Source: an optimization exercise on an open RTL-to-GDS flow (aim: small area and a short achievable clock period). Production flows keep margins and buffers that such runs may drop.
At most, simulation tests tie the RTL to the original design; equivalence was not proved.
Not every run is shown, and edits may drop behaviour that the tests do not exercise.
Only the layout flow was run in runs 2 to 9; the RTL was not checked for function there.
The clock cells of runs 11 to 15 come from the design's own scripts or RTL, not from TritonCTS.
No driver is modelled on the clock port, so clock power and skew are understated where the tree is cut down; a real chip needs a root buffer or a tree.

==> design/flow/design.v <==
module axis_dwidth_upsizer #(
  parameter WIDTH      = 32,  
  parameter NUM_REG    =  4  
)(
    input  logic aclk,                     
    input  logic aresetn,               
    input  logic s_axis_tvalid,   
    output logic s_axis_tready,   
    input  logic [WIDTH-1:0] s_axis_tdata,     
    input  logic s_axis_tlast,   
    output logic m_axis_tvalid,   
    input  logic m_axis_tready,   
    output logic [WIDTH*NUM_REG-1:0] m_axis_tdata,     
    output logic m_axis_tlast
);
    localparam READY = 0;
    localparam LOAD = 1;
    localparam WRTARRAY = 2;
  logic [NUM_REG*WIDTH - 1:0] s_reg;
  logic [32:0] cnt;
  logic [1:0] state_reg;
  logic m_axis_tlast_local;
  always @(posedge aclk) begin
    if (aresetn == 0) begin
      state_reg       <= READY;
      cnt             <=  0;
      s_axis_tready   <=  1;
      m_axis_tvalid   <=  0;
      m_axis_tlast    <=  0;
      m_axis_tlast_local <= 0;
      s_reg           <= '0;
    end else begin
      m_axis_tdata    <= s_reg;
      if (s_axis_tlast == 1) m_axis_tlast_local <= 1;
      case (state_reg)
        READY:
          begin
            cnt <=  0;
            if (s_axis_tvalid == 1) begin
              s_reg[WIDTH-1:0] <= s_axis_tdata;
              state_reg   <= LOAD;
              cnt           <= cnt + 1;
            end
          end
        LOAD:
          begin
            if (cnt < NUM_REG & m_axis_tlast_local == 1) begin
              s_reg <= (s_reg << WIDTH);
              cnt            <= cnt + 1;
              state_reg      <= LOAD;
            end else if (cnt < NUM_REG  & s_axis_tvalid == 1) begin
              s_reg <= (s_reg << WIDTH) | s_axis_tdata;
              cnt            <= cnt + 1;
              state_reg      <= LOAD;
            end else if (cnt < NUM_REG & s_axis_tvalid == 0) 
              state_reg <= LOAD;
            else begin
              state_reg       <= WRTARRAY;
              s_axis_tready   <= 0;
              m_axis_tvalid   <= 1;
              m_axis_tlast    <= m_axis_tlast_local;
              cnt <= 0;
            end
          end
        WRTARRAY:
          begin
            if (m_axis_tready == 1) begin
              state_reg       <= READY;
              m_axis_tvalid <= 0;
              s_axis_tready   <= 1;
              m_axis_tlast    <= 0;
              m_axis_tlast_local <= 0;
            end
          end
      endcase
    end
  end
endmodule
==> design/flow/run.sh <==
#!/bin/bash
# synth_recipe.tcl (not shown) runs the flow's synth.tcl, then flattens the netlist and writes it again
# the make line also repeats each setting of config.mk as NAME=value (left out here)
make -C /OpenROAD-flow-scripts/flow DESIGN_CONFIG=/design/flow/config.mk WORK_HOME=/design/flow/orfs CLKGATE_MAP_FILE= SYNTH_SCRIPT=/design/flow/synth_recipe.tcl finish
==> design/flow/config.mk <==
export PLATFORM = sky130hd
export DESIGN_NAME = axis_dwidth_upsizer
export DESIGN_NICKNAME = axis_dwidth_upsizer
export VERILOG_FILES = /design/flow/design.v
export SDC_FILE = /design/flow/constraint.sdc
export NUM_CORES = 4
export LEC_CHECK = 0
export CAP_MARGIN = 20
export CORE_MARGIN = 2
export CORE_UTILIZATION = 40
export SLEW_MARGIN = 20
==> design/flow/constraint.sdc <==
create_clock -name core_clock -period 3.5 [get_ports {aclk}]
set_input_delay 0.7000 -clock core_clock [delete_from_list [all_inputs] [get_ports {aclk}]]
set_output_delay 0.7000 -clock core_clock [all_outputs]
set_load 0.01 [all_outputs]
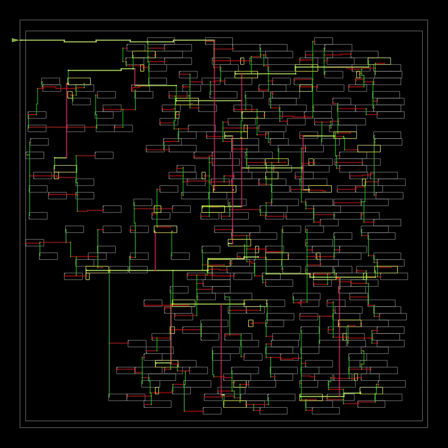
run_1/clocks.png
Clock Latency Late Sink: 0.53 ns
# clock sinks: 295
seq_cells: 295
clk_buf instances: 44

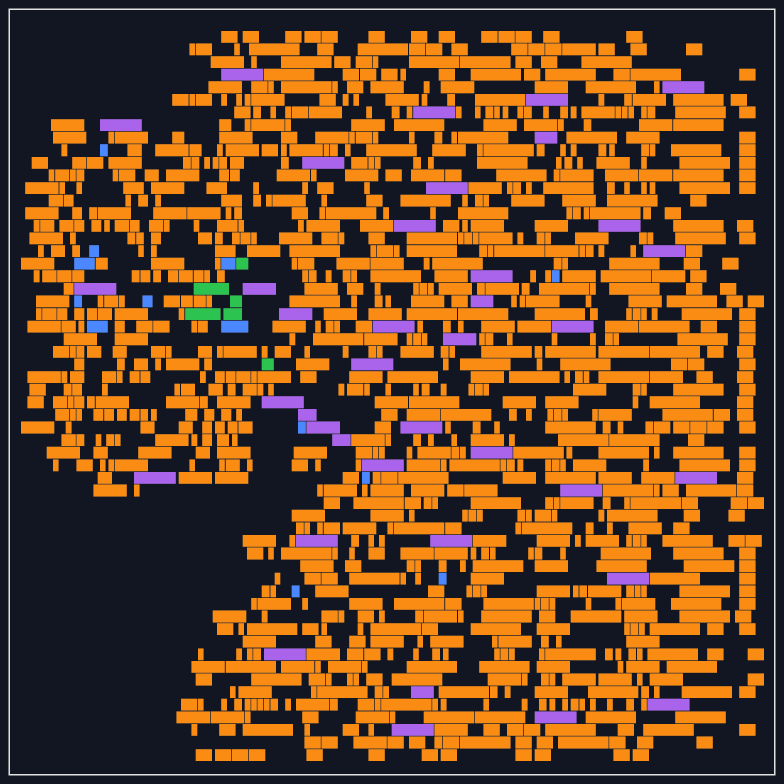
run_1/sizes.png
| size | color | cells | share |
|---|---|---|---|
| _3 and _4 cells | green | 6 | 0.55% |
| _6 and larger | purple | 38 | 3.5% |
| _0 and _1 cells | orange | 1036 | 95% |
| _2 cells | blue | 13 | 1.2% |

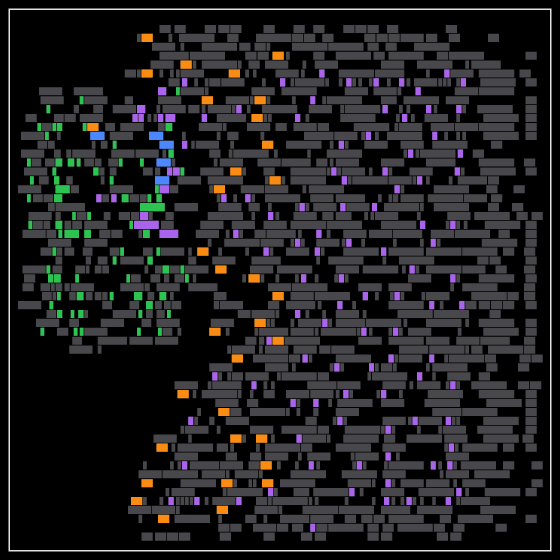
run_1/logic_types.png
| family | color | cells | most used |
|---|---|---|---|
| inverting AOI/OAI gates | purple | 110 | a21oi_1 |
| adder and majority cells | blue | 5 | ha_1 |
| NOR gates | green | 70 | nor2_1 |
| multiplexers | orange | 33 | mux2i_1 |
fin cells: 1423
commonest non-fill, non-tap cell in the layout: nand2_1
multi-input gate share of total cell area: 22.25%

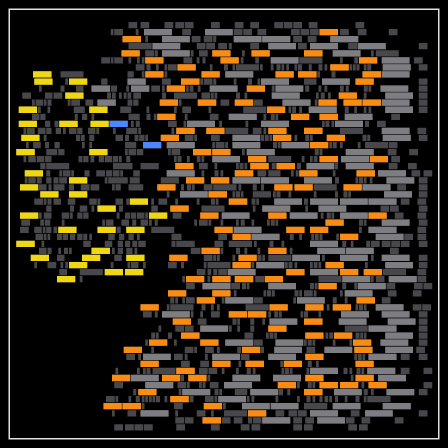
run_1/flops_by_reg.png
Other sequential cells in the stronger gray, the rest of the logic in the fainter gray.
| netlist name | color | placed flops |
|---|---|---|
| state_reg | blue | 2 |
| cnt | yellow | 33 |
| s_reg | orange | 128 |
not colored: 132
register area: 7187 sq um
final core occ: 52.12%

==> results_dict.tcl, run 1 <==
set metrics [dict create \
    status "complete, no violations" \
    synth_top_cell_by_area "edfxtp_1" \
    final_nets 1113 \
    dp.cells 1369 \
    clk_pin_slew_ns 0.06 \
    cp_max_fo 52 \
    period_share_pct 78.56 \
    nNonClkInverters 7 \
    reg2reg_slack_ns 0.75 \
    ys_seq_area_share_pct 69.39 \
    yosysTopAreaCellShare_pct 37.11 \
    fmax_ghz 0.3637 \
    rows 58 \
    fin_hold_ws_ns 0.4287 \
    rsz0062_at_grt "no" \
    routed_wirelength_mm 22.65 \
    fin_area_sq_um 13200 \
    highest-signal-layer "met4" \
    fp.dieW_um 164.9 \
    nFillCells 2267 \
    clock_area_share_pct 6.493 \
    dieArea_sq_um 27200 \
    syn_area_sq_um 10360 \
    multiInputGateArea_sq_um 2937 \
    vias 6860 \
    antenna_left 0 \
    worst-r2r-cell-count 6 \
    place_congestion 0.8191 \
    grt_pass1_vias 6321 \
    layout_common_cells "266 x nand2_1, 167 x dfxtp_1, 166 x clkdlybuf4s50_1, 128 x edfxtp_1, 98 x a21oi_1" \
    grt_use_met1_pct 24.25 \
    multi_input_cells 564 \
    timing.final.max_slew_violations 0 \
    finalClockSkew_ns 0.006769 \
    layout_setup_ws_ns 0.7503 \
    period_needed_ns 2.750 \
    busiest_layer "met2" \
    dpl_cell_area_sq_um 12320 \
    grt-ovfl-total 0 \
    synth.most_common_cell "nand2_1" \
    synth_edf_count 128 \
    seq_share_pct 54.45 \
    slew_headroom_pct 40.18 \
    cp.depth 6 \
    synth-simple-area-share_pct 15.73 \
    cts_root_buffer "clkbuf_16" \
    dpl.hpwl_mm 14.26 \
    start_util_pct 40.90 \
    path_class "reg -> reg" \
    synth-seq-cells 295 \
    worstPathCellList "nor4_1, nand4_1, or4_4, buf_12, nand2_1, a21oi_1" \
    crit_start "cnt[6]" \
    wl_per_cell_um 15.92 \
    viasPerCell 4.821 \
    muxShareOfSynthArea_pct 3.189 \
    hold_path_depth 0 \
    grt_max_degree 164 \
    num_tap_cells 330 \
    ys_top_cells_by_count "266 x nand2_1, 167 x dfxtp_1, 128 x edfxtp_1" \
    synth.avg_cell_area_sq_um 11.32 \
    grtUsageTotal_pct 16.30 \
]
## Run 2: what changed since run 1
==> design/flow/design.v (replaced) <==
module axis_dwidth_upsizer #(
  parameter WIDTH      = 32,  
  parameter NUM_REG    =  4  
)(
    input  logic aclk,
    input  logic aresetn,
    input  logic s_axis_tvalid,
    output logic s_axis_tready,
    input  logic [WIDTH-1:0] s_axis_tdata,
    input  logic s_axis_tlast,
    output logic m_axis_tvalid,
    input  logic m_axis_tready,
    output logic [WIDTH*NUM_REG-1:0] m_axis_tdata,
    output logic m_axis_tlast
);
  logic [NUM_REG*WIDTH-1:0] s_reg;
  logic [2:0] cnt;
  logic       vld;    
  logic       rdy;    
  logic       tl;     
  logic       fill;   
  wire full  = (cnt == NUM_REG);
  wire acc   = ~vld & ~full;           
  wire shift = (acc & s_axis_tvalid) | fill;
  always @(posedge aclk) begin
    if (shift)
      s_reg <= {s_reg[(NUM_REG-1)*WIDTH-1:0], s_axis_tdata & {WIDTH{~fill}}};
  end
  logic [2:0] cnt_n;
  logic       vld_n, tl_n;
  always @* begin
    cnt_n = cnt;
    vld_n = vld;
    tl_n  = tl;
    if (vld) begin
      if (m_axis_tready) begin
        vld_n = 0;
        tl_n  = 0;
      end
    end else if (full) begin
      vld_n = 1;
      cnt_n = 0;
    end else begin
      if (s_axis_tlast) tl_n = 1;
      if (shift) cnt_n = cnt + 1;
    end
  end
  always @(posedge aclk) begin
    if (aresetn == 0) begin
      cnt  <= 0;
      vld  <= 0;
      rdy  <= 1;
      tl   <= 0;
      fill <= 0;
    end else begin
      cnt  <= cnt_n;
      vld  <= vld_n;
      rdy  <= ~vld_n;
      tl   <= tl_n;
      fill <= tl_n & (cnt_n != 0) & (cnt_n != NUM_REG) & ~vld_n;
    end
  end
  assign s_axis_tready = rdy;
  assign m_axis_tvalid = vld;
  assign m_axis_tdata  = s_reg;
  assign m_axis_tlast  = tl;
endmodule
==> design/flow/flow/run.sh (new file) <==
#!/bin/bash
# Standard ORFS layout, with the port buffers made of the smallest buffer cell
# (buffer_ports otherwise picks a clock delay buffer for every port).
set -euo pipefail
bash standard.sh BUFFER_PORTS_ARGS="-buffer_cell sky130_fd_sc_hd__buf_1" finish > orfs_make.log 2>&1
==> design/flow/standard.sh (new file) <==
#!/bin/bash
# synth_recipe.tcl (not shown) runs the flow's synth.tcl, then flattens the netlist and writes it again
# the make line also repeats each setting of config.mk as NAME=value (left out here)
make -C /OpenROAD-flow-scripts/flow DESIGN_CONFIG=/design/flow/config.mk WORK_HOME=/design/flow/orfs CLKGATE_MAP_FILE= SYNTH_SCRIPT=/design/flow/synth_recipe.tcl "${@:-finish}"
removed: design/flow/run.sh
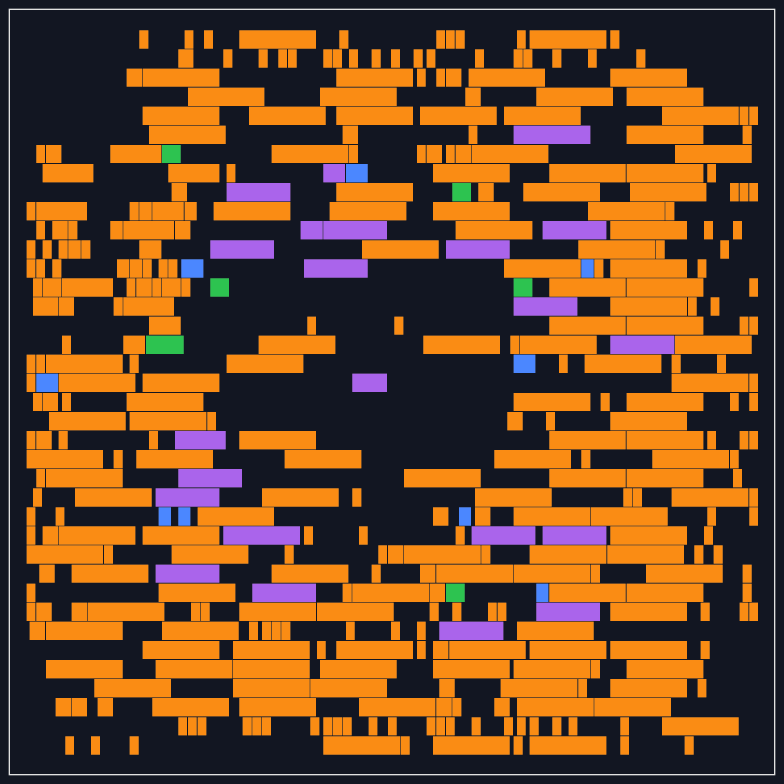
run_2/sizes.png
Layout area overhead: 31.08%
Final WS setup: 1.122 ns

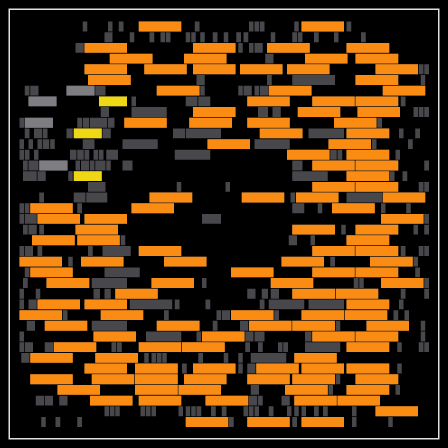
run_2/flops_by_reg.png
Other sequential cells in the stronger gray, the rest of the logic in the fainter gray.
final core occ: 53.49%

==> run 2 against run 1 <==
Compared with the run above:
- clock skew rose by 0.0017 ns
- non-clock buffer count down 4
- sequential share of layout area is 15 points higher
- clock-buffer cell count is 27 lower
- maximum frequency increased by 16%
- worst setup slack better by 0.37 ns
- critical endpoint is now s_reg[118]
- largest cell class unchanged
==> results_dict.tcl, run 2 <==
set metrics [dict create \
    rows 38 \
    antenna_left 0 \
    syn_area_sq_um 4404 \
    start_util_pct 40.81 \
    routed_wirelength_mm 7.971 \
    vias 2424 \
    fin_area_sq_um 5773 \
    yosysTopAreaCellShare_pct 87.27 \
    clock_area_share_pct 9.471 \
    timing.final.max_slew_violations 0 \
    synth_xor_area_share_pct 0 \
    rsz0062_at_grt "no" \
    ys_types 24 \
    period_share_pct 67.93 \
    multiInputGateArea_sq_um 390.4 \
    crit_path_start_kind "flip-flop" \
    seq_cell_count 135 \
    worst-r2r-cell-count 5 \
    synth_top_cell_by_area "edfxtp_1" \
    dpl.hpwl_mm 5.558 \
    synth-seq-cells 135 \
    final_common_cell "buf_1" \
    postCtsSetupBuffers 0 \
    worstPathCellList "inv_1, ha_1, a21oi_1, a21o_4, buf_4" \
    period_needed_ns 2.378 \
    grtUsageTotal_pct 13.83 \
    ys_top_cells_by_count "128 x edfxtp_1, 29 x nor2b_1, 7 x dfxtp_1" \
    drive_above_1_share_pct 9.250 \
    ys_seq_area_share_pct 90.45 \
    highest-signal-layer "met4" \
    num_tap_cells 140 \
    cts_root_buffer "clkbuf_8" \
    hold_path_depth 0 \
    htree_levels 4 \
    synth_edf_count 128 \
    fp.dieW_um 108.9 \
    multi_input_area_share_pct 6.762 \
    finalClockSkew_ns 0.008424 \
    dpl_cell_area_sq_um 5226 \
    multi_input_cells 60 \
    synth.most_common_cell "edfxtp_1" \
    final_nets 427 \
    wl_per_cell_um 14.76 \
    grt-ovfl-total 0 \
    clk_latency_ns 0.50 \
    synth.avg_cell_area_sq_um 21.70 \
    clkbuf_count 17 \
    seq_share_pct 69.01 \
    n_all_buffers 170 \
    fin_hold_ws_ns 0.4420 \
    fmax_ghz 0.4206 \
    fin_cells 540 \
    dp.cells 509 \
    status "complete, no violations" \
    cp_max_fo 41 \
    crit_start "cnt[0]" \
    dieArea_sq_um 11870 \
    cts_sinks 135 \
    muxShareOfSynthArea_pct 0.2273 \
    grt_pass1_vias 2305 \
    path_class "reg -> reg" \
    reg2reg_slack_ns 1.12 \
    slew_headroom_pct 64.22 \
    synth-simple-area-share_pct 6.080 \
    place_congestion 0.7256 \
    antenna_found_initial 0 \
    regArea_sq_um 3984 \
    grt_max_degree 61 \
    synth_cells 203 \
    nNonClkInverters 4 \
    busiest_layer "met2" \
    viasPerCell 4.489 \
]
## Run 3: what changed since run 2
--- a/design/flow/config.mk
+++ b/design/flow/config.mk
@@ -8,4 +8,5 @@
 export CAP_MARGIN = 20
 export CORE_MARGIN = 2
-export CORE_UTILIZATION = 40
+export CORE_UTILIZATION = 60
+export CTS_BUF_LIST = sky130_fd_sc_hd__clkbuf_4 sky130_fd_sc_hd__clkbuf_8
 export SLEW_MARGIN = 20
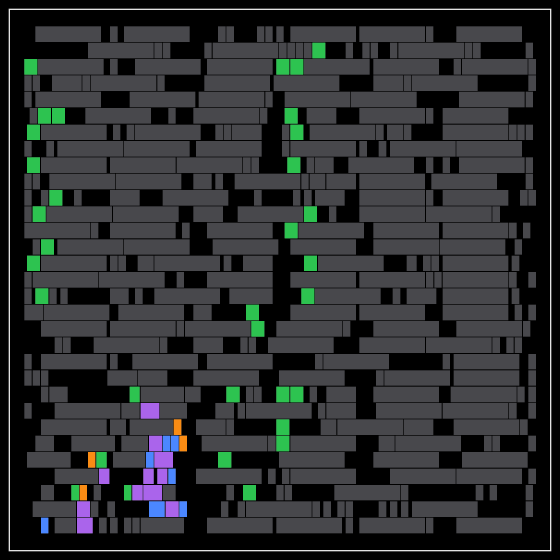
run_3/logic_types.png
| family | color | cells |
|---|---|---|
| inverting AOI/OAI gates | purple | 11 |
| NOR gates | green | 33 |
| inverters | orange | 4 |
| NAND gates | blue | 7 |

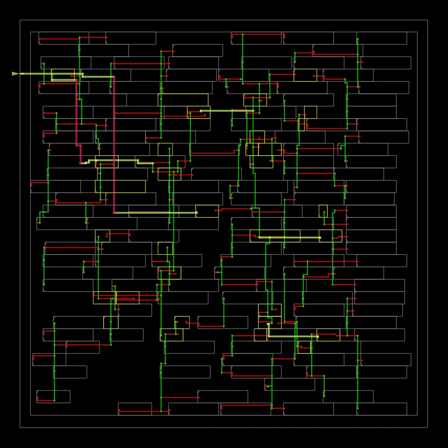
run_3/clocks.png
seq_cells: 135
Clock Latency Late Sink: 0.41 ns

==> run 3 against run 2 <==
Compared with the run above:
- non-clock buffer count rose by 1
- register-to-register slack improved by 0.09 ns
- die area fell by 32%
- sequential share of layout area rose by 2.2 points
- synthesized cell count did not move
- design area fell by 3.0%
- area after synthesis did not move
==> results_dict.tcl, run 3 <==
set metrics [dict create \
    antenna_found_initial 0 \
    synth_edf_count 128 \
    multi_input_area_share_pct 6.974 \
    path_buf_inv 2 \
    fp.dieW_um 89.68 \
    n_all_buffers 171 \
    routed_wirelength_mm 7.304 \
    fin_hold_ws_ns 0.4472 \
    syn_area_sq_um 4404 \
    wl_per_cell_um 14.58 \
    synth_top_cell_by_area "edfxtp_1" \
    worst-r2r-cell-count 5 \
    routed-wl-met2_mm 3.723 \
    post-route-util_pct 78.01 \
    synth-simple-area-share_pct 6.080 \
    synth_xor_area_share_pct 0 \
    clock_area_share_pct 7.421 \
    synth.most_common_cell "edfxtp_1" \
    postCtsSetupBuffers 0 \
    synth.avg_cell_area_sq_um 21.70 \
    drive_above_1_share_pct 9.950 \
    grt_pass1_vias 2147 \
    busiest_layer "met2" \
    ys_top_cells_by_count "128 x edfxtp_1, 29 x nor2b_1, 7 x dfxtp_1" \
    period_share_pct 65.48 \
    status "complete, no violations" \
    final_nets 428 \
    timing.final.max_slew_violations 0 \
    crit_start "cnt[0]" \
    seq_share_pct 71.17 \
    cts_root_buffer "clkbuf_8" \
    fmax_ghz 0.4363 \
    worstPathCellList "inv_1, ha_1, a21oi_1, a21o_4, buf_4" \
    regArea_sq_um 3984 \
    grt_use_met1_pct 20.57 \
    reg2reg_slack_ns 1.21 \
    cp_max_fo 53 \
    layout_common_cells "167 x buf_1, 128 x edfxtp_1, 29 x nor2b_1, 17 x clkbuf_8, 7 x dfxtp_1" \
    dp.cells 469 \
    finalClockSkew_ns 0.007787 \
    htree_levels 4 \
    critPathSlowestCell "a21o_4" \
    clkbuf_count 18 \
    fin_area_sq_um 5598 \
    dieArea_sq_um 8042 \
    grt_max_degree 54 \
    antenna_left 0 \
    cp.depth 5 \
    path_class "reg -> reg" \
    grt-ovfl-total 0 \
    nNonClkInverters 4 \
    layout_setup_ws_ns 1.208 \
    final_common_cell "buf_1" \
    dpl_cell_area_sq_um 5182 \
    multi_input_cells 60 \
    start_util_pct 61.38 \
    rsz0062_at_grt "no" \
    grtUsageTotal_pct 18.12 \
    max_stage_delay_ns 0.58 \
    ys_types 24 \
    viasPerCell 4.782 \
    clk_pin_slew_ns 0.07 \
    fin_cells 501 \
    nFillCells 425 \
    rows 31 \
    crit_path_start_kind "flip-flop" \
    multiInputGateArea_sq_um 390.4 \
    ys_seq_area_share_pct 90.45 \
    area_delta_synth_final_pct 27.10 \
    dpl.hpwl_mm 5.121 \
    hold_path_depth 0 \
    vias 2396 \
]
## Run 4: what changed since run 3
==> design/flow/design.v (replaced) <==
module axis_dwidth_upsizer #(
  parameter WIDTH      = 32,  
  parameter NUM_REG    =  4  
)(
    input  logic aclk,
    input  logic aresetn,
    input  logic s_axis_tvalid,
    output logic s_axis_tready,
    input  logic [WIDTH-1:0] s_axis_tdata,
    input  logic s_axis_tlast,
    output logic m_axis_tvalid,
    input  logic m_axis_tready,
    output logic [WIDTH*NUM_REG-1:0] m_axis_tdata,
    output logic m_axis_tlast
);
  localparam CW = $clog2(NUM_REG);
  logic [NUM_REG*WIDTH-1:0] s_reg;
  logic [CW-1:0] cnt;    
  logic       acc;       
  logic       full;      
  logic       vld;       
  logic       rdy;       
  logic       tl;        
  logic       fill;      
  wire shift = (acc & s_axis_tvalid) | fill;
  wire last  = shift & (cnt == NUM_REG - 1);
  always @(posedge aclk) begin
    if (shift)
      s_reg <= {s_reg[(NUM_REG-1)*WIDTH-1:0], s_axis_tdata & {WIDTH{~fill}}};
  end
  logic [CW-1:0] cnt_n;
  logic acc_n, full_n, vld_n, tl_n;
  always @* begin
    cnt_n  = shift ? cnt + 1'b1 : cnt;
    acc_n  = acc ? ~last : (vld & m_axis_tready);
    full_n = acc & last;
    vld_n  = full | (vld & ~m_axis_tready);
    if (acc)
      tl_n = tl | s_axis_tlast;
    else if (vld & m_axis_tready)
      tl_n = 0;
    else
      tl_n = tl;
  end
  always @(posedge aclk) begin
    if (aresetn == 0) begin
      cnt  <= 0;
      acc  <= 1;
      full <= 0;
      vld  <= 0;
      rdy  <= 1;
      tl   <= 0;
      fill <= 0;
    end else begin
      cnt  <= cnt_n;
      acc  <= acc_n;
      full <= full_n;
      vld  <= vld_n;
      rdy  <= ~vld_n;
      tl   <= tl_n;
      fill <= tl_n & acc_n & (cnt_n != 0);
    end
  end
  assign s_axis_tready = rdy;
  assign m_axis_tvalid = vld;
  assign m_axis_tdata  = s_reg;
  assign m_axis_tlast  = tl;
endmodule
--- a/design/flow/config.mk
+++ b/design/flow/config.mk
@@ -9,4 +9,4 @@
 export CORE_MARGIN = 2
 export CORE_UTILIZATION = 60
-export CTS_BUF_LIST = sky130_fd_sc_hd__clkbuf_4 sky130_fd_sc_hd__clkbuf_8
+export CTS_BUF_LIST = sky130_fd_sc_hd__clkbuf_8
 export SLEW_MARGIN = 20
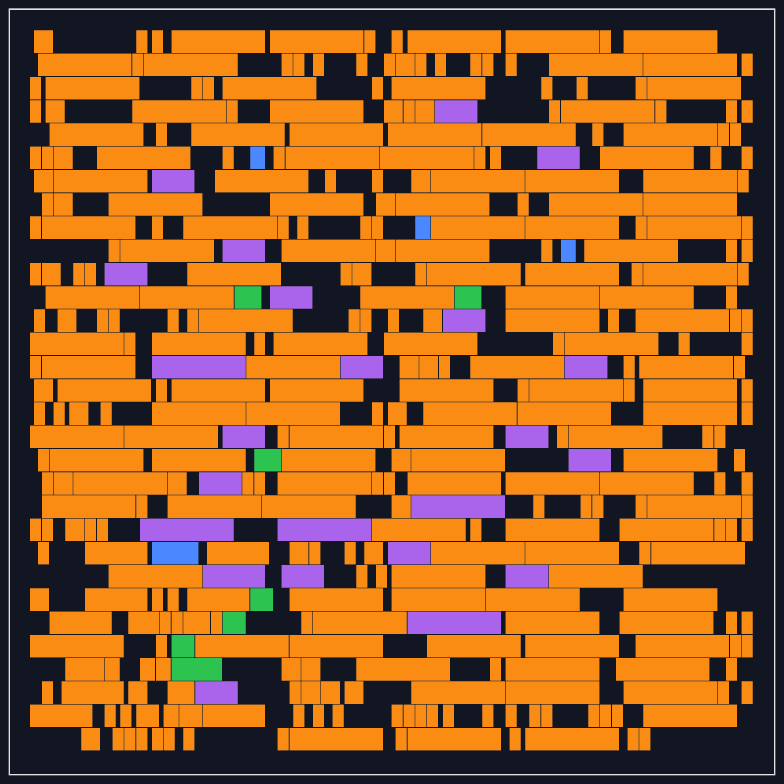
run_4/sizes.png
Layout area overhead: 27.60%
non-clock buffer count: 169

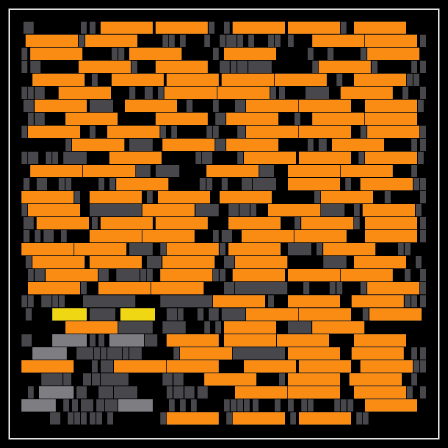
run_4/flops_by_reg.png
Other sequential cells in the stronger gray, the rest of the logic in the fainter gray.
| netlist name | color | placed flops |
|---|---|---|
| s_reg | orange | 128 |
| cnt | yellow | 2 |

==> run 4 against run 3 <==
Compared with the run above:
- still clean on timing, DRC and antenna
- die area decreased by 0.65%
- utilization grew 0.20 points
- worst setup slack improved by 0.54 ns
- non-clock buffer count is 2 lower
- highest routed layer unchanged
==> results_dict.tcl, run 4 <==
set metrics [dict create \
    dpl_cell_area_sq_um 5141 \
    layout_common_cells "167 x buf_1, 128 x edfxtp_1, 34 x nor2b_1, 17 x clkbuf_8, 8 x dfxtp_1" \
    muxShareOfSynthArea_pct 0.2288 \
    cts_hold_repair.buffers 0 \
    syn_area_sq_um 4374 \
    seq_share_pct 71.73 \
    ys_types 19 \
    num_antenna_cells 0 \
    wl_per_cell_um 14.51 \
    drc 0 \
    highest-signal-layer "met4" \
    synth_top_cell_by_area "edfxtp_1" \
    synth_cells 194 \
    worstPathCellList "buf_4, a21oi_4, clkinvlp_4, buf_12" \
    dpl.hpwl_mm 4.730 \
    htree_levels 4 \
    rsz0062_at_grt "no" \
    synth_xor_area_share_pct 0.2002 \
    clk_latency_ns 0.41 \
    worst-r2r-cell-count 4 \
    critPathSlowestCell "buf_12" \
    synth-simple-area-share_pct 5.635 \
    num_tap_cells 99 \
    layout_setup_ws_ns 1.744 \
    dominant-cell-class "sequential cells" \
    grt-ovfl-total 0 \
    start_util_pct 61.29 \
    multi_input_area_share_pct 6.232 \
    multi_input_cells 53 \
    rows 31 \
    synth.avg_cell_area_sq_um 22.55 \
    grt_max_degree 129 \
    seq_cell_count 136 \
    grt_pass1_vias 2148 \
    slew_headroom_pct 57.72 \
    viasPerCell 4.704 \
    fin_area_sq_um 5582 \
    finalClockSkew_ns 0.008600 \
    yosysTopAreaCellShare_pct 87.87 \
    crit_required_ns 3.54 \
    period_needed_ns 1.756 \
    post-route-util_pct 78.21 \
    crit_start "fill" \
    fmax_ghz 0.5696 \
    fin_cells 490 \
    hold_path_depth 0 \
    clock_area_share_pct 7.891 \
    antenna_left 0 \
    nNonClkInverters 2 \
    cts_sinks 136 \
    synth_edf_count 128 \
    final_common_cell "buf_1" \
    final_nets 417 \
    drive_above_1_share_pct 8.696 \
    path_buf_inv 3 \
    reg2reg_slack_ns 1.74 \
    fin_hold_ws_ns 0.4472 \
    place_congestion 0.8105 \
    nFillCells 423 \
    ys_seq_area_share_pct 91.53 \
    crit_path_start_kind "flip-flop" \
    routed_wirelength_mm 7.109 \
    postCtsSetupBuffers 0 \
    dp.cells 459 \
    vias 2305 \
    antenna_found_initial 0 \
    regArea_sq_um 4004 \
    cp.depth 4 \
    status "complete, no violations" \
    timing.final.max_slew_violations 0 \
    multiInputGateArea_sq_um 347.8 \
    dieArea_sq_um 7990 \
    cp_max_fo 128 \
    grt_use_met2_pct 27.74 \
    synth.most_common_cell "edfxtp_1" \
    ys_top_cells_by_count "128 x edfxtp_1, 34 x nor2b_1, 8 x dfxtp_1" \
    busiest_layer "met2" \
    grt_use_met1_pct 19.84 \
    max_stage_delay_ns 0.49 \
    yosys_warnings 1 \
    grtUsageTotal_pct 17.60 \
    clk_pin_slew_ns 0.07 \
    synth-seq-cells 136 \
    period_share_pct 50.16 \
    clkbuf_count 17 \
    worst_r2r_startpoint "fill" \
    routed-wl-met2_mm 3.636 \
    path_class "reg -> reg" \
    fp.dieW_um 89.39 \
    cts_root_buffer "clkbuf_8" \
]
## Run 5: what changed since run 4
--- a/design/flow/config.mk
+++ b/design/flow/config.mk
@@ -10,3 +10,4 @@
 export CORE_UTILIZATION = 60
 export CTS_BUF_LIST = sky130_fd_sc_hd__clkbuf_8
+export SETUP_SLACK_MARGIN = 2.0
 export SLEW_MARGIN = 20
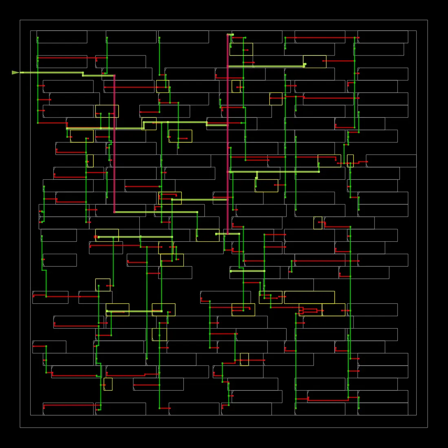
run_5/clocks.png
# clock sinks: 136
total CTS buffers: 17
clk_buf instances: 17
seq_cells: 136

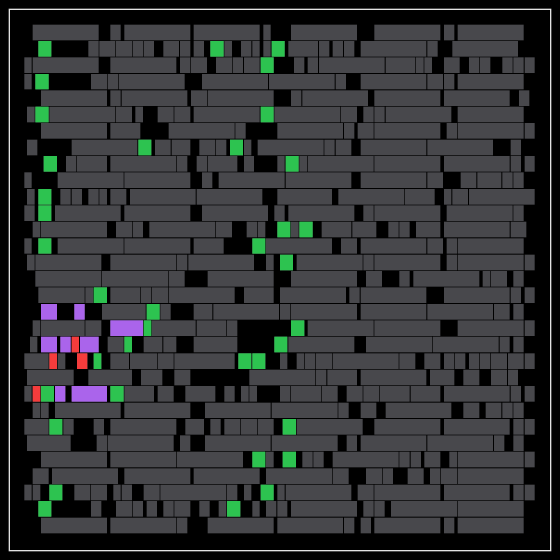
run_5/logic_types.png
| family | color | cells | most used |
|---|---|---|---|
| inverting AOI/OAI gates | purple | 8 | o21ai_0 |
| NOR gates | green | 37 | nor2b_1 |
| NAND gates | red | 4 | nand2_1 |

==> run 5 against run 4 <==
Compared with the run above:
- maximum frequency increased by 3.0%
- cell count increased by 12%
- first-iteration DRC count increased by 18%
- sequential cell count unchanged
- critical path depth decreased by 3
- critical path type is now reg -> out
- highest routed layer unchanged
==> results_dict.tcl, run 5 <==
set metrics [dict create \
    clk_pin_slew_ns 0.07 \
    period_share_pct 48.72 \
    ys_seq_area_share_pct 91.53 \
    dpl_cell_area_sq_um 5149 \
    fp.dieW_um 89.39 \
    rsz0062_at_grt "yes" \
    grt_use_met2_pct 30.51 \
    final_nets 479 \
    fmax_ghz 0.5865 \
    reg2reg_slack_ns 2.06 \
    hold_path_depth 0 \
    synth_cells 194 \
    postCtsSetupBuffers 28 \
    synth.most_common_cell "edfxtp_1" \
    crit_required_ns 2.80 \
    routed-wl-met2_mm 4.718 \
    muxShareOfSynthArea_pct 0.2288 \
    area_delta_synth_final_pct 41.08 \
    htree_levels 4 \
    grtUsageTotal_pct 18.68 \
    n_all_buffers 231 \
    cts_hold_repair.buffers 0 \
    timing.final.max_slew_violations 0 \
    cts_root_buffer "clkbuf_8" \
    yosysTopAreaCellShare_pct 87.87 \
    clock_area_share_pct 5.535 \
    highest-signal-layer "met4" \
    antenna_found_initial 0 \
    status "complete, no violations" \
    period_needed_ns 1.705 \
    rows 31 \
    num_antenna_cells 0 \
    routed_wirelength_mm 8.576 \
    multiInputGateArea_sq_um 347.8 \
    critPathSlowestCell "edfxtp_1" \
    crit_start "s_reg[53]" \
    dp.cells 460 \
    grt-ovfl-total 0 \
    worst_r2r_startpoint "acc" \
    viasPerCell 4.755 \
    multi_input_area_share_pct 5.637 \
    clk_latency_ns 0.42 \
    layout_setup_ws_ns 1.795 \
    syn_area_sq_um 4374 \
    finalClockSkew_ns 0.007147 \
    num_tap_cells 99 \
    ys_top_cells_by_count "128 x edfxtp_1, 34 x nor2b_1, 8 x dfxtp_1" \
    synth.avg_cell_area_sq_um 22.55 \
    grt_use_met1_pct 20.18 \
    final_common_cell "edfxtp_1" \
    yosys_warnings 1 \
    cp.depth 1 \
    multi_input_cells 53 \
    layout_common_cells "128 x edfxtp_1, 99 x clkbuf_2, 62 x buf_4, 41 x buf_1, 34 x nor2b_1" \
]
## Run 6: what changed since run 5
==> design/flow/design.v (replaced) <==
module axis_dwidth_upsizer #(
  parameter WIDTH      = 32,  
  parameter NUM_REG    =  4  
)(
    input  logic aclk,
    input  logic aresetn,
    input  logic s_axis_tvalid,
    output logic s_axis_tready,
    input  logic [WIDTH-1:0] s_axis_tdata,
    input  logic s_axis_tlast,
    output logic m_axis_tvalid,
    input  logic m_axis_tready,
    output logic [WIDTH*NUM_REG-1:0] m_axis_tdata,
    output logic m_axis_tlast
);
  logic [NUM_REG*WIDTH-1:0] s_reg;
  logic [NUM_REG-1:0] pos;    
  logic       full;           
  logic       vld;            
  logic       rdy;            
  logic       tl;             
  logic       fill;           
  wire acc   = |pos;
  wire shift = (acc & s_axis_tvalid) | fill;    
  wire [WIDTH-1:0] din = s_axis_tdata & {WIDTH{~fill}};
  genvar k;
  generate
    for (k = 0; k < NUM_REG; k = k + 1) begin : g_slot
      always @(posedge aclk) begin
        if (pos[k] & (s_axis_tvalid | fill))
          s_reg[(NUM_REG-k)*WIDTH-1 -: WIDTH] <= din;
      end
    end
  endgenerate
  logic [NUM_REG-1:0] pos_n;
  logic full_n, vld_n, tl_n;
  always @* begin
    pos_n  = shift ? {pos[NUM_REG-2:0], 1'b0} : pos;
    pos_n[0] = pos_n[0] | (vld & m_axis_tready);
    full_n = pos[NUM_REG-1] & shift;
    vld_n  = full | (vld & ~m_axis_tready);
    if (acc)
      tl_n = tl | s_axis_tlast;
    else if (vld & m_axis_tready)
      tl_n = 0;
    else
      tl_n = tl;
  end
  always @(posedge aclk) begin
    if (aresetn == 0) begin
      pos  <= 1;
      full <= 0;
      vld  <= 0;
      rdy  <= 1;
      tl   <= 0;
      fill <= 0;
    end else begin
      pos  <= pos_n;
      full <= full_n;
      vld  <= vld_n;
      rdy  <= ~vld_n;
      tl   <= tl_n;
      fill <= tl_n & |pos_n[NUM_REG-1:1];
    end
  end
  assign s_axis_tready = rdy;
  assign m_axis_tvalid = vld;
  assign m_axis_tdata  = s_reg;
  assign m_axis_tlast  = tl;
endmodule
--- a/design/flow/config.mk
+++ b/design/flow/config.mk
@@ -10,4 +10,3 @@
 export CORE_UTILIZATION = 60
 export CTS_BUF_LIST = sky130_fd_sc_hd__clkbuf_8
-export SETUP_SLACK_MARGIN = 2.0
 export SLEW_MARGIN = 20
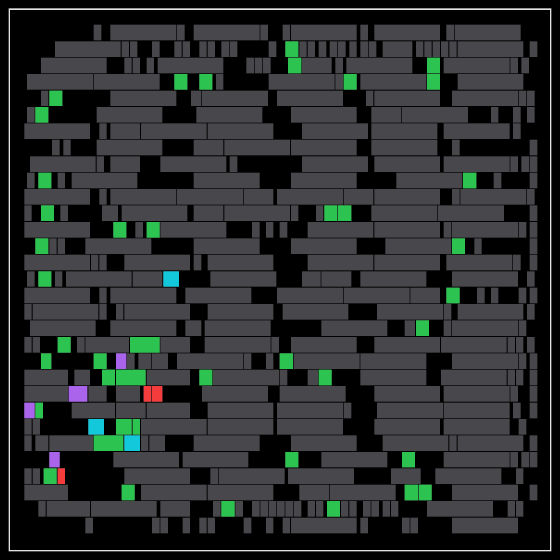
run_6/logic_types.png
| family | color | cells | most used |
|---|---|---|---|
| NAND gates | red | 3 | nand2_1 |
| inverting AOI/OAI gates | purple | 4 | o21ai_0 |
| AND-OR and OR-AND gates | cyan | 3 | o21a_1 |
| NOR gates | green | 42 | nor2b_1 |

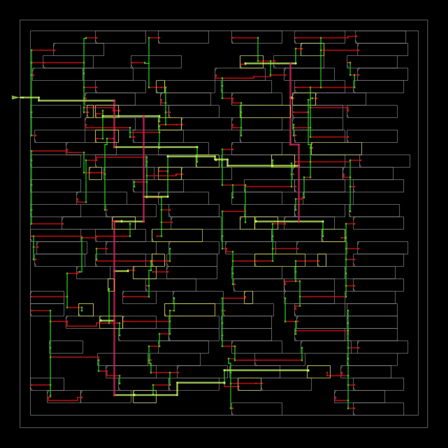
run_6/clocks.png
clock skew: 0.008868 ns
Clock Latency Late Sink: 0.43 ns
# clock sinks: 137

==> run 6 against run 5 <==
Compared with the run above:
- first-iteration DRC count rose by 18%
- sequential share of layout area up 6.9 points
- clock skew up 0.0017 ns
- die area is 0.10% higher
- global-route usage is 1.3 points higher
- worst hold slack improved by 0.033 ns
- worst setup slack worse by 0.49 ns
- utilization shrank 8.4 points
- design area shrank 9.2%
- register-to-register slack got worse by 0.76 ns
- critical path type is now reg -> reg
- highest routed layer unchanged
==> results_dict.tcl, run 6 <==
set metrics [dict create \
    antenna_found_initial 0 \
    timing.final.max_slew_violations 0 \
    nFillCells 421 \
    vias 2404 \
    dominant-cell-class "sequential cells" \
    viasPerCell 4.876 \
    drive_above_1_share_pct 9.391 \
    layout_setup_ws_ns 1.303 \
    dpl.hpwl_mm 5.199 \
    antenna_left 0 \
    synth.most_common_cell "edfxtp_1" \
    worstPathCellList "buf_4, nor2_1, nor2b_4" \
    layout_common_cells "167 x buf_1, 128 x edfxtp_1, 34 x nor2b_1, 17 x clkbuf_8, 9 x dfxtp_1" \
    num_tap_cells 99 \
    htree_levels 4 \
    path_buf_inv 1 \
    grt_pass1_vias 2179 \
    dieArea_sq_um 7998 \
    grt_use_met2_pct 30.57 \
    multi_input_cells 55 \
    critPathSlowestCell "nor2b_4" \
    fin_hold_ws_ns 0.4746 \
    path_class "reg -> reg" \
    slew_headroom_pct 31.20 \
    yosysTopAreaCellShare_pct 87.77 \
    dp.cells 462 \
    seq_cell_count 137 \
    nNonClkInverters 1 \
    num_antenna_cells 0 \
    synth-seq-cells 137 \
    postCtsSetupBuffers 0 \
    grt_use_met1_pct 25.74 \
    status "complete, no violations" \
    cts_hold_repair.buffers 0 \
    drc 0 \
    cp_max_fo 35 \
    crit_start "fill" \
    routed_wirelength_mm 8.080 \
    fp.dieW_um 89.43 \
    clock_area_share_pct 7.838 \
    rsz0062_at_grt "no" \
    clkbuf_count 17 \
    n_all_buffers 170 \
    worst-r2r-cell-count 3 \
]
## Run 7: what changed since run 6
--- a/design/flow/config.mk
+++ b/design/flow/config.mk
@@ -9,4 +9,6 @@
 export CORE_MARGIN = 2
 export CORE_UTILIZATION = 60
-export CTS_BUF_LIST = sky130_fd_sc_hd__clkbuf_8
+export CTS_BUF_LIST = sky130_fd_sc_hd__clkbuf_16
+export CTS_CLUSTER_DIAMETER = 100
+export CTS_CLUSTER_SIZE = 40
 export SLEW_MARGIN = 20
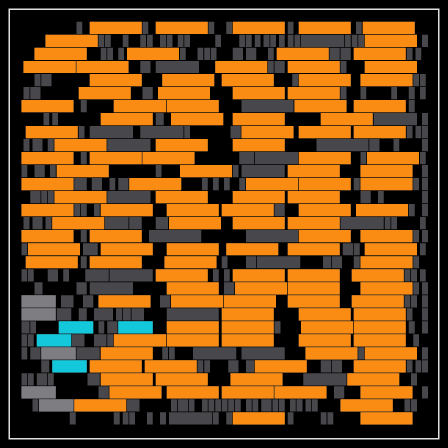
run_7/flops_by_reg.png
Other sequential cells in the stronger gray, the rest of the logic in the fainter gray.
| netlist name | color | placed flops | where |
|---|---|---|---|
| s_reg | orange | 128 | widely spread |
| pos | cyan | 4 | lower left |
not colored: 5
register area: 4024 sq um

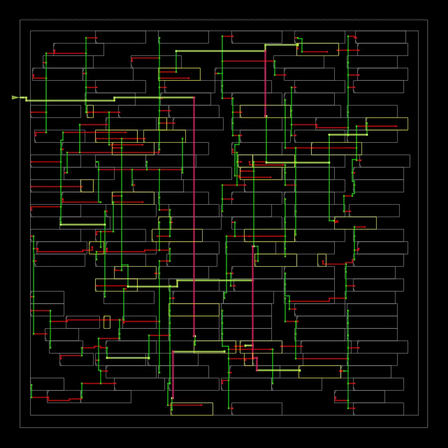
run_7/clocks.png
seq_cells: 137
Clock Latency Late Sink: 0.41 ns
clock skew: 0.008708 ns

==> run 7 against run 6 <==
Compared with the run above:
- via count grew 1.0%
- die area is the same
- utilization is 2.7 points higher
- sequential cell count stayed put
- register-to-register slack hardly changed
- area after synthesis stayed put
- largest cell class unchanged
- still clean
==> results_dict.tcl, run 7 <==
set metrics [dict create \
    status "complete, no violations" \
    drive_above_1_share_pct 9.391 \
    seq_share_pct 69.45 \
    syn_area_sq_um 4379 \
    rows 31 \
    yosys_warnings 1 \
    dpl.hpwl_mm 5.199 \
    htree_levels 4 \
    yosysTopAreaCellShare_pct 87.77 \
    synth_top_cell_by_area "edfxtp_1" \
    dominant-cell-class "sequential cells" \
    period_share_pct 62.74 \
    clock_area_share_pct 10.88 \
    cp_max_fo 35 \
    routed_wirelength_mm 8.688 \
    dp.cells 462 \
    fin_cells 493 \
    final_common_cell "buf_1" \
    layout_setup_ws_ns 1.304 \
    cts_buffers 17 \
    busiest_layer "met2" \
    grt_use_met2_pct 33.94 \
    fp.dieW_um 89.43 \
    drc 0 \
    dieArea_sq_um 7998 \
    post-route-util_pct 80.75 \
    worst-r2r-cell-count 3 \
    path_class "reg -> reg" \
    multiInputGateArea_sq_um 362.8 \
    synth_xor_area_share_pct 0 \
    cp.depth 3 \
    fin_hold_ws_ns 0.4711 \
    area_delta_synth_final_pct 32.31 \
    cts_hold_repair.buffers 0 \
    timing.final.max_slew_violations 0 \
    cts_root_buffer "clkbuf_16" \
    grt_max_degree 36 \
    hold_path_depth 1 \
    rsz0062_at_grt "no" \
    path_buf_inv 1 \
    crit_start "fill" \
    n_all_buffers 170 \
    synth.most_common_cell "edfxtp_1" \
    start_util_pct 61.03 \
    reg2reg_slack_ns 1.30 \
    fmax_ghz 0.4554 \
    place_congestion 0.7928 \
    period_needed_ns 2.196 \
    ys_seq_area_share_pct 91.89 \
    worstPathCellList "buf_4, nor2_1, nor2b_4" \
    synth_cells 196 \
    viasPerCell 4.925 \
    postCtsSetupBuffers 0 \
    grtUsageTotal_pct 22.35 \
    ys_top_cells_by_count "128 x edfxtp_1, 37 x nor2b_1, 9 x dfxtp_1" \
    grt_pass1_vias 2304 \
    highest-signal-layer "met4" \
    nNonClkInverters 1 \
    multi_input_area_share_pct 6.262 \
    final_nets 419 \
    grt-ovfl-total 0 \
    grt_use_met1_pct 27.06 \
    max_stage_delay_ns 0.86 \
    num_tap_cells 99 \
    ys_types 17 \
    num_antenna_cells 0 \
    layout_common_cells "167 x buf_1, 128 x edfxtp_1, 34 x nor2b_1, 17 x clkbuf_16, 9 x dfxtp_1" \
    synth-simple-area-share_pct 6.714 \
    routed-wl-met2_mm 4.286 \
]
## Run 8: what changed since run 7
==> design/flow/flow/run.sh (replaced) <==
#!/bin/bash
# Standard ORFS layout with: the smallest buffer cell for the port buffers
# (buffer_ports otherwise picks a clock delay buffer), and a shallow clock tree
# of large clock buffers without dummy loads.
set -euo pipefail
CTS="-sink_clustering_enable -repair_clock_nets -dont_use_dummy_load -sink_clustering_size 36 -sink_clustering_max_diameter 100 -buf_list sky130_fd_sc_hd__clkbuf_16 -root_buf sky130_fd_sc_hd__clkbuf_16"
bash standard.sh BUFFER_PORTS_ARGS="-buffer_cell sky130_fd_sc_hd__buf_1" CTS_ARGS="$CTS" finish > orfs_make.log 2>&1
--- a/design/flow/config.mk
+++ b/design/flow/config.mk
@@ -9,6 +9,3 @@
 export CORE_MARGIN = 2
 export CORE_UTILIZATION = 60
-export CTS_BUF_LIST = sky130_fd_sc_hd__clkbuf_16
-export CTS_CLUSTER_DIAMETER = 100
-export CTS_CLUSTER_SIZE = 40
 export SLEW_MARGIN = 20
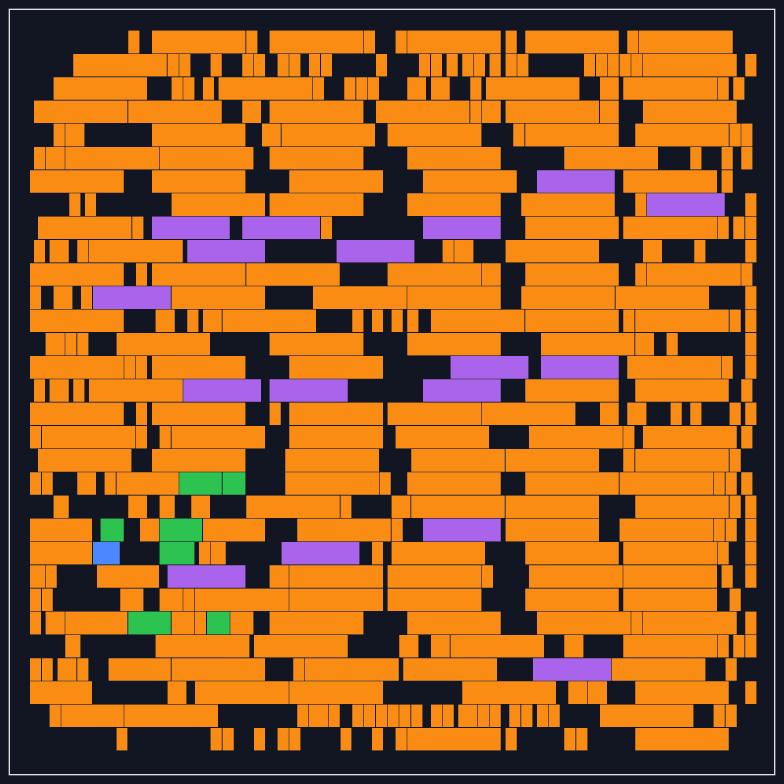
run_8/sizes.png
| size | color | cells | share |
|---|---|---|---|
| _0 and _1 cells | orange | 355 | 93% |
| _3 and _4 cells | green | 7 | 1.8% |
| _6 and larger | purple | 17 | 4.5% |
| _2 cells | blue | 1 | 0.26% |

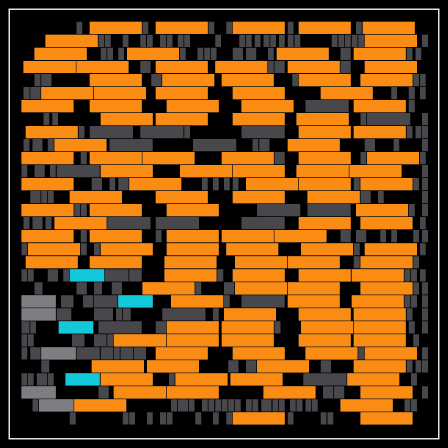
run_8/flops_by_reg.png
Other sequential cells in the stronger gray, the rest of the logic in the fainter gray.
| netlist name | color | placed flops |
|---|---|---|
| s_reg | orange | 128 |
| pos | cyan | 4 |
not colored: 5
final core occ: 77.89%
sequential share of cell area: 71.99%

==> run 8 against run 7 <==
Compared with the run above:
- still clean on timing, DRC and antenna
- clock-buffer cell count unchanged
- register-to-register slack about the same
- maximum frequency down 0.32%
- critical path type unchanged
- critical endpoint is now s_reg[23]
==> results_dict.tcl, run 8 <==
set metrics [dict create \
    layout_setup_ws_ns 1.297 \
    num_tap_cells 99 \
    path_class "reg -> reg" \
    clk_pin_slew_ns 0.05 \
    n_all_buffers 170 \
    dp.cells 462 \
    synth.avg_cell_area_sq_um 22.34 \
    grt_use_met1_pct 26.17 \
    synth_top_cell_by_area "edfxtp_1" \
    syn_area_sq_um 4379 \
    muxShareOfSynthArea_pct 0 \
    place_congestion 0.7928 \
    synth_xor_area_share_pct 0 \
    multi_input_area_share_pct 6.492 \
    layout_common_cells "167 x buf_1, 128 x edfxtp_1, 34 x nor2b_1, 17 x clkbuf_16, 9 x dfxtp_1" \
    area_delta_synth_final_pct 27.63 \
    max_stage_delay_ns 0.86 \
    synth_edf_count 128 \
    antenna_found_initial 0 \
    multiInputGateArea_sq_um 362.8 \
    crit_path_start_kind "flip-flop" \
    clk_latency_ns 0.39 \
    drive_above_1_share_pct 6.579 \
    grt_max_degree 36 \
    grt_pass1_vias 2194 \
    synth-seq-cells 137 \
    ys_seq_area_share_pct 91.89 \
    dpl_cell_area_sq_um 5164 \
    timing.final.max_slew_violations 0 \
    busiest_layer "met2" \
    fp.dieW_um 89.43 \
    regArea_sq_um 4024 \
    worst-r2r-cell-count 3 \
    yosys_warnings 1 \
    period_needed_ns 2.203 \
    rsz0062_at_grt "no" \
    routed_wirelength_mm 8.088 \
    nFillCells 433 \
    vias 2384 \
    period_share_pct 62.94 \
    drc 0 \
    slew_headroom_pct 30.81 \
    htree_levels 4 \
    finalClockSkew_ns 0.01454 \
    cts_sinks 137 \
    grt-ovfl-total 0 \
    viasPerCell 4.977 \
    postCtsSetupBuffers 0 \
    reg2reg_slack_ns 1.30 \
    crit_start "fill" \
    status "complete, no violations" \
    critPathSlowestCell "nor2b_4" \
    fin_area_sq_um 5589 \
    dpl.hpwl_mm 5.199 \
    fin_cells 479 \
    cp_max_fo 35 \
    start_util_pct 61.03 \
]
## Run 9: what changed since run 8
==> design/flow/flow/run.sh (replaced) <==
#!/bin/bash
# Standard ORFS layout with: the smallest buffer cell for the port buffers
# (buffer_ports otherwise picks a clock delay buffer), and a shallow clock tree
# of large clock buffers without dummy loads.
set -euo pipefail
CTS="-sink_clustering_enable -repair_clock_nets -dont_use_dummy_load -sink_clustering_size 20 -sink_clustering_max_diameter 60 -buf_list sky130_fd_sc_hd__clkbuf_8"
bash standard.sh BUFFER_PORTS_ARGS="-buffer_cell sky130_fd_sc_hd__buf_1" CTS_ARGS="$CTS" finish > orfs_make.log 2>&1
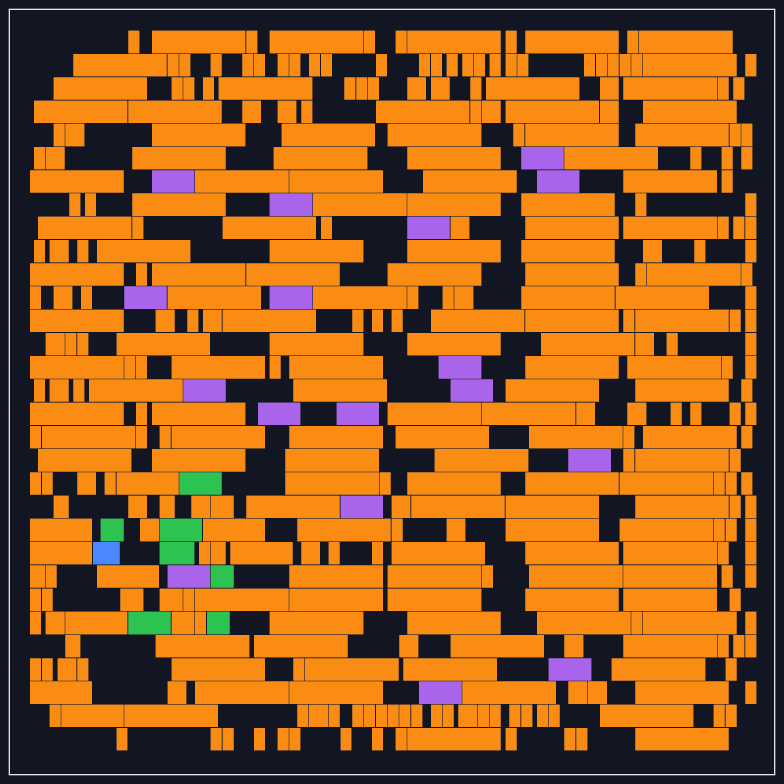
run_9/sizes.png
| size | color | cells | share |
|---|---|---|---|
| _6 and larger | purple | 17 | 4.5% |
| _0 and _1 cells | orange | 355 | 93% |
| _2 cells | blue | 1 | 0.26% |
| _3 and _4 cells | green | 7 | 1.8% |

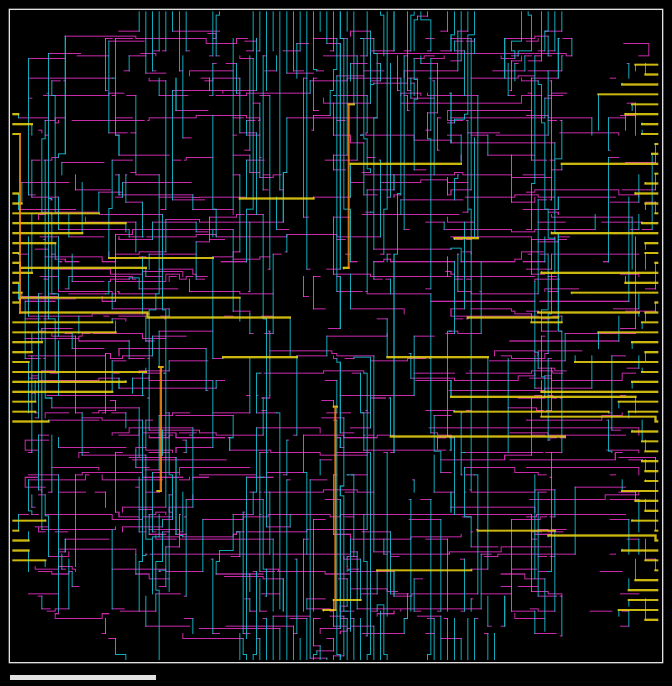
run_9/wires.png
Scale bar: 20 um.
| layer | color | wire length |
|---|---|---|
| metal 2 | cyan | 3970 um |
| metal 1 | magenta | 3180 um |
| metal 4 | orange | 91.8 um |
| metal 3 | yellow | 691 um |

==> run 9 against run 8 <==
Compared with the run above:
- utilization fell by 2.7 points
- worst setup slack improved by 0.024 ns
- first-iteration DRC count rose by 12%
- sequential share of layout area rose by 2.6 points
- die area did not move
- clock-buffer cell count did not move
- highest routed layer unchanged
- critical path type unchanged
- maximum frequency rose by 1.1%
- synthesized cell count did not move
- area after synthesis did not move
- still clean on timing, DRC and antenna
- register-to-register slack improved by 0.02 ns
==> results_dict.tcl, run 9 <==
set metrics [dict create \
    grtUsageTotal_pct 19.91 \
    crit_start "fill" \
    multi_input_cells 55 \
    dpl_cell_area_sq_um 5164 \
    synth_top_cell_by_area "edfxtp_1" \
    nNonClkInverters 1 \
    path_buf_inv 1 \
    place_congestion 0.7928 \
    clock_area_share_pct 4.335 \
    grt_max_degree 36 \
    routed_wirelength_mm 7.939 \
    antenna_left 0 \
    worst-r2r-cell-count 3 \
    drive_above_1_share_pct 6.579 \
    layout_common_cells "167 x buf_1, 128 x edfxtp_1, 34 x nor2b_1, 17 x clkbuf_8, 9 x dfxtp_1" \
    period_share_pct 62.24 \
    cp_max_fo 35 \
    vias 2343 \
    synth.avg_cell_area_sq_um 22.34 \
    synth.most_common_cell "edfxtp_1" \
    rsz0062_at_grt "no" \
    hold_path_depth 1 \
    muxShareOfSynthArea_pct 0 \
    start_util_pct 61.03 \
    timing.final.max_slew_violations 0 \
    cpLargestDelayFamily "simple AND/OR/NAND/NOR gates" \
    seq_share_pct 74.55 \
    wl_per_cell_um 16.57 \
    cts_sinks 137 \
    dominant-cell-class "sequential cells" \
    synth_xor_area_share_pct 0 \
    drc 0 \
    seq_cell_count 137 \
    fin_area_sq_um 5398 \
    cts_buffers 17 \
    routed-wl-met2_mm 3.973 \
    core_sq_um 7176 \
    fin_cells 479 \
    synth_edf_count 128 \
    clk_latency_ns 0.41 \
    synth-seq-cells 137 \
    critPathSlowestCell "nor2b_4" \
    grt_pass1_vias 2159 \
    slew_headroom_pct 31.05 \
    grt-ovfl-total 0 \
    fin_hold_ws_ns 0.4735 \
    fmax_ghz 0.4590 \
    dp.cells 462 \
    ys_seq_area_share_pct 91.89 \
    regArea_sq_um 4024 \
    path_class "reg -> reg" \
    post_cts_resized 0 \
    yosysTopAreaCellShare_pct 87.77 \
    final_common_cell "buf_1" \
    n_all_buffers 170 \
    dieArea_sq_um 7998 \
    area_delta_synth_final_pct 23.26 \
    multiInputGateArea_sq_um 362.8 \
    clk_pin_slew_ns 0.07 \
    final_nets 419 \
    crit_required_ns 3.50 \
    worst_r2r_startpoint "fill" \
    num_tap_cells 99 \
    synth-simple-area-share_pct 6.714 \
    period_needed_ns 2.179 \
    ys_top_cells_by_count "128 x edfxtp_1, 37 x nor2b_1, 9 x dfxtp_1" \
    ys_types 17 \
    cts_hold_repair.buffers 0 \
    reg2reg_slack_ns 1.32 \
    htree_levels 4 \
    crit_path_start_kind "flip-flop" \
    grt_use_met2_pct 30.03 \
    viasPerCell 4.891 \
    highest-signal-layer "met4" \
    grt_use_met1_pct 25.65 \
    finalClockSkew_ns 0.02395 \
    fp.dieW_um 89.43 \
    cts_root_buffer "clkbuf_8" \
    async_flop_share_pct 0 \
    cp.depth 3 \
    dpl.hpwl_mm 5.199 \
    postCtsSetupBuffers 0 \
    nFillCells 450 \
    syn_area_sq_um 4379 \
    status "complete, no violations" \
    num_antenna_cells 0 \
    busiest_layer "met2" \
    post-route-util_pct 75.22 \
    max_stage_delay_ns 0.86 \
    grt_pass1_wl_mm 10.92 \
    multi_input_area_share_pct 6.722 \
    worstPathCellList "buf_4, nor2_1, nor2b_4" \
    layout_setup_ws_ns 1.321 \
    fin_setup_tns_ns 0 \
    antenna_found_initial 0 \
    clkbuf_count 17 \
    rows 31 \
    yosys_warnings 1 \
    synth_cells 196 \
]
## Run 10: what changed since run 9
==> design/flow/design.v (replaced) <==
module axis_dwidth_upsizer #(
  parameter WIDTH      = 32,  
  parameter NUM_REG    =  4  
)(
    input  logic aclk,
    input  logic aresetn,
    input  logic s_axis_tvalid,
    output logic s_axis_tready,
    input  logic [WIDTH-1:0] s_axis_tdata,
    input  logic s_axis_tlast,
    output logic m_axis_tvalid,
    input  logic m_axis_tready,
    output logic [WIDTH*NUM_REG-1:0] m_axis_tdata,
    output logic m_axis_tlast
);
  logic [NUM_REG*WIDTH-1:0] s_reg;
  logic [2:0] cnt;
  logic       vld;
  logic       tl;    
  wire idle    = (cnt == 0) & ~vld;
  wire full    = (cnt == NUM_REG);
  wire loading = (cnt != 0) & ~full;
  wire fill    = loading & tl;
  wire shift   = (idle & s_axis_tvalid) | (loading & (tl | s_axis_tvalid));
  always @(posedge aclk) begin
    if (shift)
      s_reg <= {s_reg[(NUM_REG-1)*WIDTH-1:0], fill ? {WIDTH{1'b0}} : s_axis_tdata};
  end
  always @(posedge aclk) begin
    if (aresetn == 0) begin
      cnt <= 0;
      vld <= 0;
      tl  <= 0;
    end else begin
      if (vld) begin
        if (m_axis_tready) begin
          vld <= 0;
          tl  <= 0;
        end
      end else if (full) begin
        vld <= 1;
        cnt <= 0;
      end else begin
        if (s_axis_tlast) tl <= 1;
        if (shift) cnt <= cnt + 1;
      end
    end
  end
  assign s_axis_tready = ~vld;
  assign m_axis_tvalid = vld;
  assign m_axis_tdata  = s_reg;
  assign m_axis_tlast  = tl;
endmodule
==> design/flow/run.sh (new file) <==
#!/bin/bash
# synth_recipe.tcl (not shown) runs the flow's synth.tcl, then flattens the netlist and writes it again
# the make line also repeats each setting of config.mk as NAME=value (left out here)
make -C /OpenROAD-flow-scripts/flow DESIGN_CONFIG=/design/flow/config.mk WORK_HOME=/design/flow/orfs CLKGATE_MAP_FILE= SYNTH_SCRIPT=/design/flow/synth_recipe.tcl finish
--- a/design/flow/config.mk
+++ b/design/flow/config.mk
@@ -8,4 +8,4 @@
 export CAP_MARGIN = 20
 export CORE_MARGIN = 2
-export CORE_UTILIZATION = 60
+export CORE_UTILIZATION = 40
 export SLEW_MARGIN = 20
removed: design/flow/flow/run.sh
removed: design/flow/standard.sh
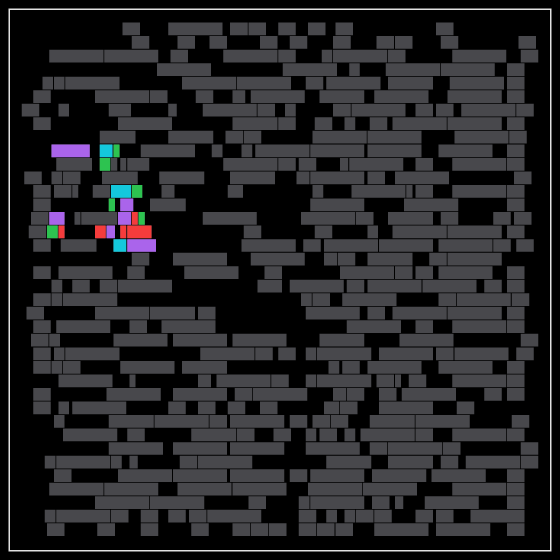
run_10/logic_types.png
multi-input gate share of total cell area: 6.010%
commonest non-fill, non-tap cell in the layout: clkdlybuf4s50_1
fin cells: 534

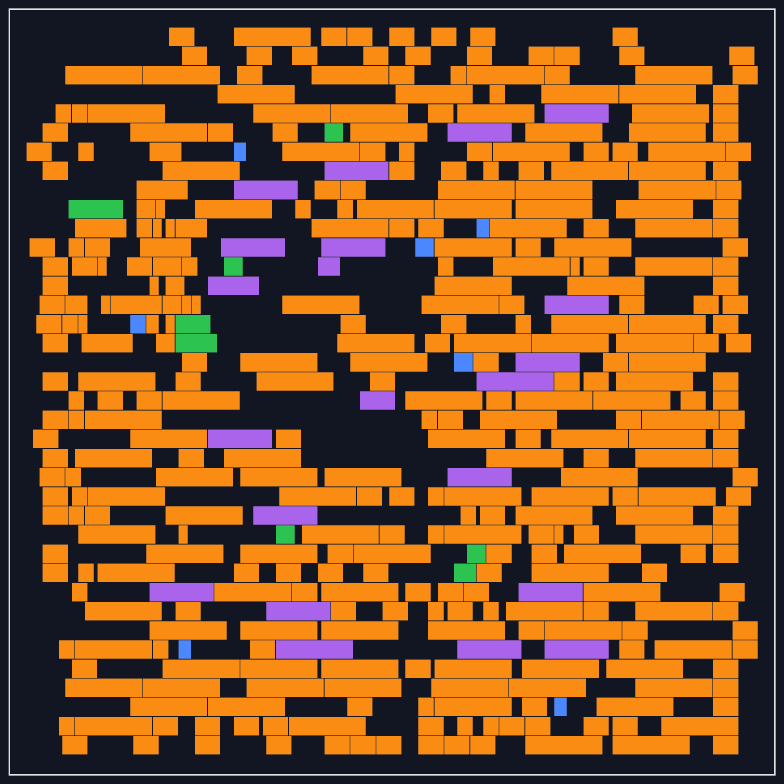
run_10/sizes.png
non-clock buffer count: 168
Final WS setup: 1.200 ns
design area: 6787 sq um
Layout area overhead: 55.28%

==> run 10 against run 9 <==
Compared with the run above:
- still clean on timing, DRC and antenna
- design area is 26% higher
- cell count is 11% higher
- area after synthesis is 0.20% lower
- non-clock buffer count is 2 lower
- worst setup slack worse by 0.12 ns
- synthesized cell count is 0.51% higher
- global-route usage is 5.8 points lower
- critical endpoint is now s_axis_tready
- largest cell class unchanged
==> results_dict.tcl, run 10 <==
set metrics [dict create \
    dominant-cell-class "sequential cells" \
    antenna_left 0 \
    nNonClkInverters 4 \
    post-route-util_pct 63.16 \
    start_util_pct 40.67 \
    synth-seq-cells 133 \
    synth.avg_cell_area_sq_um 22.18 \
    status "complete, no violations" \
    cpLargestDelayFamily "buffers and inverters" \
    async_flop_share_pct 0 \
    timing.final.max_slew_violations 0 \
    post_cts_resized 0 \
    fin_hold_ws_ns 0.4428 \
    ys_top_cells_by_count "128 x edfxtp_1, 31 x and2_1, 5 x dfxtp_1" \
    synth_cells 197 \
    hold_path_depth 0 \
    drive_above_1_share_pct 9.137 \
    grt_use_met2_pct 21.65 \
    grtUsageTotal_pct 14.12 \
    grt_pass1_wl_mm 11.79 \
    rows 38 \
    yosys_warnings 1 \
    cp.depth 2 \
    multiInputGateArea_sq_um 407.9 \
    slew_headroom_pct 56.43 \
    busiest_layer "met2" \
    synth_edf_count 128 \
    place_congestion 0.7056 \
    routed-wl-met2_mm 3.958 \
    htree_levels 4 \
    synth-simple-area-share_pct 6.184 \
    clkbuf_count 17 \
    synth_xor_area_share_pct 0 \
    clk_pin_slew_ns 0.06 \
    clock_area_share_pct 8.149 \
    vias 2344 \
    num_antenna_cells 0 \
    worstPathCellList "inv_1, clkdlybuf4s50_1" \
    cp_max_fo 5 \
    critPathSlowestCell "clkdlybuf4s50_1" \
    yosysTopAreaCellShare_pct 87.95 \
    highest-signal-layer "met4" \
    worst-r2r-cell-count 4 \
    cts_root_buffer "clkbuf_8" \
    grt_use_met1_pct 16.64 \
    layout_common_cells "167 x clkdlybuf4s50_1, 128 x edfxtp_1, 31 x and2_1, 16 x clkbuf_16, 5 x dfxtp_1" \
    worst_r2r_startpoint "cnt[0]" \
    ys_seq_area_share_pct 90.24 \
    final_nets 420 \
    rsz0062_at_grt "no" \
    core_sq_um 10750 \
    nFillCells 834 \
    crit_start "vld" \
    viasPerCell 4.390 \
    grt_max_degree 129 \
    cts_sinks 133 \
    drc 0 \
    muxShareOfSynthArea_pct 0.4581 \
    fp.dieW_um 108.5 \
]
==> run 11: a larger rewrite; changed files in full <==
removed: design/flow/run.sh
==> design/flow/design.v <==
module axis_dwidth_upsizer #(
  parameter WIDTH      = 32,  
  parameter NUM_REG    =  4  
)(
    input  logic aclk,
    input  logic aresetn,
    input  logic s_axis_tvalid,
    output logic s_axis_tready,
    input  logic [WIDTH-1:0] s_axis_tdata,
    input  logic s_axis_tlast,
    output logic m_axis_tvalid,
    input  logic m_axis_tready,
    output logic [WIDTH*NUM_REG-1:0] m_axis_tdata,
    output logic m_axis_tlast
);
  logic [NUM_REG*WIDTH-1:0] s_reg;
  logic [NUM_REG-1:0] pos;    
  logic       full;           
  logic       vld;            
  logic       rdy;            
  logic       tl;             
  wire acc   = ~(full | vld);
  wire zero  = tl & ~pos[0];
  wire shift = acc & (s_axis_tvalid | zero);     
  wire [WIDTH-1:0] din = s_axis_tdata & {WIDTH{~zero}};
  genvar k;
  generate
    for (k = 0; k < NUM_REG; k = k + 1) begin : g_slot
      always @(posedge aclk) begin
        if (pos[k])
          s_reg[(NUM_REG-k)*WIDTH-1 -: WIDTH] <= din;
      end
    end
  endgenerate
  logic [NUM_REG-1:0] pos_n;
  logic full_n, vld_n, tl_n;
  always @* begin
    pos_n  = shift ? {pos[NUM_REG-2:0], 1'b0} : pos;
    pos_n[0] = pos_n[0] | (vld & m_axis_tready);
    full_n = pos[NUM_REG-1] & shift;
    vld_n  = full | (vld & ~m_axis_tready);
    tl_n   = (acc & s_axis_tlast) | (tl & ~(vld & m_axis_tready));
  end
  always @(posedge aclk) begin
    if (aresetn == 0) begin
      pos  <= 1;
      full <= 0;
      vld  <= 0;
      rdy  <= 1;
      tl   <= 0;
    end else begin
      pos  <= pos_n;
      full <= full_n;
      vld  <= vld_n;
      rdy  <= ~vld_n;
      tl   <= tl_n;
    end
  end
  assign s_axis_tready = rdy;
  assign m_axis_tvalid = vld;
  assign m_axis_tdata  = s_reg;
  assign m_axis_tlast  = tl;
endmodule
==> design/flow/flow/run.sh <==
#!/bin/bash
# Standard ORFS layout with: the smallest buffer cell for the port buffers
# (buffer_ports otherwise picks a clock delay buffer), a one-level clock tree of
# four clock buffers fed by the clock port (flow/clock_tree.tcl, run at the end
# of the CTS step), and a setup repair there aimed at FLOW_REPAIR_MARGIN.
set -euo pipefail
F=$(cd "$(dirname "$0")" && pwd)
export FLOW_REPAIR_MARGIN=${FLOW_REPAIR_MARGIN:-2.05}
export FLOW_REPAIR_ARGS=${FLOW_REPAIR_ARGS:-}
CTS="-sink_clustering_enable -dont_use_dummy_load -buf_list sky130_fd_sc_hd__clkbuf_16"
bash standard.sh BUFFER_PORTS_ARGS="-buffer_cell sky130_fd_sc_hd__buf_1" CTS_ARGS="$CTS" \
  POST_CTS_TCL="$F/post_cts.tcl" finish > orfs_make.log 2>&1
==> design/flow/flow/clock_tree.tcl <==
# Replaces the clock tree that CTS built with a single level of clock buffers:
# the clock port drives NLEAF buffers, each placed at the middle of a balanced
# geometric cluster of the registers and driving that cluster's clock pins.
proc my_clock_tree { nleaf master } {
  set block [ord::get_db_block]
  set root [$block findNet aclk]
  set mbuf [[ord::get_db] findMaster $master]

  # Walk the old tree from the port: buffers and inverters, and the register clock pins.
  set sinks {}
  set old_insts {}
  set old_nets {}
  set todo [list $root]
  while { [llength $todo] } {
    set net [lindex $todo 0]
    set todo [lrange $todo 1 end]
    foreach it [$net getITerms] {
      if { ![$it isInputSignal] && [$it getIoType] ne "INPUT" } { continue }
      set inst [$it getInst]
      set m [$inst getMaster]
      if { [$m isSequential] } {
        lappend sinks $it
      } else {
        lappend old_insts $inst
        foreach o [$inst getITerms] {
          if { [$o isOutputSignal] && [$o getNet] ne "NULL" } {
            lappend old_nets [$o getNet]
            lappend todo [$o getNet]
          }
        }
      }
    }
  }
  puts "clock_tree: [llength $sinks] sinks, removing [llength $old_insts] old clock cells"
  foreach it $sinks { $it disconnect }
  foreach inst $old_insts { odb::dbInst_destroy $inst }
  foreach net $old_nets { odb::dbNet_destroy $net }

  # Balanced split into nleaf groups (nleaf a power of 2): alternately by x and by y.
  set pts {}
  foreach it $sinks {
    set box [[$it getInst] getBBox]
    lappend pts [list [expr {([$box xMin] + [$box xMax]) / 2}] [expr {([$box yMin] + [$box yMax]) / 2}] $it]
  }
  set groups [list $pts]
  set axis 0
  while { [llength $groups] < $nleaf } {
    set next {}
    foreach g $groups {
      set s [lsort -integer -index $axis $g]
      set h [expr {[llength $s] / 2}]
      lappend next [lrange $s 0 [expr {$h - 1}]] [lrange $s $h end]
    }
    set groups $next
    set axis [expr {1 - $axis}]
  }

  set i 0
  foreach g $groups {
    set sx 0; set sy 0
    foreach p $g { incr sx [lindex $p 0]; incr sy [lindex $p 1] }
    set cx [expr {$sx / [llength $g]}]
    set cy [expr {$sy / [llength $g]}]
    set buf [odb::dbInst_create $block $mbuf "clkbuf_leaf_${i}_aclk"]
    $buf setSourceType TIMING
    $buf setLocation $cx $cy
    $buf setPlacementStatus PLACED
    set net [odb::dbNet_create $block "clknet_leaf_${i}_aclk"]
    $net setSigType CLOCK
    foreach it [$buf getITerms] {
      if { [$it isInputSignal] } { $it connect $root }
      if { [$it isOutputSignal] } { $it connect $net }
    }
    foreach p $g { [lindex $p 2] connect $net }
    puts "clock_tree: leaf $i at ($cx, $cy) drives [llength $g] sinks"
    incr i
  }
}
==> design/flow/flow/post_cts.tcl <==
# Run at the end of ORFS's CTS step (POST_CTS_TCL), before the step saves its results.
source [file join [file dirname [info script]] clock_tree.tcl]
my_clock_tree 4 sky130_fd_sc_hd__clkbuf_16
detailed_placement
estimate_parasitics -placement
if { [info exists ::env(FLOW_REPAIR_MARGIN)] } {
  repair_timing -setup -setup_margin $::env(FLOW_REPAIR_MARGIN) {*}$::env(FLOW_REPAIR_ARGS) -verbose
  detailed_placement
  estimate_parasitics -placement
}
report_clock_latency
report_checks -format end -group_path_count 5
==> design/flow/standard.sh <==
#!/bin/bash
# synth_recipe.tcl (not shown) runs the flow's synth.tcl, then flattens the netlist and writes it again
# the make line also repeats each setting of config.mk as NAME=value (left out here)
make -C /OpenROAD-flow-scripts/flow DESIGN_CONFIG=/design/flow/config.mk WORK_HOME=/design/flow/orfs CLKGATE_MAP_FILE= SYNTH_SCRIPT=/design/flow/synth_recipe.tcl "${@:-finish}"
==> design/flow/config.mk <==
export PLATFORM = sky130hd
export DESIGN_NAME = axis_dwidth_upsizer
export DESIGN_NICKNAME = axis_dwidth_upsizer
export VERILOG_FILES = /design/flow/design.v
export SDC_FILE = /design/flow/constraint.sdc
export NUM_CORES = 4
export LEC_CHECK = 0
export CAP_MARGIN = 20
export CORE_MARGIN = 2
export CORE_UTILIZATION = 60
export CTS_BUF_LIST = sky130_fd_sc_hd__clkbuf_8
export SLEW_MARGIN = 20
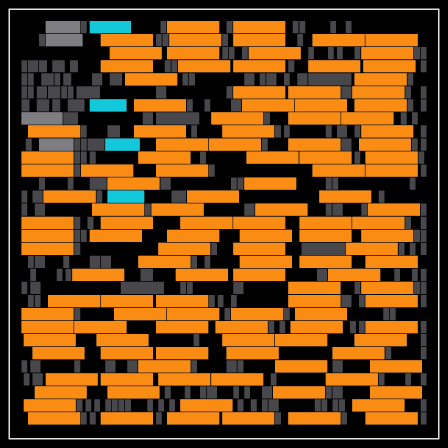
run_11/flops_by_reg.png
Other sequential cells in the stronger gray, the rest of the logic in the fainter gray.
final core occ: 73.47%
register area: 4015 sq um

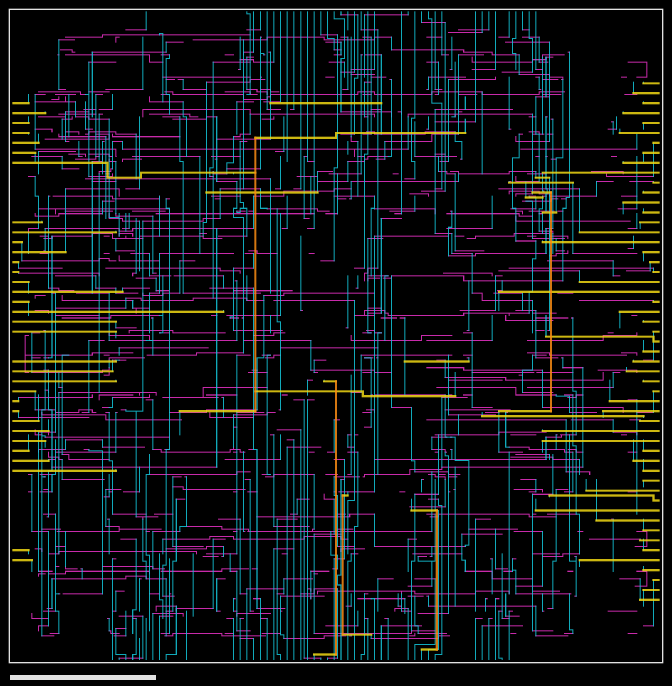
run_11/wires.png
Scale bar: 20 um.
DR WL/cell: 17.24 um
DR vias: 2253
Tot GR Track Use: 19.94%
drt total wl: 8.015 mm

==> run 11 against run 10 <==
Compared with the run above:
- still clean
- largest cell class unchanged
- critical endpoint is now m_axis_tvalid
- synthesized cell count shrank 1.5%
- design area shrank 23%
- utilization up 10 points
==> results_dict.tcl, run 11 <==
set metrics [dict create \
    grt_use_met1_pct 26.59 \
    synth.most_common_cell "edfxtp_1" \
    multi_input_area_share_pct 6.538 \
    cp.depth 1 \
    layout_common_cells "166 x buf_1, 128 x edfxtp_1, 32 x and2_1, 4 x clkbuf_16" \
    muxShareOfSynthArea_pct 0.4591 \
    synthFlopType "edfxtp_1" \
    period_needed_ns 1.442 \
    hold_path.class "reg -> reg" \
    fin_hold_ws_ns 0.5776 \
    synth_top_cell_by_area "edfxtp_1" \
    fp.dieW_um 89.25 \
    cp_max_fo 7 \
    fin_cells 465 \
    drc 0 \
    multi_input_cells 53 \
    layout_setup_ws_ns 2.058 \
    synth-seq-cells 136 \
    critPathSlowestCell "dfxtp_2" \
    clk_pin_slew_ns 0.11 \
    max_stage_delay_ns 0.40 \
    period_share_pct 41.19 \
    busiest_layer "met2" \
    syn_area_sq_um 4360 \
    ys_top_cells_by_count "128 x edfxtp_1, 32 x and2_1, 8 x dfxtp_1" \
    slew_headroom_pct 64.91 \
    synthAdderAreaFrac_pct 0 \
    dieArea_sq_um 7966 \
    finalClockSkew_ns 0.007996 \
    crit_required_ns 2.80 \
    crit_path_start_kind "flip-flop" \
    antenna_left 0 \
    viasPerCell 4.845 \
    crit_start "vld" \
    start_util_pct 61.10 \
    status "complete, no violations" \
    ys_types 18 \
    worst_r2r_startpoint "pos[0]" \
    fin_area_sq_um 5244 \
    synth.avg_cell_area_sq_um 22.48 \
    r2r-end "pos[0]" \
    async_flop_share_pct 0 \
    yosysTopAreaCellShare_pct 88.15 \
    synth-simple-area-share_pct 5.968 \
    cts_sinks 136 \
    rsz0062_at_grt "no" \
    ys_seq_area_share_pct 91.82 \
    nFillCells 455 \
    cpLargestDelayFamily "flip-flops" \
    grt_use_met3_pct 6.833 \
    num_tap_cells 99 \
    rows 31 \
    grt_max_degree 36 \
    core_sq_um 7137 \
    timing.final.max_slew_violations 0 \
    final_common_cell "buf_1" \
    area_delta_synth_final_pct 20.26 \
    fmax_ghz 0.6936 \
    cp-end-kind "output pin" \
    seq_share_pct 76.57 \
    final_nets 405 \
    antenna_found_initial 0 \
    yosys_warnings 1 \
    routed-wl-met2_mm 3.909 \
    dpl_cell_area_sq_um 5125 \
    grt-ovfl-total 0 \
    path_buf_inv 1 \
    timing_hold_violations_final 0 \
    multiInputGateArea_sq_um 342.8 \
    grt_use_met2_pct 32.26 \
    hold_path_depth 1 \
    grt_pass1_vias 2066 \
    num_antenna_cells 0 \
    seq_cell_count 136 \
    nNonClkInverters 3 \
    place_congestion 0.7339 \
    synth-compound-area-share_pct 1.234 \
    synth_edf_count 128 \
    worstPathCellList "buf_1" \
    reg2reg_slack_ns 2.11 \
    dp.cells 460 \
    dpl.hpwl_mm 5.103 \
    drive_above_1_share_pct 4.098 \
    hold_start "vld" \
    path_class "reg -> out" \
    clk_latency_ns 0.17 \
    synth_cells 194 \
    synth_xor_area_share_pct 0 \
    wl_met3_um 698 \
    fp.dieH_um 89.25 \
    fin_setup_tns_ns 0 \
    grt_pass1_wl_mm 11.29 \
    worst-r2r-cell-count 3 \
    dominant-cell-class "sequential cells" \
    highest-signal-layer "met4" \
]
## Run 12: what changed since run 11
--- a/design/flow/design.v
+++ b/design/flow/design.v
@@ -22,5 +22,4 @@
   wire acc   = ~(full | vld);
   wire zero  = tl & ~pos[0];
-  wire shift = acc & (s_axis_tvalid | zero);     
   wire [WIDTH-1:0] din = s_axis_tdata & {WIDTH{~zero}};
   genvar k;
@@ -33,10 +32,13 @@
     end
   endgenerate
+  wire step = s_axis_tvalid | tl;
   logic [NUM_REG-1:0] pos_n;
   logic full_n, vld_n, tl_n;
   always @* begin
-    pos_n  = shift ? {pos[NUM_REG-2:0], 1'b0} : pos;
-    pos_n[0] = pos_n[0] | (vld & m_axis_tready);
-    full_n = pos[NUM_REG-1] & shift;
+    pos_n[0] = (pos[0] & ~s_axis_tvalid) | (vld & m_axis_tready);
+    pos_n[1] = (pos[1] & ~step) | (pos[0] & s_axis_tvalid);
+    for (int i = 2; i < NUM_REG; i++)
+      pos_n[i] = (pos[i] & ~step) | (pos[i-1] & step);
+    full_n = pos[NUM_REG-1] & step;
     vld_n  = full | (vld & ~m_axis_tready);
     tl_n   = (acc & s_axis_tlast) | (tl & ~(vld & m_axis_tready));
--- a/design/flow/flow/run.sh
+++ b/design/flow/flow/run.sh
@@ -6,5 +6,5 @@
 set -euo pipefail
 F=$(cd "$(dirname "$0")" && pwd)
-export FLOW_REPAIR_MARGIN=${FLOW_REPAIR_MARGIN:-2.05}
+export FLOW_REPAIR_MARGIN=${FLOW_REPAIR_MARGIN:-2.1}
 export FLOW_REPAIR_ARGS=${FLOW_REPAIR_ARGS:-}
 CTS="-sink_clustering_enable -dont_use_dummy_load -buf_list sky130_fd_sc_hd__clkbuf_16"
--- a/design/flow/flow/post_cts.tcl
+++ b/design/flow/flow/post_cts.tcl
@@ -1,5 +1,7 @@
 # Run at the end of ORFS's CTS step (POST_CTS_TCL), before the step saves its results.
 source [file join [file dirname [info script]] clock_tree.tcl]
-my_clock_tree 4 sky130_fd_sc_hd__clkbuf_16
+set clk_master sky130_fd_sc_hd__buf_16
+if { [info exists ::env(FLOW_CLK_MASTER)] } { set clk_master $::env(FLOW_CLK_MASTER) }
+my_clock_tree 4 $clk_master
 detailed_placement
 estimate_parasitics -placement
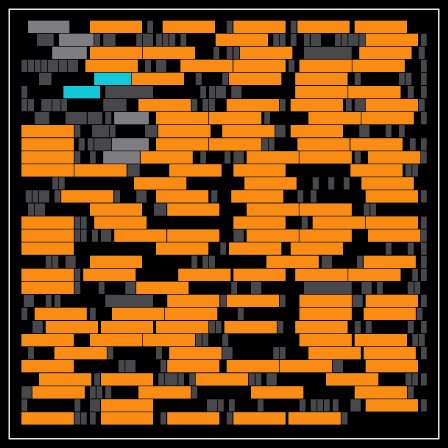
run_12/flops_by_reg.png
Other sequential cells in the stronger gray, the rest of the logic in the fainter gray.
| netlist name | color | placed flops |
|---|---|---|
| s_reg | orange | 128 |
| pos | cyan | 2 |
sequential share of cell area: 76.61%
register area: 4013 sq um
final core occ: 73.39%

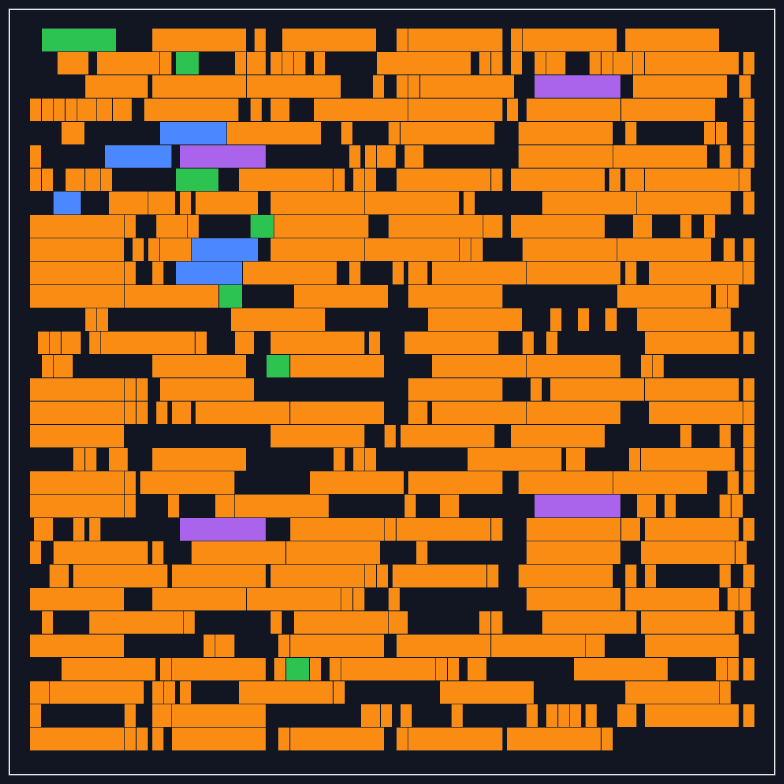
run_12/sizes.png
design area: 5238 sq um
Layout area overhead: 20.32%
Final WS setup: 2.095 ns

==> run 12 against run 11 <==
Compared with the run above:
- global-route usage rose by 0.17 points
- maximum frequency up 2.6%
- still clean on timing, DRC and antenna
- sequential cell count is the same
- sequential share of layout area hardly changed
- wire length up 1.5%
- die area down 0.17%
- synthesized cell count is 2.1% lower
- highest routed layer unchanged
==> results_dict.tcl, run 12 <==
set metrics [dict create \
    fin_setup_tns_ns 0 \
    synth_cells 190 \
    dominant-cell-class "sequential cells" \
    grt_max_degree 35 \
    timing_hold_violations_final 0 \
    synth_top_cell_by_area "edfxtp_1" \
    period_share_pct 40.14 \
    final_common_cell "buf_1" \
    worst_r2r_startpoint "pos[1]" \
    hold_path_depth 1 \
    finalClockSkew_ns 0.004804 \
    num_antenna_cells 0 \
    timing.final.max_slew_violations 0 \
    ys_types 18 \
    dpl_cell_area_sq_um 5120 \
    rsz0062_at_grt "no" \
    critPathSlowestCell "edfxtp_1" \
    routed-wl-met2_mm 4.108 \
    clk_latency_ns 0.14 \
    synth-seq-cells 136 \
    status "complete, no violations" \
    final_nets 401 \
    multi_input_cells 50 \
    cts_sinks 136 \
    antenna_found_initial 0 \
    grt_use_met2_pct 34.28 \
    seq_cell_count 136 \
    drive_above_1_share_pct 4.420 \
    routed_wirelength_mm 8.137 \
    reg2reg_slack_ns 2.23 \
    max_stage_delay_ns 0.41 \
    yosys_warnings 1 \
    path_buf_inv 1 \
    highest-signal-layer "met4" \
    nNonClkInverters 0 \
    busiest_layer "met2" \
    layout_common_cells "167 x buf_1, 128 x edfxtp_1, 32 x and2_1, 5 x buf_4" \
    fp.dieH_um 89.18 \
    r2r-end "s_reg[67]" \
    dieArea_sq_um 7952 \
    wl_per_cell_um 17.65 \
    fin_cells 461 \
    cp-end-kind "output pin" \
    grt_pass1_vias 2180 \
    rows 31 \
    muxShareOfSynthArea_pct 0.4599 \
    grt_use_met3_pct 6.833 \
    synthFlopType "edfxtp_1" \
    synth.most_common_cell "edfxtp_1" \
    antenna_left 0 \
    fin_hold_ws_ns 0.5285 \
    fmax_ghz 0.7117 \
    wl_met3_um 642 \
    syn_area_sq_um 4353 \
    grt-ovfl-total 0 \
    worstPathCellList "buf_1" \
    clk_pin_slew_ns 0.11 \
    async_flop_share_pct 0 \
    place_congestion 0.7854 \
    num_tap_cells 99 \
    hold_start "full" \
    core_sq_um 7137 \
    grt_use_met1_pct 25.00 \
    ys_top_cells_by_count "128 x edfxtp_1, 32 x and2_1, 8 x dfxtp_1" \
    crit_start "s_reg[122]" \
    nFillCells 453 \
    yosysTopAreaCellShare_pct 88.30 \
    drc 0 \
    start_util_pct 60.99 \
    dp.cells 457 \
    crit_path_start_kind "flip-flop" \
    synth-compound-area-share_pct 0.6899 \
    cp_max_fo 1 \
    dpl.hpwl_mm 5.407 \
    synth_edf_count 128 \
    ys_seq_area_share_pct 91.98 \
    slew_headroom_pct 66.14 \
]
--- run 13 (changed files replaced; the others as in run 12) ---
==> design/flow/design.v <==
module axis_upsizer_slot_bit (
    input  logic d,
    input  logic w,
    input  logic q,
    input  logic h,
    output logic y
);
  assign y = (d & w) | (q & h);
endmodule
module axis_dwidth_upsizer #(
  parameter WIDTH      = 32,  
  parameter NUM_REG    =  4  
)(
    input  logic aclk,
    input  logic aresetn,
    input  logic s_axis_tvalid,
    output logic s_axis_tready,
    input  logic [WIDTH-1:0] s_axis_tdata,
    input  logic s_axis_tlast,
    output logic m_axis_tvalid,
    input  logic m_axis_tready,
    output logic [WIDTH*NUM_REG-1:0] m_axis_tdata,
    output logic m_axis_tlast
);
  logic [NUM_REG*WIDTH-1:0] s_reg;
  logic [NUM_REG-1:0] pos;    
  logic       full;           
  logic       vld;            
  logic       rdy;            
  logic       tl;             
  wire acc   = ~(full | vld);
  wire zero  = tl & ~pos[0];
  wire [WIDTH-1:0] din = s_axis_tdata & {WIDTH{~zero}};
  logic [NUM_REG*WIDTH-1:0] s_next;
  genvar k, b;
  generate
    for (k = 0; k < NUM_REG; k = k + 1) begin : g_slot
      wire hold = ~pos[k];
      for (b = 0; b < WIDTH; b = b + 1) begin : g_bit
        axis_upsizer_slot_bit u_bit (
          .d(din[b]), .w(pos[k]), .q(s_reg[(NUM_REG-1-k)*WIDTH+b]), .h(hold),
          .y(s_next[(NUM_REG-1-k)*WIDTH+b]));
      end
    end
  endgenerate
  always @(posedge aclk)
    s_reg <= s_next;
  wire step = s_axis_tvalid | tl;
  logic [NUM_REG-1:0] pos_n;
  logic full_n, vld_n, tl_n;
  always @* begin
    pos_n[0] = (pos[0] & ~s_axis_tvalid) | (vld & m_axis_tready);
    pos_n[1] = (pos[1] & ~step) | (pos[0] & s_axis_tvalid);
    pos_n[2] = (pos[2] & ~step) | (pos[1] & step);
    pos_n[3] = (pos[3] & ~step) | (pos[2] & step);
    full_n = pos[3] & step;
    vld_n  = full | (vld & ~m_axis_tready);
    tl_n   = (acc & s_axis_tlast) | (tl & ~(vld & m_axis_tready));
  end
  always @(posedge aclk) begin
    if (aresetn == 0) begin
      pos  <= 1;
      full <= 0;
      vld  <= 0;
      rdy  <= 1;
      tl   <= 0;
    end else begin
      pos  <= pos_n;
      full <= full_n;
      vld  <= vld_n;
      rdy  <= ~vld_n;
      tl   <= tl_n;
    end
  end
  assign s_axis_tready = rdy;
  assign m_axis_tvalid = vld;
  assign m_axis_tdata  = s_reg;
  assign m_axis_tlast  = tl;
endmodule
==> design/flow/flow/run.sh <==
#!/bin/bash
# Standard ORFS layout with:
# - the smallest buffer cell for the port buffers (buffer_ports otherwise picks
#   a clock delay buffer);
# - every pin placed by flow/io_pins.tcl, a data bit's pins together, and each
#   bit's cells moved next to its pins before detailed placement
#   (flow/bit_place.tcl);
# - a one-level clock tree of four buffers fed by the clock port
#   (flow/clock_tree.tcl), then a setup repair aimed at FLOW_REPAIR_MARGIN, a
#   downsizing of cells with slack to spare, and a second repair, all at the end
#   of the CTS step (flow/post_cts.tcl).
# ORFS's own output goes to orfs_make.log; each tool's log stays in orfs/logs/.
set -euo pipefail
F=$(cd "$(dirname "$0")" && pwd)
export FLOW_REPAIR_MARGIN=${FLOW_REPAIR_MARGIN:-2.12}
export FLOW_RECOVER=${FLOW_RECOVER:-100}
export FLOW_REPAIR_ARGS=${FLOW_REPAIR_ARGS:-}
CTS="-sink_clustering_enable -dont_use_dummy_load -buf_list sky130_fd_sc_hd__clkbuf_16"
bash standard.sh BUFFER_PORTS_ARGS="-buffer_cell sky130_fd_sc_hd__buf_1" CTS_ARGS="$CTS" \
  PRE_IO_PLACEMENT_TCL="$F/io_pins.tcl" PRE_DETAIL_PLACE_TCL="$F/bit_place.tcl" POST_CTS_TCL="$F/post_cts.tcl" finish > orfs_make.log 2>&1
==> design/flow/flow/bit_place.tcl <==
# Run before ORFS's detailed placement (PRE_DETAIL_PLACE_TCL): moves each data
# bit's cells next to its pins (flow/io_pins.tcl puts a bit's pins together):
# the port buffers by the pin, each output's register and the gate that feeds
# it behind its buffer, the input's gate behind the input buffer. Detailed
# placement then makes the placement legal.
proc my_net_driver { net } {
  foreach it [$net getITerms] {
    if { [$it isOutputSignal] } { return [$it getInst] }
  }
  return "NULL"
}
proc my_net_loads { net } {
  set r {}
  foreach it [$net getITerms] {
    if { [$it isInputSignal] } { lappend r [$it getInst] }
  }
  return $r
}
proc my_inst_pin_net { inst pin } {
  foreach it [$inst getITerms] {
    if { [[$it getMTerm] getName] eq $pin } { return [$it getNet] }
  }
  return "NULL"
}
proc my_put { inst px py nx ny depth } {
  if { $inst eq "NULL" } { return }
  if { [$inst isFixed] } { return }
  set m [$inst getMaster]
  set w [$m getWidth]
  set h [$m getHeight]
  # Centre the cell on the point depth inside the pin, along the inward normal.
  set x [expr {int($px + $nx * $depth - $w / 2)}]
  set y [expr {int($py + $ny * $depth - $h / 2)}]
  $inst setLocation $x $y
  $inst setPlacementStatus PLACED
}
proc my_bit_place { } {
  set block [ord::get_db_block]
  set dbu [$block getDbUnitsPerMicron]
  set die [$block getDieArea]
  set W [$die xMax]
  set H [$die yMax]
  set um [expr {double($dbu)}]
  foreach bt [$block getBTerms] {
    set name [$bt getName]
    if { ![string match "*_tdata*" $name] } { continue }
    set bb [$bt getBBox]
    set px [expr {([$bb xMin] + [$bb xMax]) / 2}]
    set py [expr {([$bb yMin] + [$bb yMax]) / 2}]
    if { $py <= [expr {$um}] } { set nx 0; set ny 1
    } elseif { $py >= $H - $um } { set nx 0; set ny -1
    } elseif { $px <= [expr {$um}] } { set nx 1; set ny 0
    } else { set nx -1; set ny 0 }
    set net [$bt getNet]
    if { [string match "m_axis_tdata*" $name] } {
      set buf [my_net_driver $net]
      if { $buf eq "NULL" } { continue }
      my_put $buf $px $py $nx $ny [expr {4 * $um}]
      set reg [my_net_driver [my_inst_pin_net $buf A]]
      if { $reg eq "NULL" } { continue }
      my_put $reg $px $py $nx $ny [expr {8 * $um}]
      set dnet [my_inst_pin_net $reg D]
      if { $dnet ne "NULL" } {
        my_put [my_net_driver $dnet] $px $py $nx $ny [expr {12 * $um}]
      }
    } else {
      foreach buf [my_net_loads $net] {
        my_put $buf $px $py $nx $ny [expr {4 * $um}]
        set onet [my_inst_pin_net $buf X]
        if { $onet eq "NULL" } { continue }
        foreach g [my_net_loads $onet] {
          my_put $g $px $py $nx $ny [expr {14 * $um}]
        }
      }
    }
  }
}
my_bit_place
==> design/flow/flow/io_pins.tcl <==
# Run before ORFS's pin placement (PRE_IO_PLACEMENT_TCL): places every pin along
# the die edge in a fixed order, so that each data bit's pins sit together: for
# bit b the four output bits that can hold input bit b (one per slot) with
# s_axis_tdata[b] in their middle, and the control pins together.
proc my_place_pins { } {
  set block [ord::get_db_block]
  set die [$block getDieArea]
  set W [$die xMax]
  set H [$die yMax]
  set n 4
  set w 32
  set seq {}
  for { set b 0 } { $b < $w } { incr b } {
    if { $b == $w / 2 } {
      lappend seq s_axis_tvalid s_axis_tready s_axis_tlast aresetn aclk m_axis_tvalid m_axis_tready m_axis_tlast
    }
    lappend seq "m_axis_tdata\[[expr {3 * $w + $b}]\]" "m_axis_tdata\[[expr {2 * $w + $b}]\]" \
      "s_axis_tdata\[$b\]" "m_axis_tdata\[[expr {$w + $b}]\]" "m_axis_tdata\[$b\]"
  }
  set npins [llength $seq]
  # Walk the edge counterclockwise from the bottom left corner, keeping clear of corners.
  set corner 3000
  set eh [expr {$W - 2 * $corner}]
  set ev [expr {$H - 2 * $corner}]
  set perim [expr {2 * ($eh + $ev)}]
  set step [expr {double($perim) / $npins}]
  set i 0
  foreach name $seq {
    set d [expr {($i + 0.5) * $step}]
    if { $d < $eh } {
      set x [expr {$corner + $d}]; set y 0; set layer $::env(IO_PLACER_V); set size {0.14 0.485}
    } elseif { $d < $eh + $ev } {
      set x $W; set y [expr {$corner + $d - $eh}]; set layer $::env(IO_PLACER_H); set size {0.8 0.3}
    } elseif { $d < 2 * $eh + $ev } {
      set x [expr {$W - $corner - ($d - $eh - $ev)}]; set y $H; set layer $::env(IO_PLACER_V); set size {0.14 0.485}
    } else {
      set x 0; set y [expr {$H - $corner - ($d - 2 * $eh - $ev)}]; set layer $::env(IO_PLACER_H); set size {0.8 0.3}
    }
    set dbu [$block getDbUnitsPerMicron]
    place_pin -pin_name $name -layer $layer -location [list [expr {double($x) / $dbu}] [expr {double($y) / $dbu}]] \
      -pin_size $size -force_to_die_boundary
    incr i
  }
}
my_place_pins
==> design/flow/flow/post_cts.tcl <==
# Run at the end of ORFS's CTS step (POST_CTS_TCL), before the step saves its results.
source [file join [file dirname [info script]] clock_tree.tcl]
set clk_master sky130_fd_sc_hd__buf_16
if { [info exists ::env(FLOW_CLK_MASTER)] } { set clk_master $::env(FLOW_CLK_MASTER) }
my_clock_tree 4 $clk_master
detailed_placement
estimate_parasitics -placement
if { [info exists ::env(FLOW_REPAIR_MARGIN)] } {
  repair_timing -setup -setup_margin $::env(FLOW_REPAIR_MARGIN) {*}$::env(FLOW_REPAIR_ARGS) -verbose
  if { [info exists ::env(FLOW_RECOVER)] } {
    repair_timing -recover_power $::env(FLOW_RECOVER) -setup_margin $::env(FLOW_REPAIR_MARGIN) -verbose
    repair_timing -setup -setup_margin $::env(FLOW_REPAIR_MARGIN) {*}$::env(FLOW_REPAIR_ARGS) -verbose
  }
  detailed_placement
  estimate_parasitics -placement
}
report_clock_latency
report_checks -format end -group_path_count 5
==> design/flow/config.mk <==
export PLATFORM = sky130hd
export DESIGN_NAME = axis_dwidth_upsizer
export DESIGN_NICKNAME = axis_dwidth_upsizer
export VERILOG_FILES = /design/flow/design.v
export SDC_FILE = /design/flow/constraint.sdc
export NUM_CORES = 4
export LEC_CHECK = 0
export CAP_MARGIN = 20
export CORE_MARGIN = 2
export CORE_UTILIZATION = 40
export SLEW_MARGIN = 20
export SYNTH_HIERARCHICAL = 1
export SYNTH_MINIMUM_KEEP_SIZE = 0
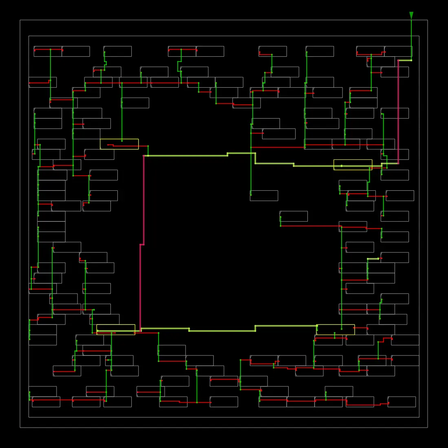
run_13/clocks.png
Clock Latency Late Sink: 0.15 ns
seq_cells: 136
clock skew: 0.004660 ns
# clock sinks: 136

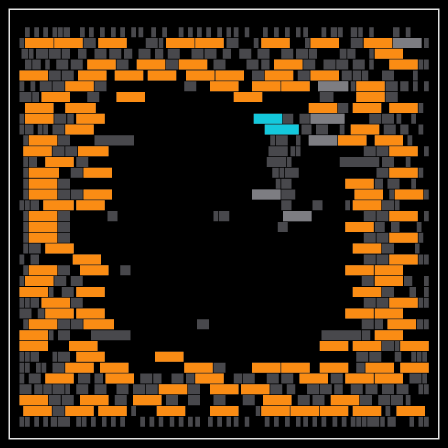
run_13/flops_by_reg.png
Other sequential cells in the stronger gray, the rest of the logic in the fainter gray.
| netlist name | color | placed flops |
|---|---|---|
| s_reg | orange | 128 |
| pos | cyan | 2 |
register area: 2738 sq um
sequential share of cell area: 52.46%
final core occ: 50.33%

==> run 13 against run 12 <==
Compared with the run above:
- design area shrank 0.36%
- die area is 45% higher
- wire length up 48%
- synthesized cell count grew 69%
- via count is 56% higher
- critical path type is now reg -> reg
==> results_dict.tcl, run 13 <==
set metrics [dict create \
    status "complete, no violations" \
    grt_pass1_wl_mm 18.18 \
    muxShareOfSynthArea_pct 0.4666 \
    io_buffers 167 \
    grt_max_degree 35 \
    cp-end-kind "flip-flop" \
    hold_start "s_reg[86]" \
    synth_top_family_by_area "compound AO/OA/AOI/OAI gates" \
    dpl_cell_area_sq_um 5102 \
    grt_pass1_vias 3358 \
    layout_setup_ws_ns 2.112 \
    synth_edf_count 0 \
    timing.final.max_slew_violations 0 \
    final_nets 540 \
    max_stage_delay_ns 0.45 \
    area_delta_synth_final_pct 21.64 \
    antenna_left 0 \
    fp.dieW_um 107.6 \
    antenna_found_initial 0 \
    hold_path.class "reg -> reg" \
    synthAdderAreaFrac_pct 0 \
    fin_cells 637 \
    yosysTopAreaCellShare_pct 63.46 \
    cpLargestDelayFamily "simple AND/OR/NAND/NOR gates" \
    drc 0 \
    synth-simple-area-share_pct 7.582 \
    num_tap_cells 136 \
    nNonClkInverters 5 \
    maxCapViolations 0 \
    r2r-end "s_reg[61]" \
    path_class "reg -> reg" \
    synth.avg_cell_area_sq_um 13.32 \
    clk_pin_slew_ns 0.12 \
    dieArea_sq_um 11570 \
    synth_cells 322 \
    place_congestion 0.7284 \
    final_common_cell "buf_1" \
    num_antenna_cells 0 \
    slew_headroom_pct 65.64 \
    grt-ovfl-total 0 \
    grt_use_met2_pct 32.08 \
    routed-wl-met2_mm 5.490 \
    fin_hold_ws_ns 0.4836 \
    wl_per_cell_um 18.89 \
    synth-seq-cells 136 \
    core_sq_um 10370 \
    highest-signal-layer "met4" \
    wl_met3_mm 1.184 \
    async_flop_share_pct 0 \
    worstPathCellList "nand2b_2, and2_0, a22o_1" \
    dpl.hpwl_mm 7.363 \
    crit_required_ns 3.55 \
    busiest_layer "met2" \
    synth_xor_area_share_pct 0 \
    crit_start "pos[0]" \
    synth-compound-area-share_pct 27.00 \
    critPathSlowestCell "dfxtp_4" \
    hold_path_depth 1 \
    path_buf_inv 0 \
    multi_input_area_share_pct 27.95 \
    routed_wirelength_mm 12.04 \
    syn_area_sq_um 4290 \
    crit_path_start_kind "flip-flop" \
    fmax_ghz 0.7206 \
    rsz0062_at_grt "no" \
    worst_r2r_startpoint "pos[0]" \
    dominant-cell-class "sequential cells" \
    multiInputGateArea_sq_um 1459 \
    fin_area_sq_um 5219 \
    synth_top_cell_by_area "dfxtp_1" \
    ys_types 19 \
    timing_hold_violations_final 0 \
    nFillCells 955 \
    grt_use_met1_pct 26.95 \
    reg2reg_slack_ns 2.11 \
    layout_common_cells "151 x buf_1, 128 x dfxtp_1, 128 x a22o_1, 32 x and2_0, 14 x clkbuf_2" \
    fin_setup_tns_ns 0 \
    grtUsageTotal_pct 20.37 \
    cp_max_fo 19 \
    period_share_pct 39.65 \
    drive_above_1_share_pct 8.184 \
    yosys_warnings 7 \
    dp.cells 629 \
    fp.dieH_um 107.6 \
    viasPerCell 5.606 \
    ys_seq_area_share_pct 63.46 \
    cp.depth 3 \
    synth.most_common_cell "dfxtp_1" \
    multi_input_cells 179 \
    rows 37 \
    period_needed_ns 1.388 \
    worst-r2r-cell-count 3 \
    start_util_pct 41.37 \
    vias 3571 \
    synthFlopType "dfxtp_1" \
    grt_use_met3_pct 5.690 \
    ys_top_cells_by_count "136 x dfxtp_1, 128 x a22o_1, 20 x and2_4" \
]
## Run 14: what changed since run 13
--- a/design/flow/design.v
+++ b/design/flow/design.v
@@ -1,10 +1,9 @@
 module axis_upsizer_slot_bit (
-    input  logic d,
-    input  logic w,
+    input  logic dn,
     input  logic q,
     input  logic h,
     output logic y
 );
-  assign y = (d & w) | (q & h);
+  assign y = (~dn & ~h) | (q & h);
 endmodule
 module axis_dwidth_upsizer #(
@@ -29,15 +28,15 @@
   logic       rdy;            
   logic       tl;             
+  logic       zero_n;         
+  logic [NUM_REG-1:0] hold;   
   wire acc   = ~(full | vld);
-  wire zero  = tl & ~pos[0];
-  wire [WIDTH-1:0] din = s_axis_tdata & {WIDTH{~zero}};
+  wire [WIDTH-1:0] din_n = ~(s_axis_tdata & {WIDTH{zero_n}});
   logic [NUM_REG*WIDTH-1:0] s_next;
   genvar k, b;
   generate
     for (k = 0; k < NUM_REG; k = k + 1) begin : g_slot
-      wire hold = ~pos[k];
       for (b = 0; b < WIDTH; b = b + 1) begin : g_bit
         axis_upsizer_slot_bit u_bit (
-          .d(din[b]), .w(pos[k]), .q(s_reg[(NUM_REG-1-k)*WIDTH+b]), .h(hold),
+          .dn(din_n[b]), .q(s_reg[(NUM_REG-1-k)*WIDTH+b]), .h(hold[k]),
           .y(s_next[(NUM_REG-1-k)*WIDTH+b]));
       end
@@ -65,4 +64,6 @@
       rdy  <= 1;
       tl   <= 0;
+      zero_n <= 1;
+      hold <= ~1;
     end else begin
       pos  <= pos_n;
@@ -71,4 +72,6 @@
       rdy  <= ~vld_n;
       tl   <= tl_n;
+      zero_n <= ~(tl_n & ~pos_n[0]);
+      hold <= ~pos_n;
     end
   end
--- a/design/flow/flow/clock_tree.tcl
+++ b/design/flow/flow/clock_tree.tcl
@@ -45,4 +45,18 @@
   set groups [list $pts]
   set axis 0
+  if { [info exists ::env(FLOW_CLK_SPLIT)] && $::env(FLOW_CLK_SPLIT) eq "edge" && $nleaf == 4 } {
+    # One group per die edge: each register goes with the edge nearest to it.
+    set die [$block getDieArea]
+    set W [$die xMax]
+    set H [$die yMax]
+    set groups [list {} {} {} {}]
+    foreach p $pts {
+      set x [lindex $p 0]
+      set y [lindex $p 1]
+      set d [list $y [expr {$W - $x}] [expr {$H - $y}] $x]
+      set e [lsearch -exact $d [tcl::mathfunc::min {*}$d]]
+      lset groups $e [concat [lindex $groups $e] [list $p]]
+    }
+  }
   while { [llength $groups] < $nleaf } {
     set next {}
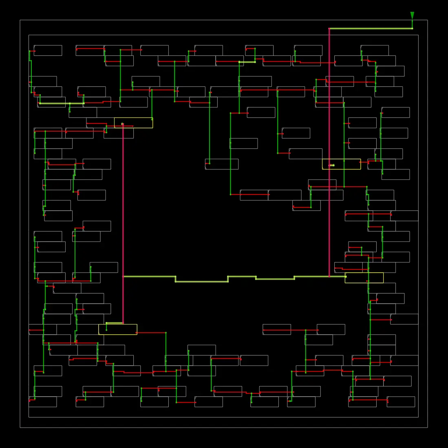
run_14/clocks.png
# clock sinks: 141
clock skew: 0.005464 ns

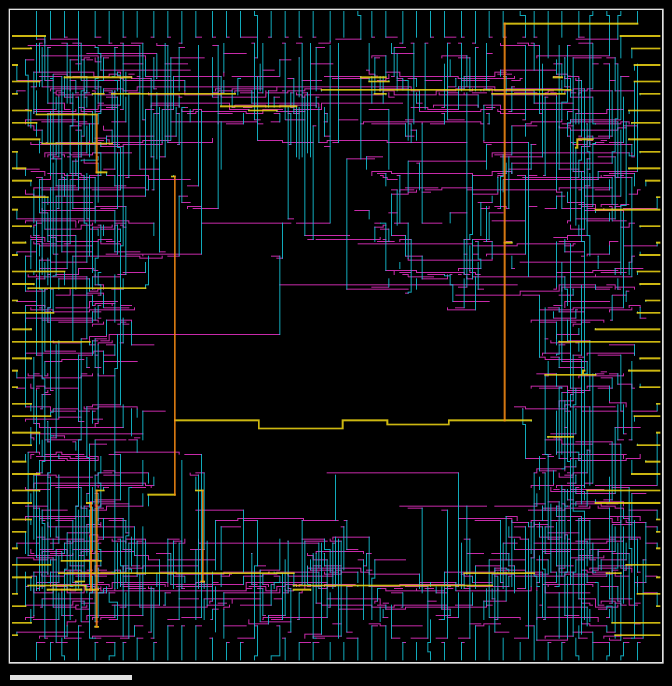
run_14/wires.png
Scale bar: 20 um.
| layer | color | wire length |
|---|---|---|
| metal 3 | yellow | 695 um |
| metal 4 | orange | 179 um |
| metal 2 | cyan | 5360 um |
| metal 1 | magenta | 4460 um |
DR WL/cell: 13.94 um
Tot GR Track Use: 18.27%
DR vias: 3814
drt total wl: 10.69 mm

==> run 14 against run 13 <==
Compared with the run above:
- wire length is 11% lower
- area after synthesis is 0.50% lower
- clock skew is 0.00080 ns higher
- synthesized cell count is 42% higher
- critical path type is now reg -> out
==> results_dict.tcl, run 14 <==
set metrics [dict create \
    final_nets 670 \
    drc 0 \
    hold_path_depth 2 \
    seq_cell_count 141 \
    synth-compound-area-share_pct 17.32 \
    num_tap_cells 136 \
    worstPathCellList "buf_1" \
    layout_common_cells "161 x nand2_1, 147 x buf_1, 134 x dfxtp_1, 131 x o21ai_0, 15 x clkbuf_2" \
    synth_top_family_by_area "compound AO/OA/AOI/OAI gates" \
    area_delta_synth_final_pct 22.57 \
    core_sq_um 10320 \
    fin_area_sq_um 5233 \
    synth.most_common_cell "nand2_1" \
    timing.final.max_slew_violations 0 \
    dr.pass1.iters 5 \
    grt_use_met3_pct 2.906 \
    timing_hold_violations_final 0 \
    synth_xor_area_share_pct 0 \
    period_needed_ns 1.399 \
    dp.cells 761 \
    synth_top_cell_by_area "dfxtp_1" \
    dpl.hpwl_mm 7.288 \
    num_antenna_cells 0 \
    ys_top_cells_by_count "161 x nand2_1, 141 x dfxtp_1, 130 x o21ai_1" \
    hold_start "s_reg[45]" \
    yosys_warnings 7 \
    synthAdderAreaFrac_pct 0 \
    grt-ovfl-total 0 \
    grt_max_degree 59 \
    reg2reg_slack_ns 2.20 \
    multi_input_area_share_pct 26.95 \
    rows 37 \
    multiInputGateArea_sq_um 1410 \
    synth-simple-area-share_pct 15.83 \
    nNonClkInverters 0 \
    hold_path.class "reg -> reg" \
    period_share_pct 39.97 \
    crit_required_ns 2.80 \
    muxShareOfSynthArea_pct 0 \
    synth_cells 458 \
    fp.dieH_um 107.3 \
    cpLargestDelayFamily "flip-flops" \
    fp.dieW_um 107.3 \
    start_util_pct 41.35 \
    dominant-cell-class "sequential cells" \
    routed-wl-met2_mm 5.357 \
    crit_start "s_reg[127]" \
    grt_pass1_vias 3511 \
    fin_hold_ws_ns 0.4663 \
    layout_setup_ws_ns 2.101 \
    worst-r2r-cell-count 3 \
    path_class "reg -> out" \
    async_flop_share_pct 0 \
    status "complete, no violations" \
    place_congestion 0.7585 \
    synth.avg_cell_area_sq_um 9.321 \
    io_pins 0 \
    viasPerCell 4.973 \
    worst_r2r_startpoint "hold[3]" \
    ys_seq_area_share_pct 66.12 \
    ys_types 17 \
    final_common_cell "nand2_1" \
    fmax_ghz 0.7148 \
    r2r-end "s_reg[31]" \
    path_buf_inv 1 \
    slew_headroom_pct 60.82 \
    post-route-util_pct 50.68 \
    io_buffers 167 \
    highest-signal-layer "met4" \
    drt-initial-drc-count 188 \
    antenna_left 0 \
    fin_cells 767 \
    cp-end-kind "output pin" \
    busiest_layer "met2" \
    regArea_sq_um 2844 \
    crit_path_start_kind "flip-flop" \
    synthFlopType "dfxtp_1" \
    grt_use_met1_pct 22.23 \
    antenna_found_initial 0 \
    wl_met3_um 695 \
    grt_pass1_wl_mm 16.72 \
    multi_input_cells 312 \
    dieArea_sq_um 11520 \
    maxCapViolations 0 \
    synth_edf_count 0 \
    netlist_top_cells_area "dfxtp_1 66%, o21ai_1 15%, nand2_1 14%" \
    max_stage_delay_ns 0.38 \
    cp.depth 1 \
    fin_setup_tns_ns 0 \
    rsz0062_at_grt "no" \
    nFillCells 961 \
    clk_pin_slew_ns 0.12 \
    seq_share_pct 54.35 \
    synth-seq-cells 141 \
    dpl_cell_area_sq_um 5077 \
    grt_use_met2_pct 32.69 \
]
## Run 15: what changed since run 14
--- a/design/flow/design.v
+++ b/design/flow/design.v
@@ -23,5 +23,4 @@
 );
   logic [NUM_REG*WIDTH-1:0] s_reg;
-  logic [NUM_REG-1:0] pos;    
   logic       full;           
   logic       vld;            
@@ -30,4 +29,5 @@
   logic       zero_n;         
   logic [NUM_REG-1:0] hold;   
+  wire  [NUM_REG-1:0] pos = ~hold;   
   wire acc   = ~(full | vld);
   wire [WIDTH-1:0] din_n = ~(s_axis_tdata & {WIDTH{zero_n}});
@@ -59,5 +59,4 @@
   always @(posedge aclk) begin
     if (aresetn == 0) begin
-      pos  <= 1;
       full <= 0;
       vld  <= 0;
@@ -67,5 +66,4 @@
       hold <= ~1;
     end else begin
-      pos  <= pos_n;
       full <= full_n;
       vld  <= vld_n;
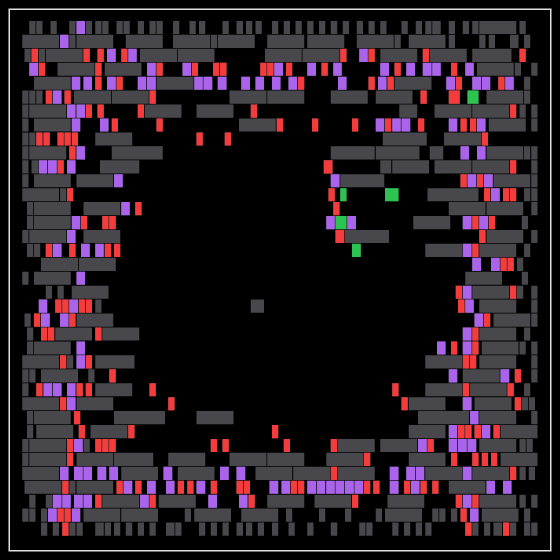
run_15/logic_types.png
multi-input gate share of total cell area: 26.72%
commonest non-fill, non-tap cell in the layout: nand2_1
fin cells: 755

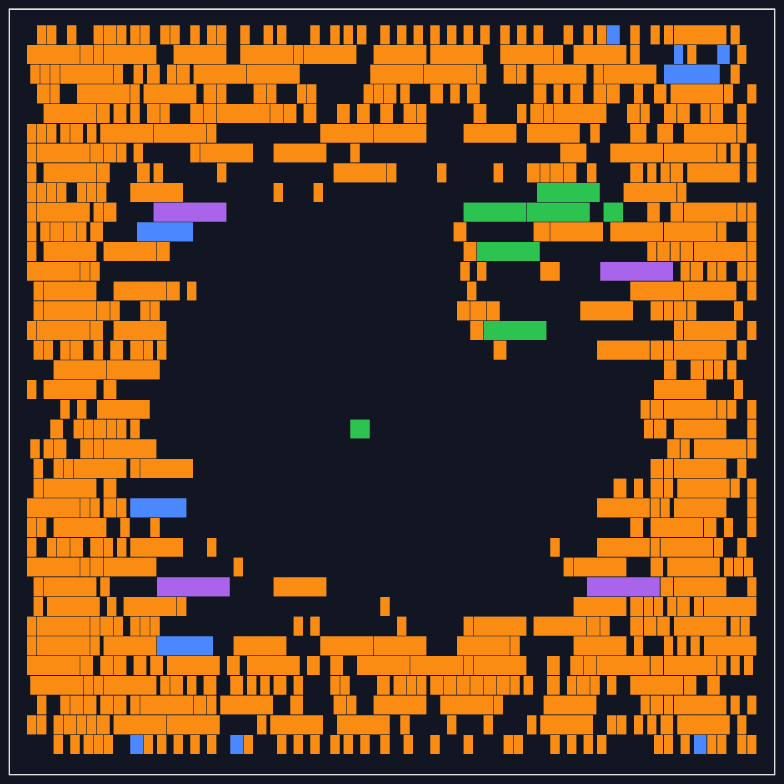
run_15/sizes.png
Layout area overhead: 22.69%
Final WS setup: 2.102 ns
design area: 5047 sq um

==> run 15 against run 14 <==
Compared with the run above:
- wire length down 5.1%
- worst hold slack worse by 0.0050 ns
- first-iteration DRC count down 22%
- sequential cell count down 4
- die area down 3.5%
- via count down 2.7%
- worst setup slack better by 0.00092 ns
- design area down 3.5%
- clock skew up 0.0072 ns
- area after synthesis down 3.6%
- critical path type unchanged
- critical endpoint is now m_axis_tdata[95]
- largest cell class unchanged
==> results_dict.tcl, run 15 <==
set metrics [dict create \
    status "complete, no violations" \
    dpl_cell_area_sq_um 4908 \
    ys_seq_area_share_pct 66.67 \
    synth_top_family_by_area "compound AO/OA/AOI/OAI gates" \
    fin_hold_ws_ns 0.4613 \
    ys_top_cells_by_count "163 x nand2_1, 137 x dfxtp_1, 131 x o21ai_1" \
    async_flop_share_pct 0 \
    wl_per_cell_um 13.43 \
    netlist_top_cells_area "dfxtp_1 67%, o21ai_1 16%, nand2_1 15%" \
    grt_max_degree 67 \
    cts_sinks 137 \
    regArea_sq_um 2766 \
    synth-simple-area-share_pct 16.12 \
    synth_xor_area_share_pct 0 \
    drt-initial-drc-count 147 \
    grt_use_met3_pct 2.968 \
    seq_cell_count 137 \
    timing.final.max_slew_violations 0 \
    period_share_pct 39.94 \
    multiInputGateArea_sq_um 1349 \
    timing_hold_violations_final 0 \
    grt_pass1_wl_mm 16.36 \
    grt_use_met1_pct 22.05 \
    io_pins 0 \
    synth-seq-cells 137 \
    yosysTopAreaCellShare_pct 66.67 \
    drc 0 \
    synth_top_cell_by_area "dfxtp_1" \
    nFillCells 954 \
    cp.depth 1 \
    worst_r2r_startpoint "zero_n" \
    crit_start "s_reg[95]" \
    nNonClkInverters 1 \
    synth_edf_count 0 \
    path_class "reg -> out" \
    synth-compound-area-share_pct 16.76 \
    muxShareOfSynthArea_pct 0 \
    worst-r2r-cell-count 3 \
    cp-end-kind "output pin" \
    hold_path.class "reg -> reg" \
    fin_setup_tns_ns 0 \
    hold_start "s_reg[17]" \
    critPathSlowestCell "dfxtp_1" \
    synth_cells 449 \
    max_stage_delay_ns 0.39 \
    clk_latency_ns 0.15 \
    antenna_found_initial 0 \
    io_buffers 167 \
    viasPerCell 4.914 \
    drive_above_1_share_pct 3.393 \
    crit_required_ns 2.80 \
    num_tap_cells 136 \
    start_util_pct 40.58 \
    path_buf_inv 1 \
    r2r-end "s_reg[97]" \
    final_nets 658 \
    dp.cells 750 \
]
## Run 16: what changed since run 15
--- a/design/flow/flow/run.sh
+++ b/design/flow/flow/run.sh
@@ -6,6 +6,6 @@
 #   bit's cells moved next to its pins before detailed placement
 #   (flow/bit_place.tcl);
-# - a one-level clock tree of four buffers fed by the clock port
-#   (flow/clock_tree.tcl), then a setup repair aimed at FLOW_REPAIR_MARGIN, a
+# - a two-level clock tree of inverters, four fed by the clock port and eight
+#   driving the registers (flow/clock_tree.tcl), then a setup repair aimed at FLOW_REPAIR_MARGIN, a
 #   downsizing of cells with slack to spare, and a second repair, all at the end
 #   of the CTS step (flow/post_cts.tcl).
--- a/design/flow/flow/clock_tree.tcl
+++ b/design/flow/flow/clock_tree.tcl
@@ -91,2 +91,99 @@
   }
 }
+
+# Two-level version: the clock port drives NROOT cells (ROOT_MASTER), each
+# driving NLEAF / NROOT leaf cells (LEAF_MASTER) that drive the registers. With
+# inverters at both levels the registers see the clock's own polarity.
+proc my_clock_tree2 { nroot nleaf root_master leaf_master } {
+  set block [ord::get_db_block]
+  set root [$block findNet aclk]
+  set mroot [[ord::get_db] findMaster $root_master]
+  set mleaf [[ord::get_db] findMaster $leaf_master]
+
+  set sinks {}
+  set old_insts {}
+  set old_nets {}
+  set todo [list $root]
+  while { [llength $todo] } {
+    set net [lindex $todo 0]
+    set todo [lrange $todo 1 end]
+    foreach it [$net getITerms] {
+      if { ![$it isInputSignal] && [$it getIoType] ne "INPUT" } { continue }
+      set inst [$it getInst]
+      if { [[$inst getMaster] isSequential] } {
+        lappend sinks $it
+      } else {
+        lappend old_insts $inst
+        foreach o [$inst getITerms] {
+          if { [$o isOutputSignal] && [$o getNet] ne "NULL" } {
+            lappend old_nets [$o getNet]
+            lappend todo [$o getNet]
+          }
+        }
+      }
+    }
+  }
+  puts "clock_tree: [llength $sinks] sinks, removing [llength $old_insts] old clock cells"
+  foreach it $sinks { $it disconnect }
+  foreach inst $old_insts { odb::dbInst_destroy $inst }
+  foreach net $old_nets { odb::dbNet_destroy $net }
+
+  # Balanced split into nleaf groups, alternately by x and by y; groups 2i and
+  # 2i+1 (and so on up) come from the same parent, so they lie side by side.
+  set pts {}
+  foreach it $sinks {
+    set box [[$it getInst] getBBox]
+    lappend pts [list [expr {([$box xMin] + [$box xMax]) / 2}] [expr {([$box yMin] + [$box yMax]) / 2}] $it]
+  }
+  set groups [list $pts]
+  set axis 0
+  while { [llength $groups] < $nleaf } {
+    set next {}
+    foreach g $groups {
+      set s [lsort -integer -index $axis $g]
+      set h [expr {[llength $s] / 2}]
+      lappend next [lrange $s 0 [expr {$h - 1}]] [lrange $s $h end]
+    }
+    set groups $next
+    set axis [expr {1 - $axis}]
+  }
+
+  set per [expr {$nleaf / $nroot}]
+  for { set r 0 } { $r < $nroot } { incr r } {
+    set mine [lrange $groups [expr {$r * $per}] [expr {($r + 1) * $per - 1}]]
+    set rnet [odb::dbNet_create $block "clknet_root_${r}_aclk"]
+    $rnet setSigType CLOCK
+    set lx {}; set ly {}
+    foreach g $mine {
+      set i [expr {$r * $per + [lsearch -exact $mine $g]}]
+      set sx 0; set sy 0
+      foreach p $g { incr sx [lindex $p 0]; incr sy [lindex $p 1] }
+      set cx [expr {$sx / [llength $g]}]
+      set cy [expr {$sy / [llength $g]}]
+      lappend lx $cx; lappend ly $cy
+      set buf [odb::dbInst_create $block $mleaf "clkbuf_leaf_${i}_aclk"]
+      $buf setSourceType TIMING
+      $buf setLocation $cx $cy
+      $buf setPlacementStatus PLACED
+      set net [odb::dbNet_create $block "clknet_leaf_${i}_aclk"]
+      $net setSigType CLOCK
+      foreach it [$buf getITerms] {
+        if { [$it isInputSignal] } { $it connect $rnet }
+        if { [$it isOutputSignal] } { $it connect $net }
+      }
+      foreach p $g { [lindex $p 2] connect $net }
+      puts "clock_tree: leaf $i at ($cx, $cy) drives [llength $g] sinks"
+    }
+    set rx [expr {int([tcl::mathop::+ {*}$lx] / [llength $lx])}]
+    set ry [expr {int([tcl::mathop::+ {*}$ly] / [llength $ly])}]
+    set rb [odb::dbInst_create $block $mroot "clkbuf_root_${r}_aclk"]
+    $rb setSourceType TIMING
+    $rb setLocation $rx $ry
+    $rb setPlacementStatus PLACED
+    foreach it [$rb getITerms] {
+      if { [$it isInputSignal] } { $it connect $root }
+      if { [$it isOutputSignal] } { $it connect $rnet }
+    }
+    puts "clock_tree: root $r at ($rx, $ry)"
+  }
+}
--- a/design/flow/flow/post_cts.tcl
+++ b/design/flow/flow/post_cts.tcl
@@ -1,7 +1,13 @@
 # Run at the end of ORFS's CTS step (POST_CTS_TCL), before the step saves its results.
 source [file join [file dirname [info script]] clock_tree.tcl]
-set clk_master sky130_fd_sc_hd__buf_16
-if { [info exists ::env(FLOW_CLK_MASTER)] } { set clk_master $::env(FLOW_CLK_MASTER) }
-my_clock_tree 4 $clk_master
+# The clock port drives four inverters, each driving two inverters that drive
+# an eighth of the registers.
+set clk_cells {sky130_fd_sc_hd__inv_8 sky130_fd_sc_hd__inv_12}
+if { [info exists ::env(FLOW_CLK_TWO)] } { set clk_cells $::env(FLOW_CLK_TWO) }
+if { [info exists ::env(FLOW_CLK_MASTER)] } {
+  my_clock_tree 4 $::env(FLOW_CLK_MASTER)
+} else {
+  my_clock_tree2 4 8 {*}$clk_cells
+}
 detailed_placement
 estimate_parasitics -placement
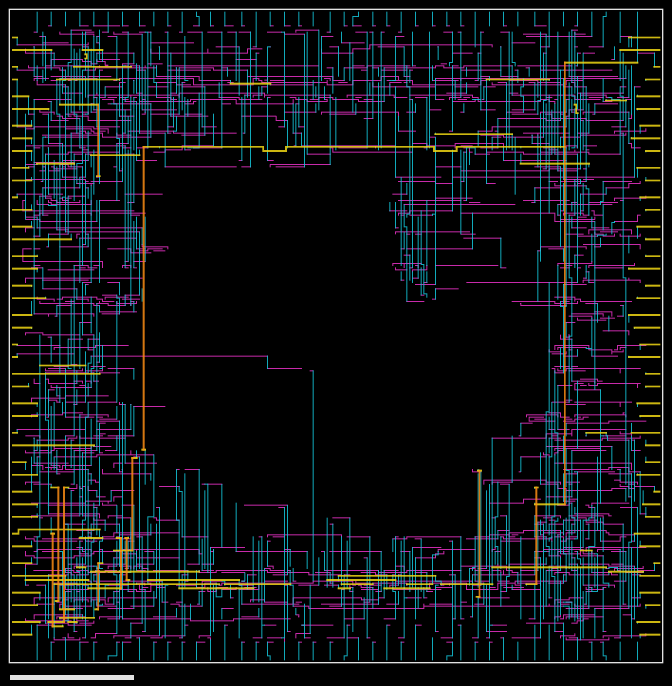
run_16/wires.png
Scale bar: 20 um.
| layer | color | wire length |
|---|---|---|
| metal 3 | yellow | 693 um |
| metal 1 | magenta | 4260 um |
| metal 2 | cyan | 4940 um |
| metal 4 | orange | 260 um |

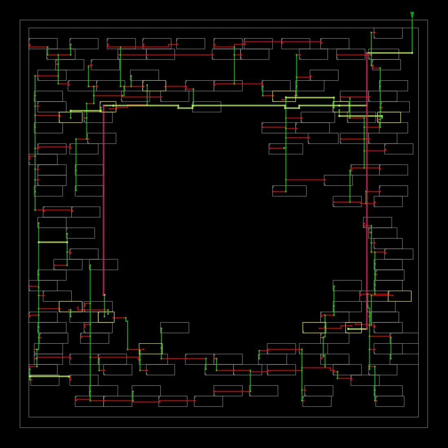
run_16/clocks.png
seq_cells: 137
# clock sinks: 137

==> run 16 against run 15 <==
Compared with the run above:
- still clean
- worst setup slack better by 0.036 ns
- utilization up 0.49 points
- first-iteration DRC count up 3.4%
- cell count up 0.93%
- area after synthesis unchanged
- sequential cell count unchanged
- clock skew down 0.0095 ns
- register-to-register slack better by 0.09 ns
- critical path type unchanged
- highest routed layer unchanged
==> results_dict.tcl, run 16 <==
set metrics [dict create \
    nNonClkInverters 1 \
    fmax_ghz 0.7341 \
    vias 3762 \
    grt_use_met2_pct 31.38 \
    synth.avg_cell_area_sq_um 9.162 \
    start_util_pct 40.58 \
    grt_pass1_vias 3564 \
    cp.depth 1 \
    yosysTopAreaCellShare_pct 66.67 \
    cp_max_fo 6 \
    synth-compound-area-share_pct 16.76 \
    grt_use_met1_pct 21.94 \
    routed_wirelength_mm 10.15 \
    cp-end-kind "output pin" \
    synth_top_cell_by_area "dfxtp_1" \
    async_flop_share_pct 0 \
    dpl.hpwl_mm 6.941 \
    dominant-cell-class "sequential cells" \
    drc 0 \
    nFillCells 946 \
    dieArea_sq_um 11110 \
    viasPerCell 4.937 \
    status "complete, no violations" \
    period_needed_ns 1.362 \
    ys_seq_area_share_pct 66.67 \
    r2r-end "s_reg[64]" \
    slew_headroom_pct 56.68 \
    synth_edf_count 0 \
    fin_area_sq_um 5097 \
    multi_input_area_share_pct 26.46 \
    num_antenna_cells 0 \
    post-route-util_pct 50.28 \
    multiInputGateArea_sq_um 1349 \
    grt_max_degree 67 \
    grt-ovfl-total 0 \
    crit_required_ns 2.80 \
    multi_input_cells 308 \
    max_stage_delay_ns 0.39 \
    hold_start "s_reg[17]" \
    ys_types 16 \
    highest-signal-layer "met4" \
    synthAdderAreaFrac_pct 0 \
    grt_use_met3_pct 3.834 \
    synth-seq-cells 137 \
    io_pins 0 \
    period_share_pct 38.92 \
    antenna_found_initial 0 \
    drive_above_1_share_pct 3.514 \
    synth-simple-area-share_pct 16.12 \
    cpLargestDelayFamily "flip-flops" \
    worst-r2r-cell-count 3 \
    grt_pass1_wl_mm 16.62 \
    io_buffers 167 \
    regArea_sq_um 2764 \
    rows 37 \
    finalClockSkew_ns 0.003128 \
    layout_setup_ws_ns 2.138 \
    place_congestion 0.7216 \
]

-- re-timing with driven ports --
Ports are ideal in the flow. The routed layouts listed here were re-timed in OpenROAD.
Step 1: set_driving_cell puts a clkbuf_16 on aclk and a buf_2 on each other input, an assumption about the parent block.
Step 2 adds t to the input delays and takes it off the output delays; t is the mean of the earliest and latest rising clock arrival at the registers after step 1. Input paths then give back, and output paths get back, about the clock's delay inside the block.
Slacks: ideal ports / drivers / drivers and shift; pairs: ideal ports / drivers.
| run | shift t [ns] | slack for setup (ns) | clock arrival spread, ns | worst slew at a driven data input, ns |
|---|---|---|---|---|
| run 1 | 0.571 | 0.750 / 0.750 / 0.668 | 0.008 / 0.008 | 0.09 |
| run 2 | 0.528 | 1.122 / 1.122 / 1.122 | 0.008 / 0.009 | 0.05 |
| run 3 | 0.437 | 1.208 / 1.208 / 1.208 | 0.009 / 0.008 | 0.06 |
| run 4 | 0.431 | 1.744 / 1.744 / 1.479 | 0.010 / 0.010 | 0.06 |
| run 5 | 0.445 | 1.795 / 1.765 / 1.574 | 0.008 / 0.008 | 0.06 |
| run 6 | 0.447 | 1.303 / 1.303 / 1.221 | 0.010 / 0.011 | 0.05 |
| run 7 | 0.437 | 1.304 / 1.304 / 1.206 | 0.010 / 0.010 | 0.05 |
| run 8 | 0.412 | 1.297 / 1.297 / 1.212 | 0.016 / 0.016 | 0.05 |
| run 9 | 0.425 | 1.321 / 1.321 / 1.204 | 0.028 / 0.028 | 0.05 |
| run 10 | 0.533 | 1.200 / 1.167 / 0.978 | 0.006 / 0.006 | 0.06 |
| run 11 | 0.243 | 2.058 / 1.984 / 1.887 | 0.008 / 0.008 | 0.04 |
| run 12 | 0.241 | 2.095 / 1.996 / 1.996 | 0.006 / 0.007 | 0.05 |
| run 13 | 0.252 | 2.112 / 2.014 / 1.980 | 0.008 / 0.007 | 0.05 |
| run 14 | 0.251 | 2.101 / 2.000 / 2.039 | 0.007 / 0.007 | 0.05 |
| run 15 | 0.252 | 2.102 / 1.998 / 2.050 | 0.015 / 0.015 | 0.04 |
| run 16 | 0.240 | 2.138 / 2.006 / 2.044 | 0.006 / 0.006 | 0.03 |
After both steps setup and hold are still met in every run listed. The setup slack of run 4, which loses most, moves by 0.000 ns with the drivers and by -0.265 ns with both steps.
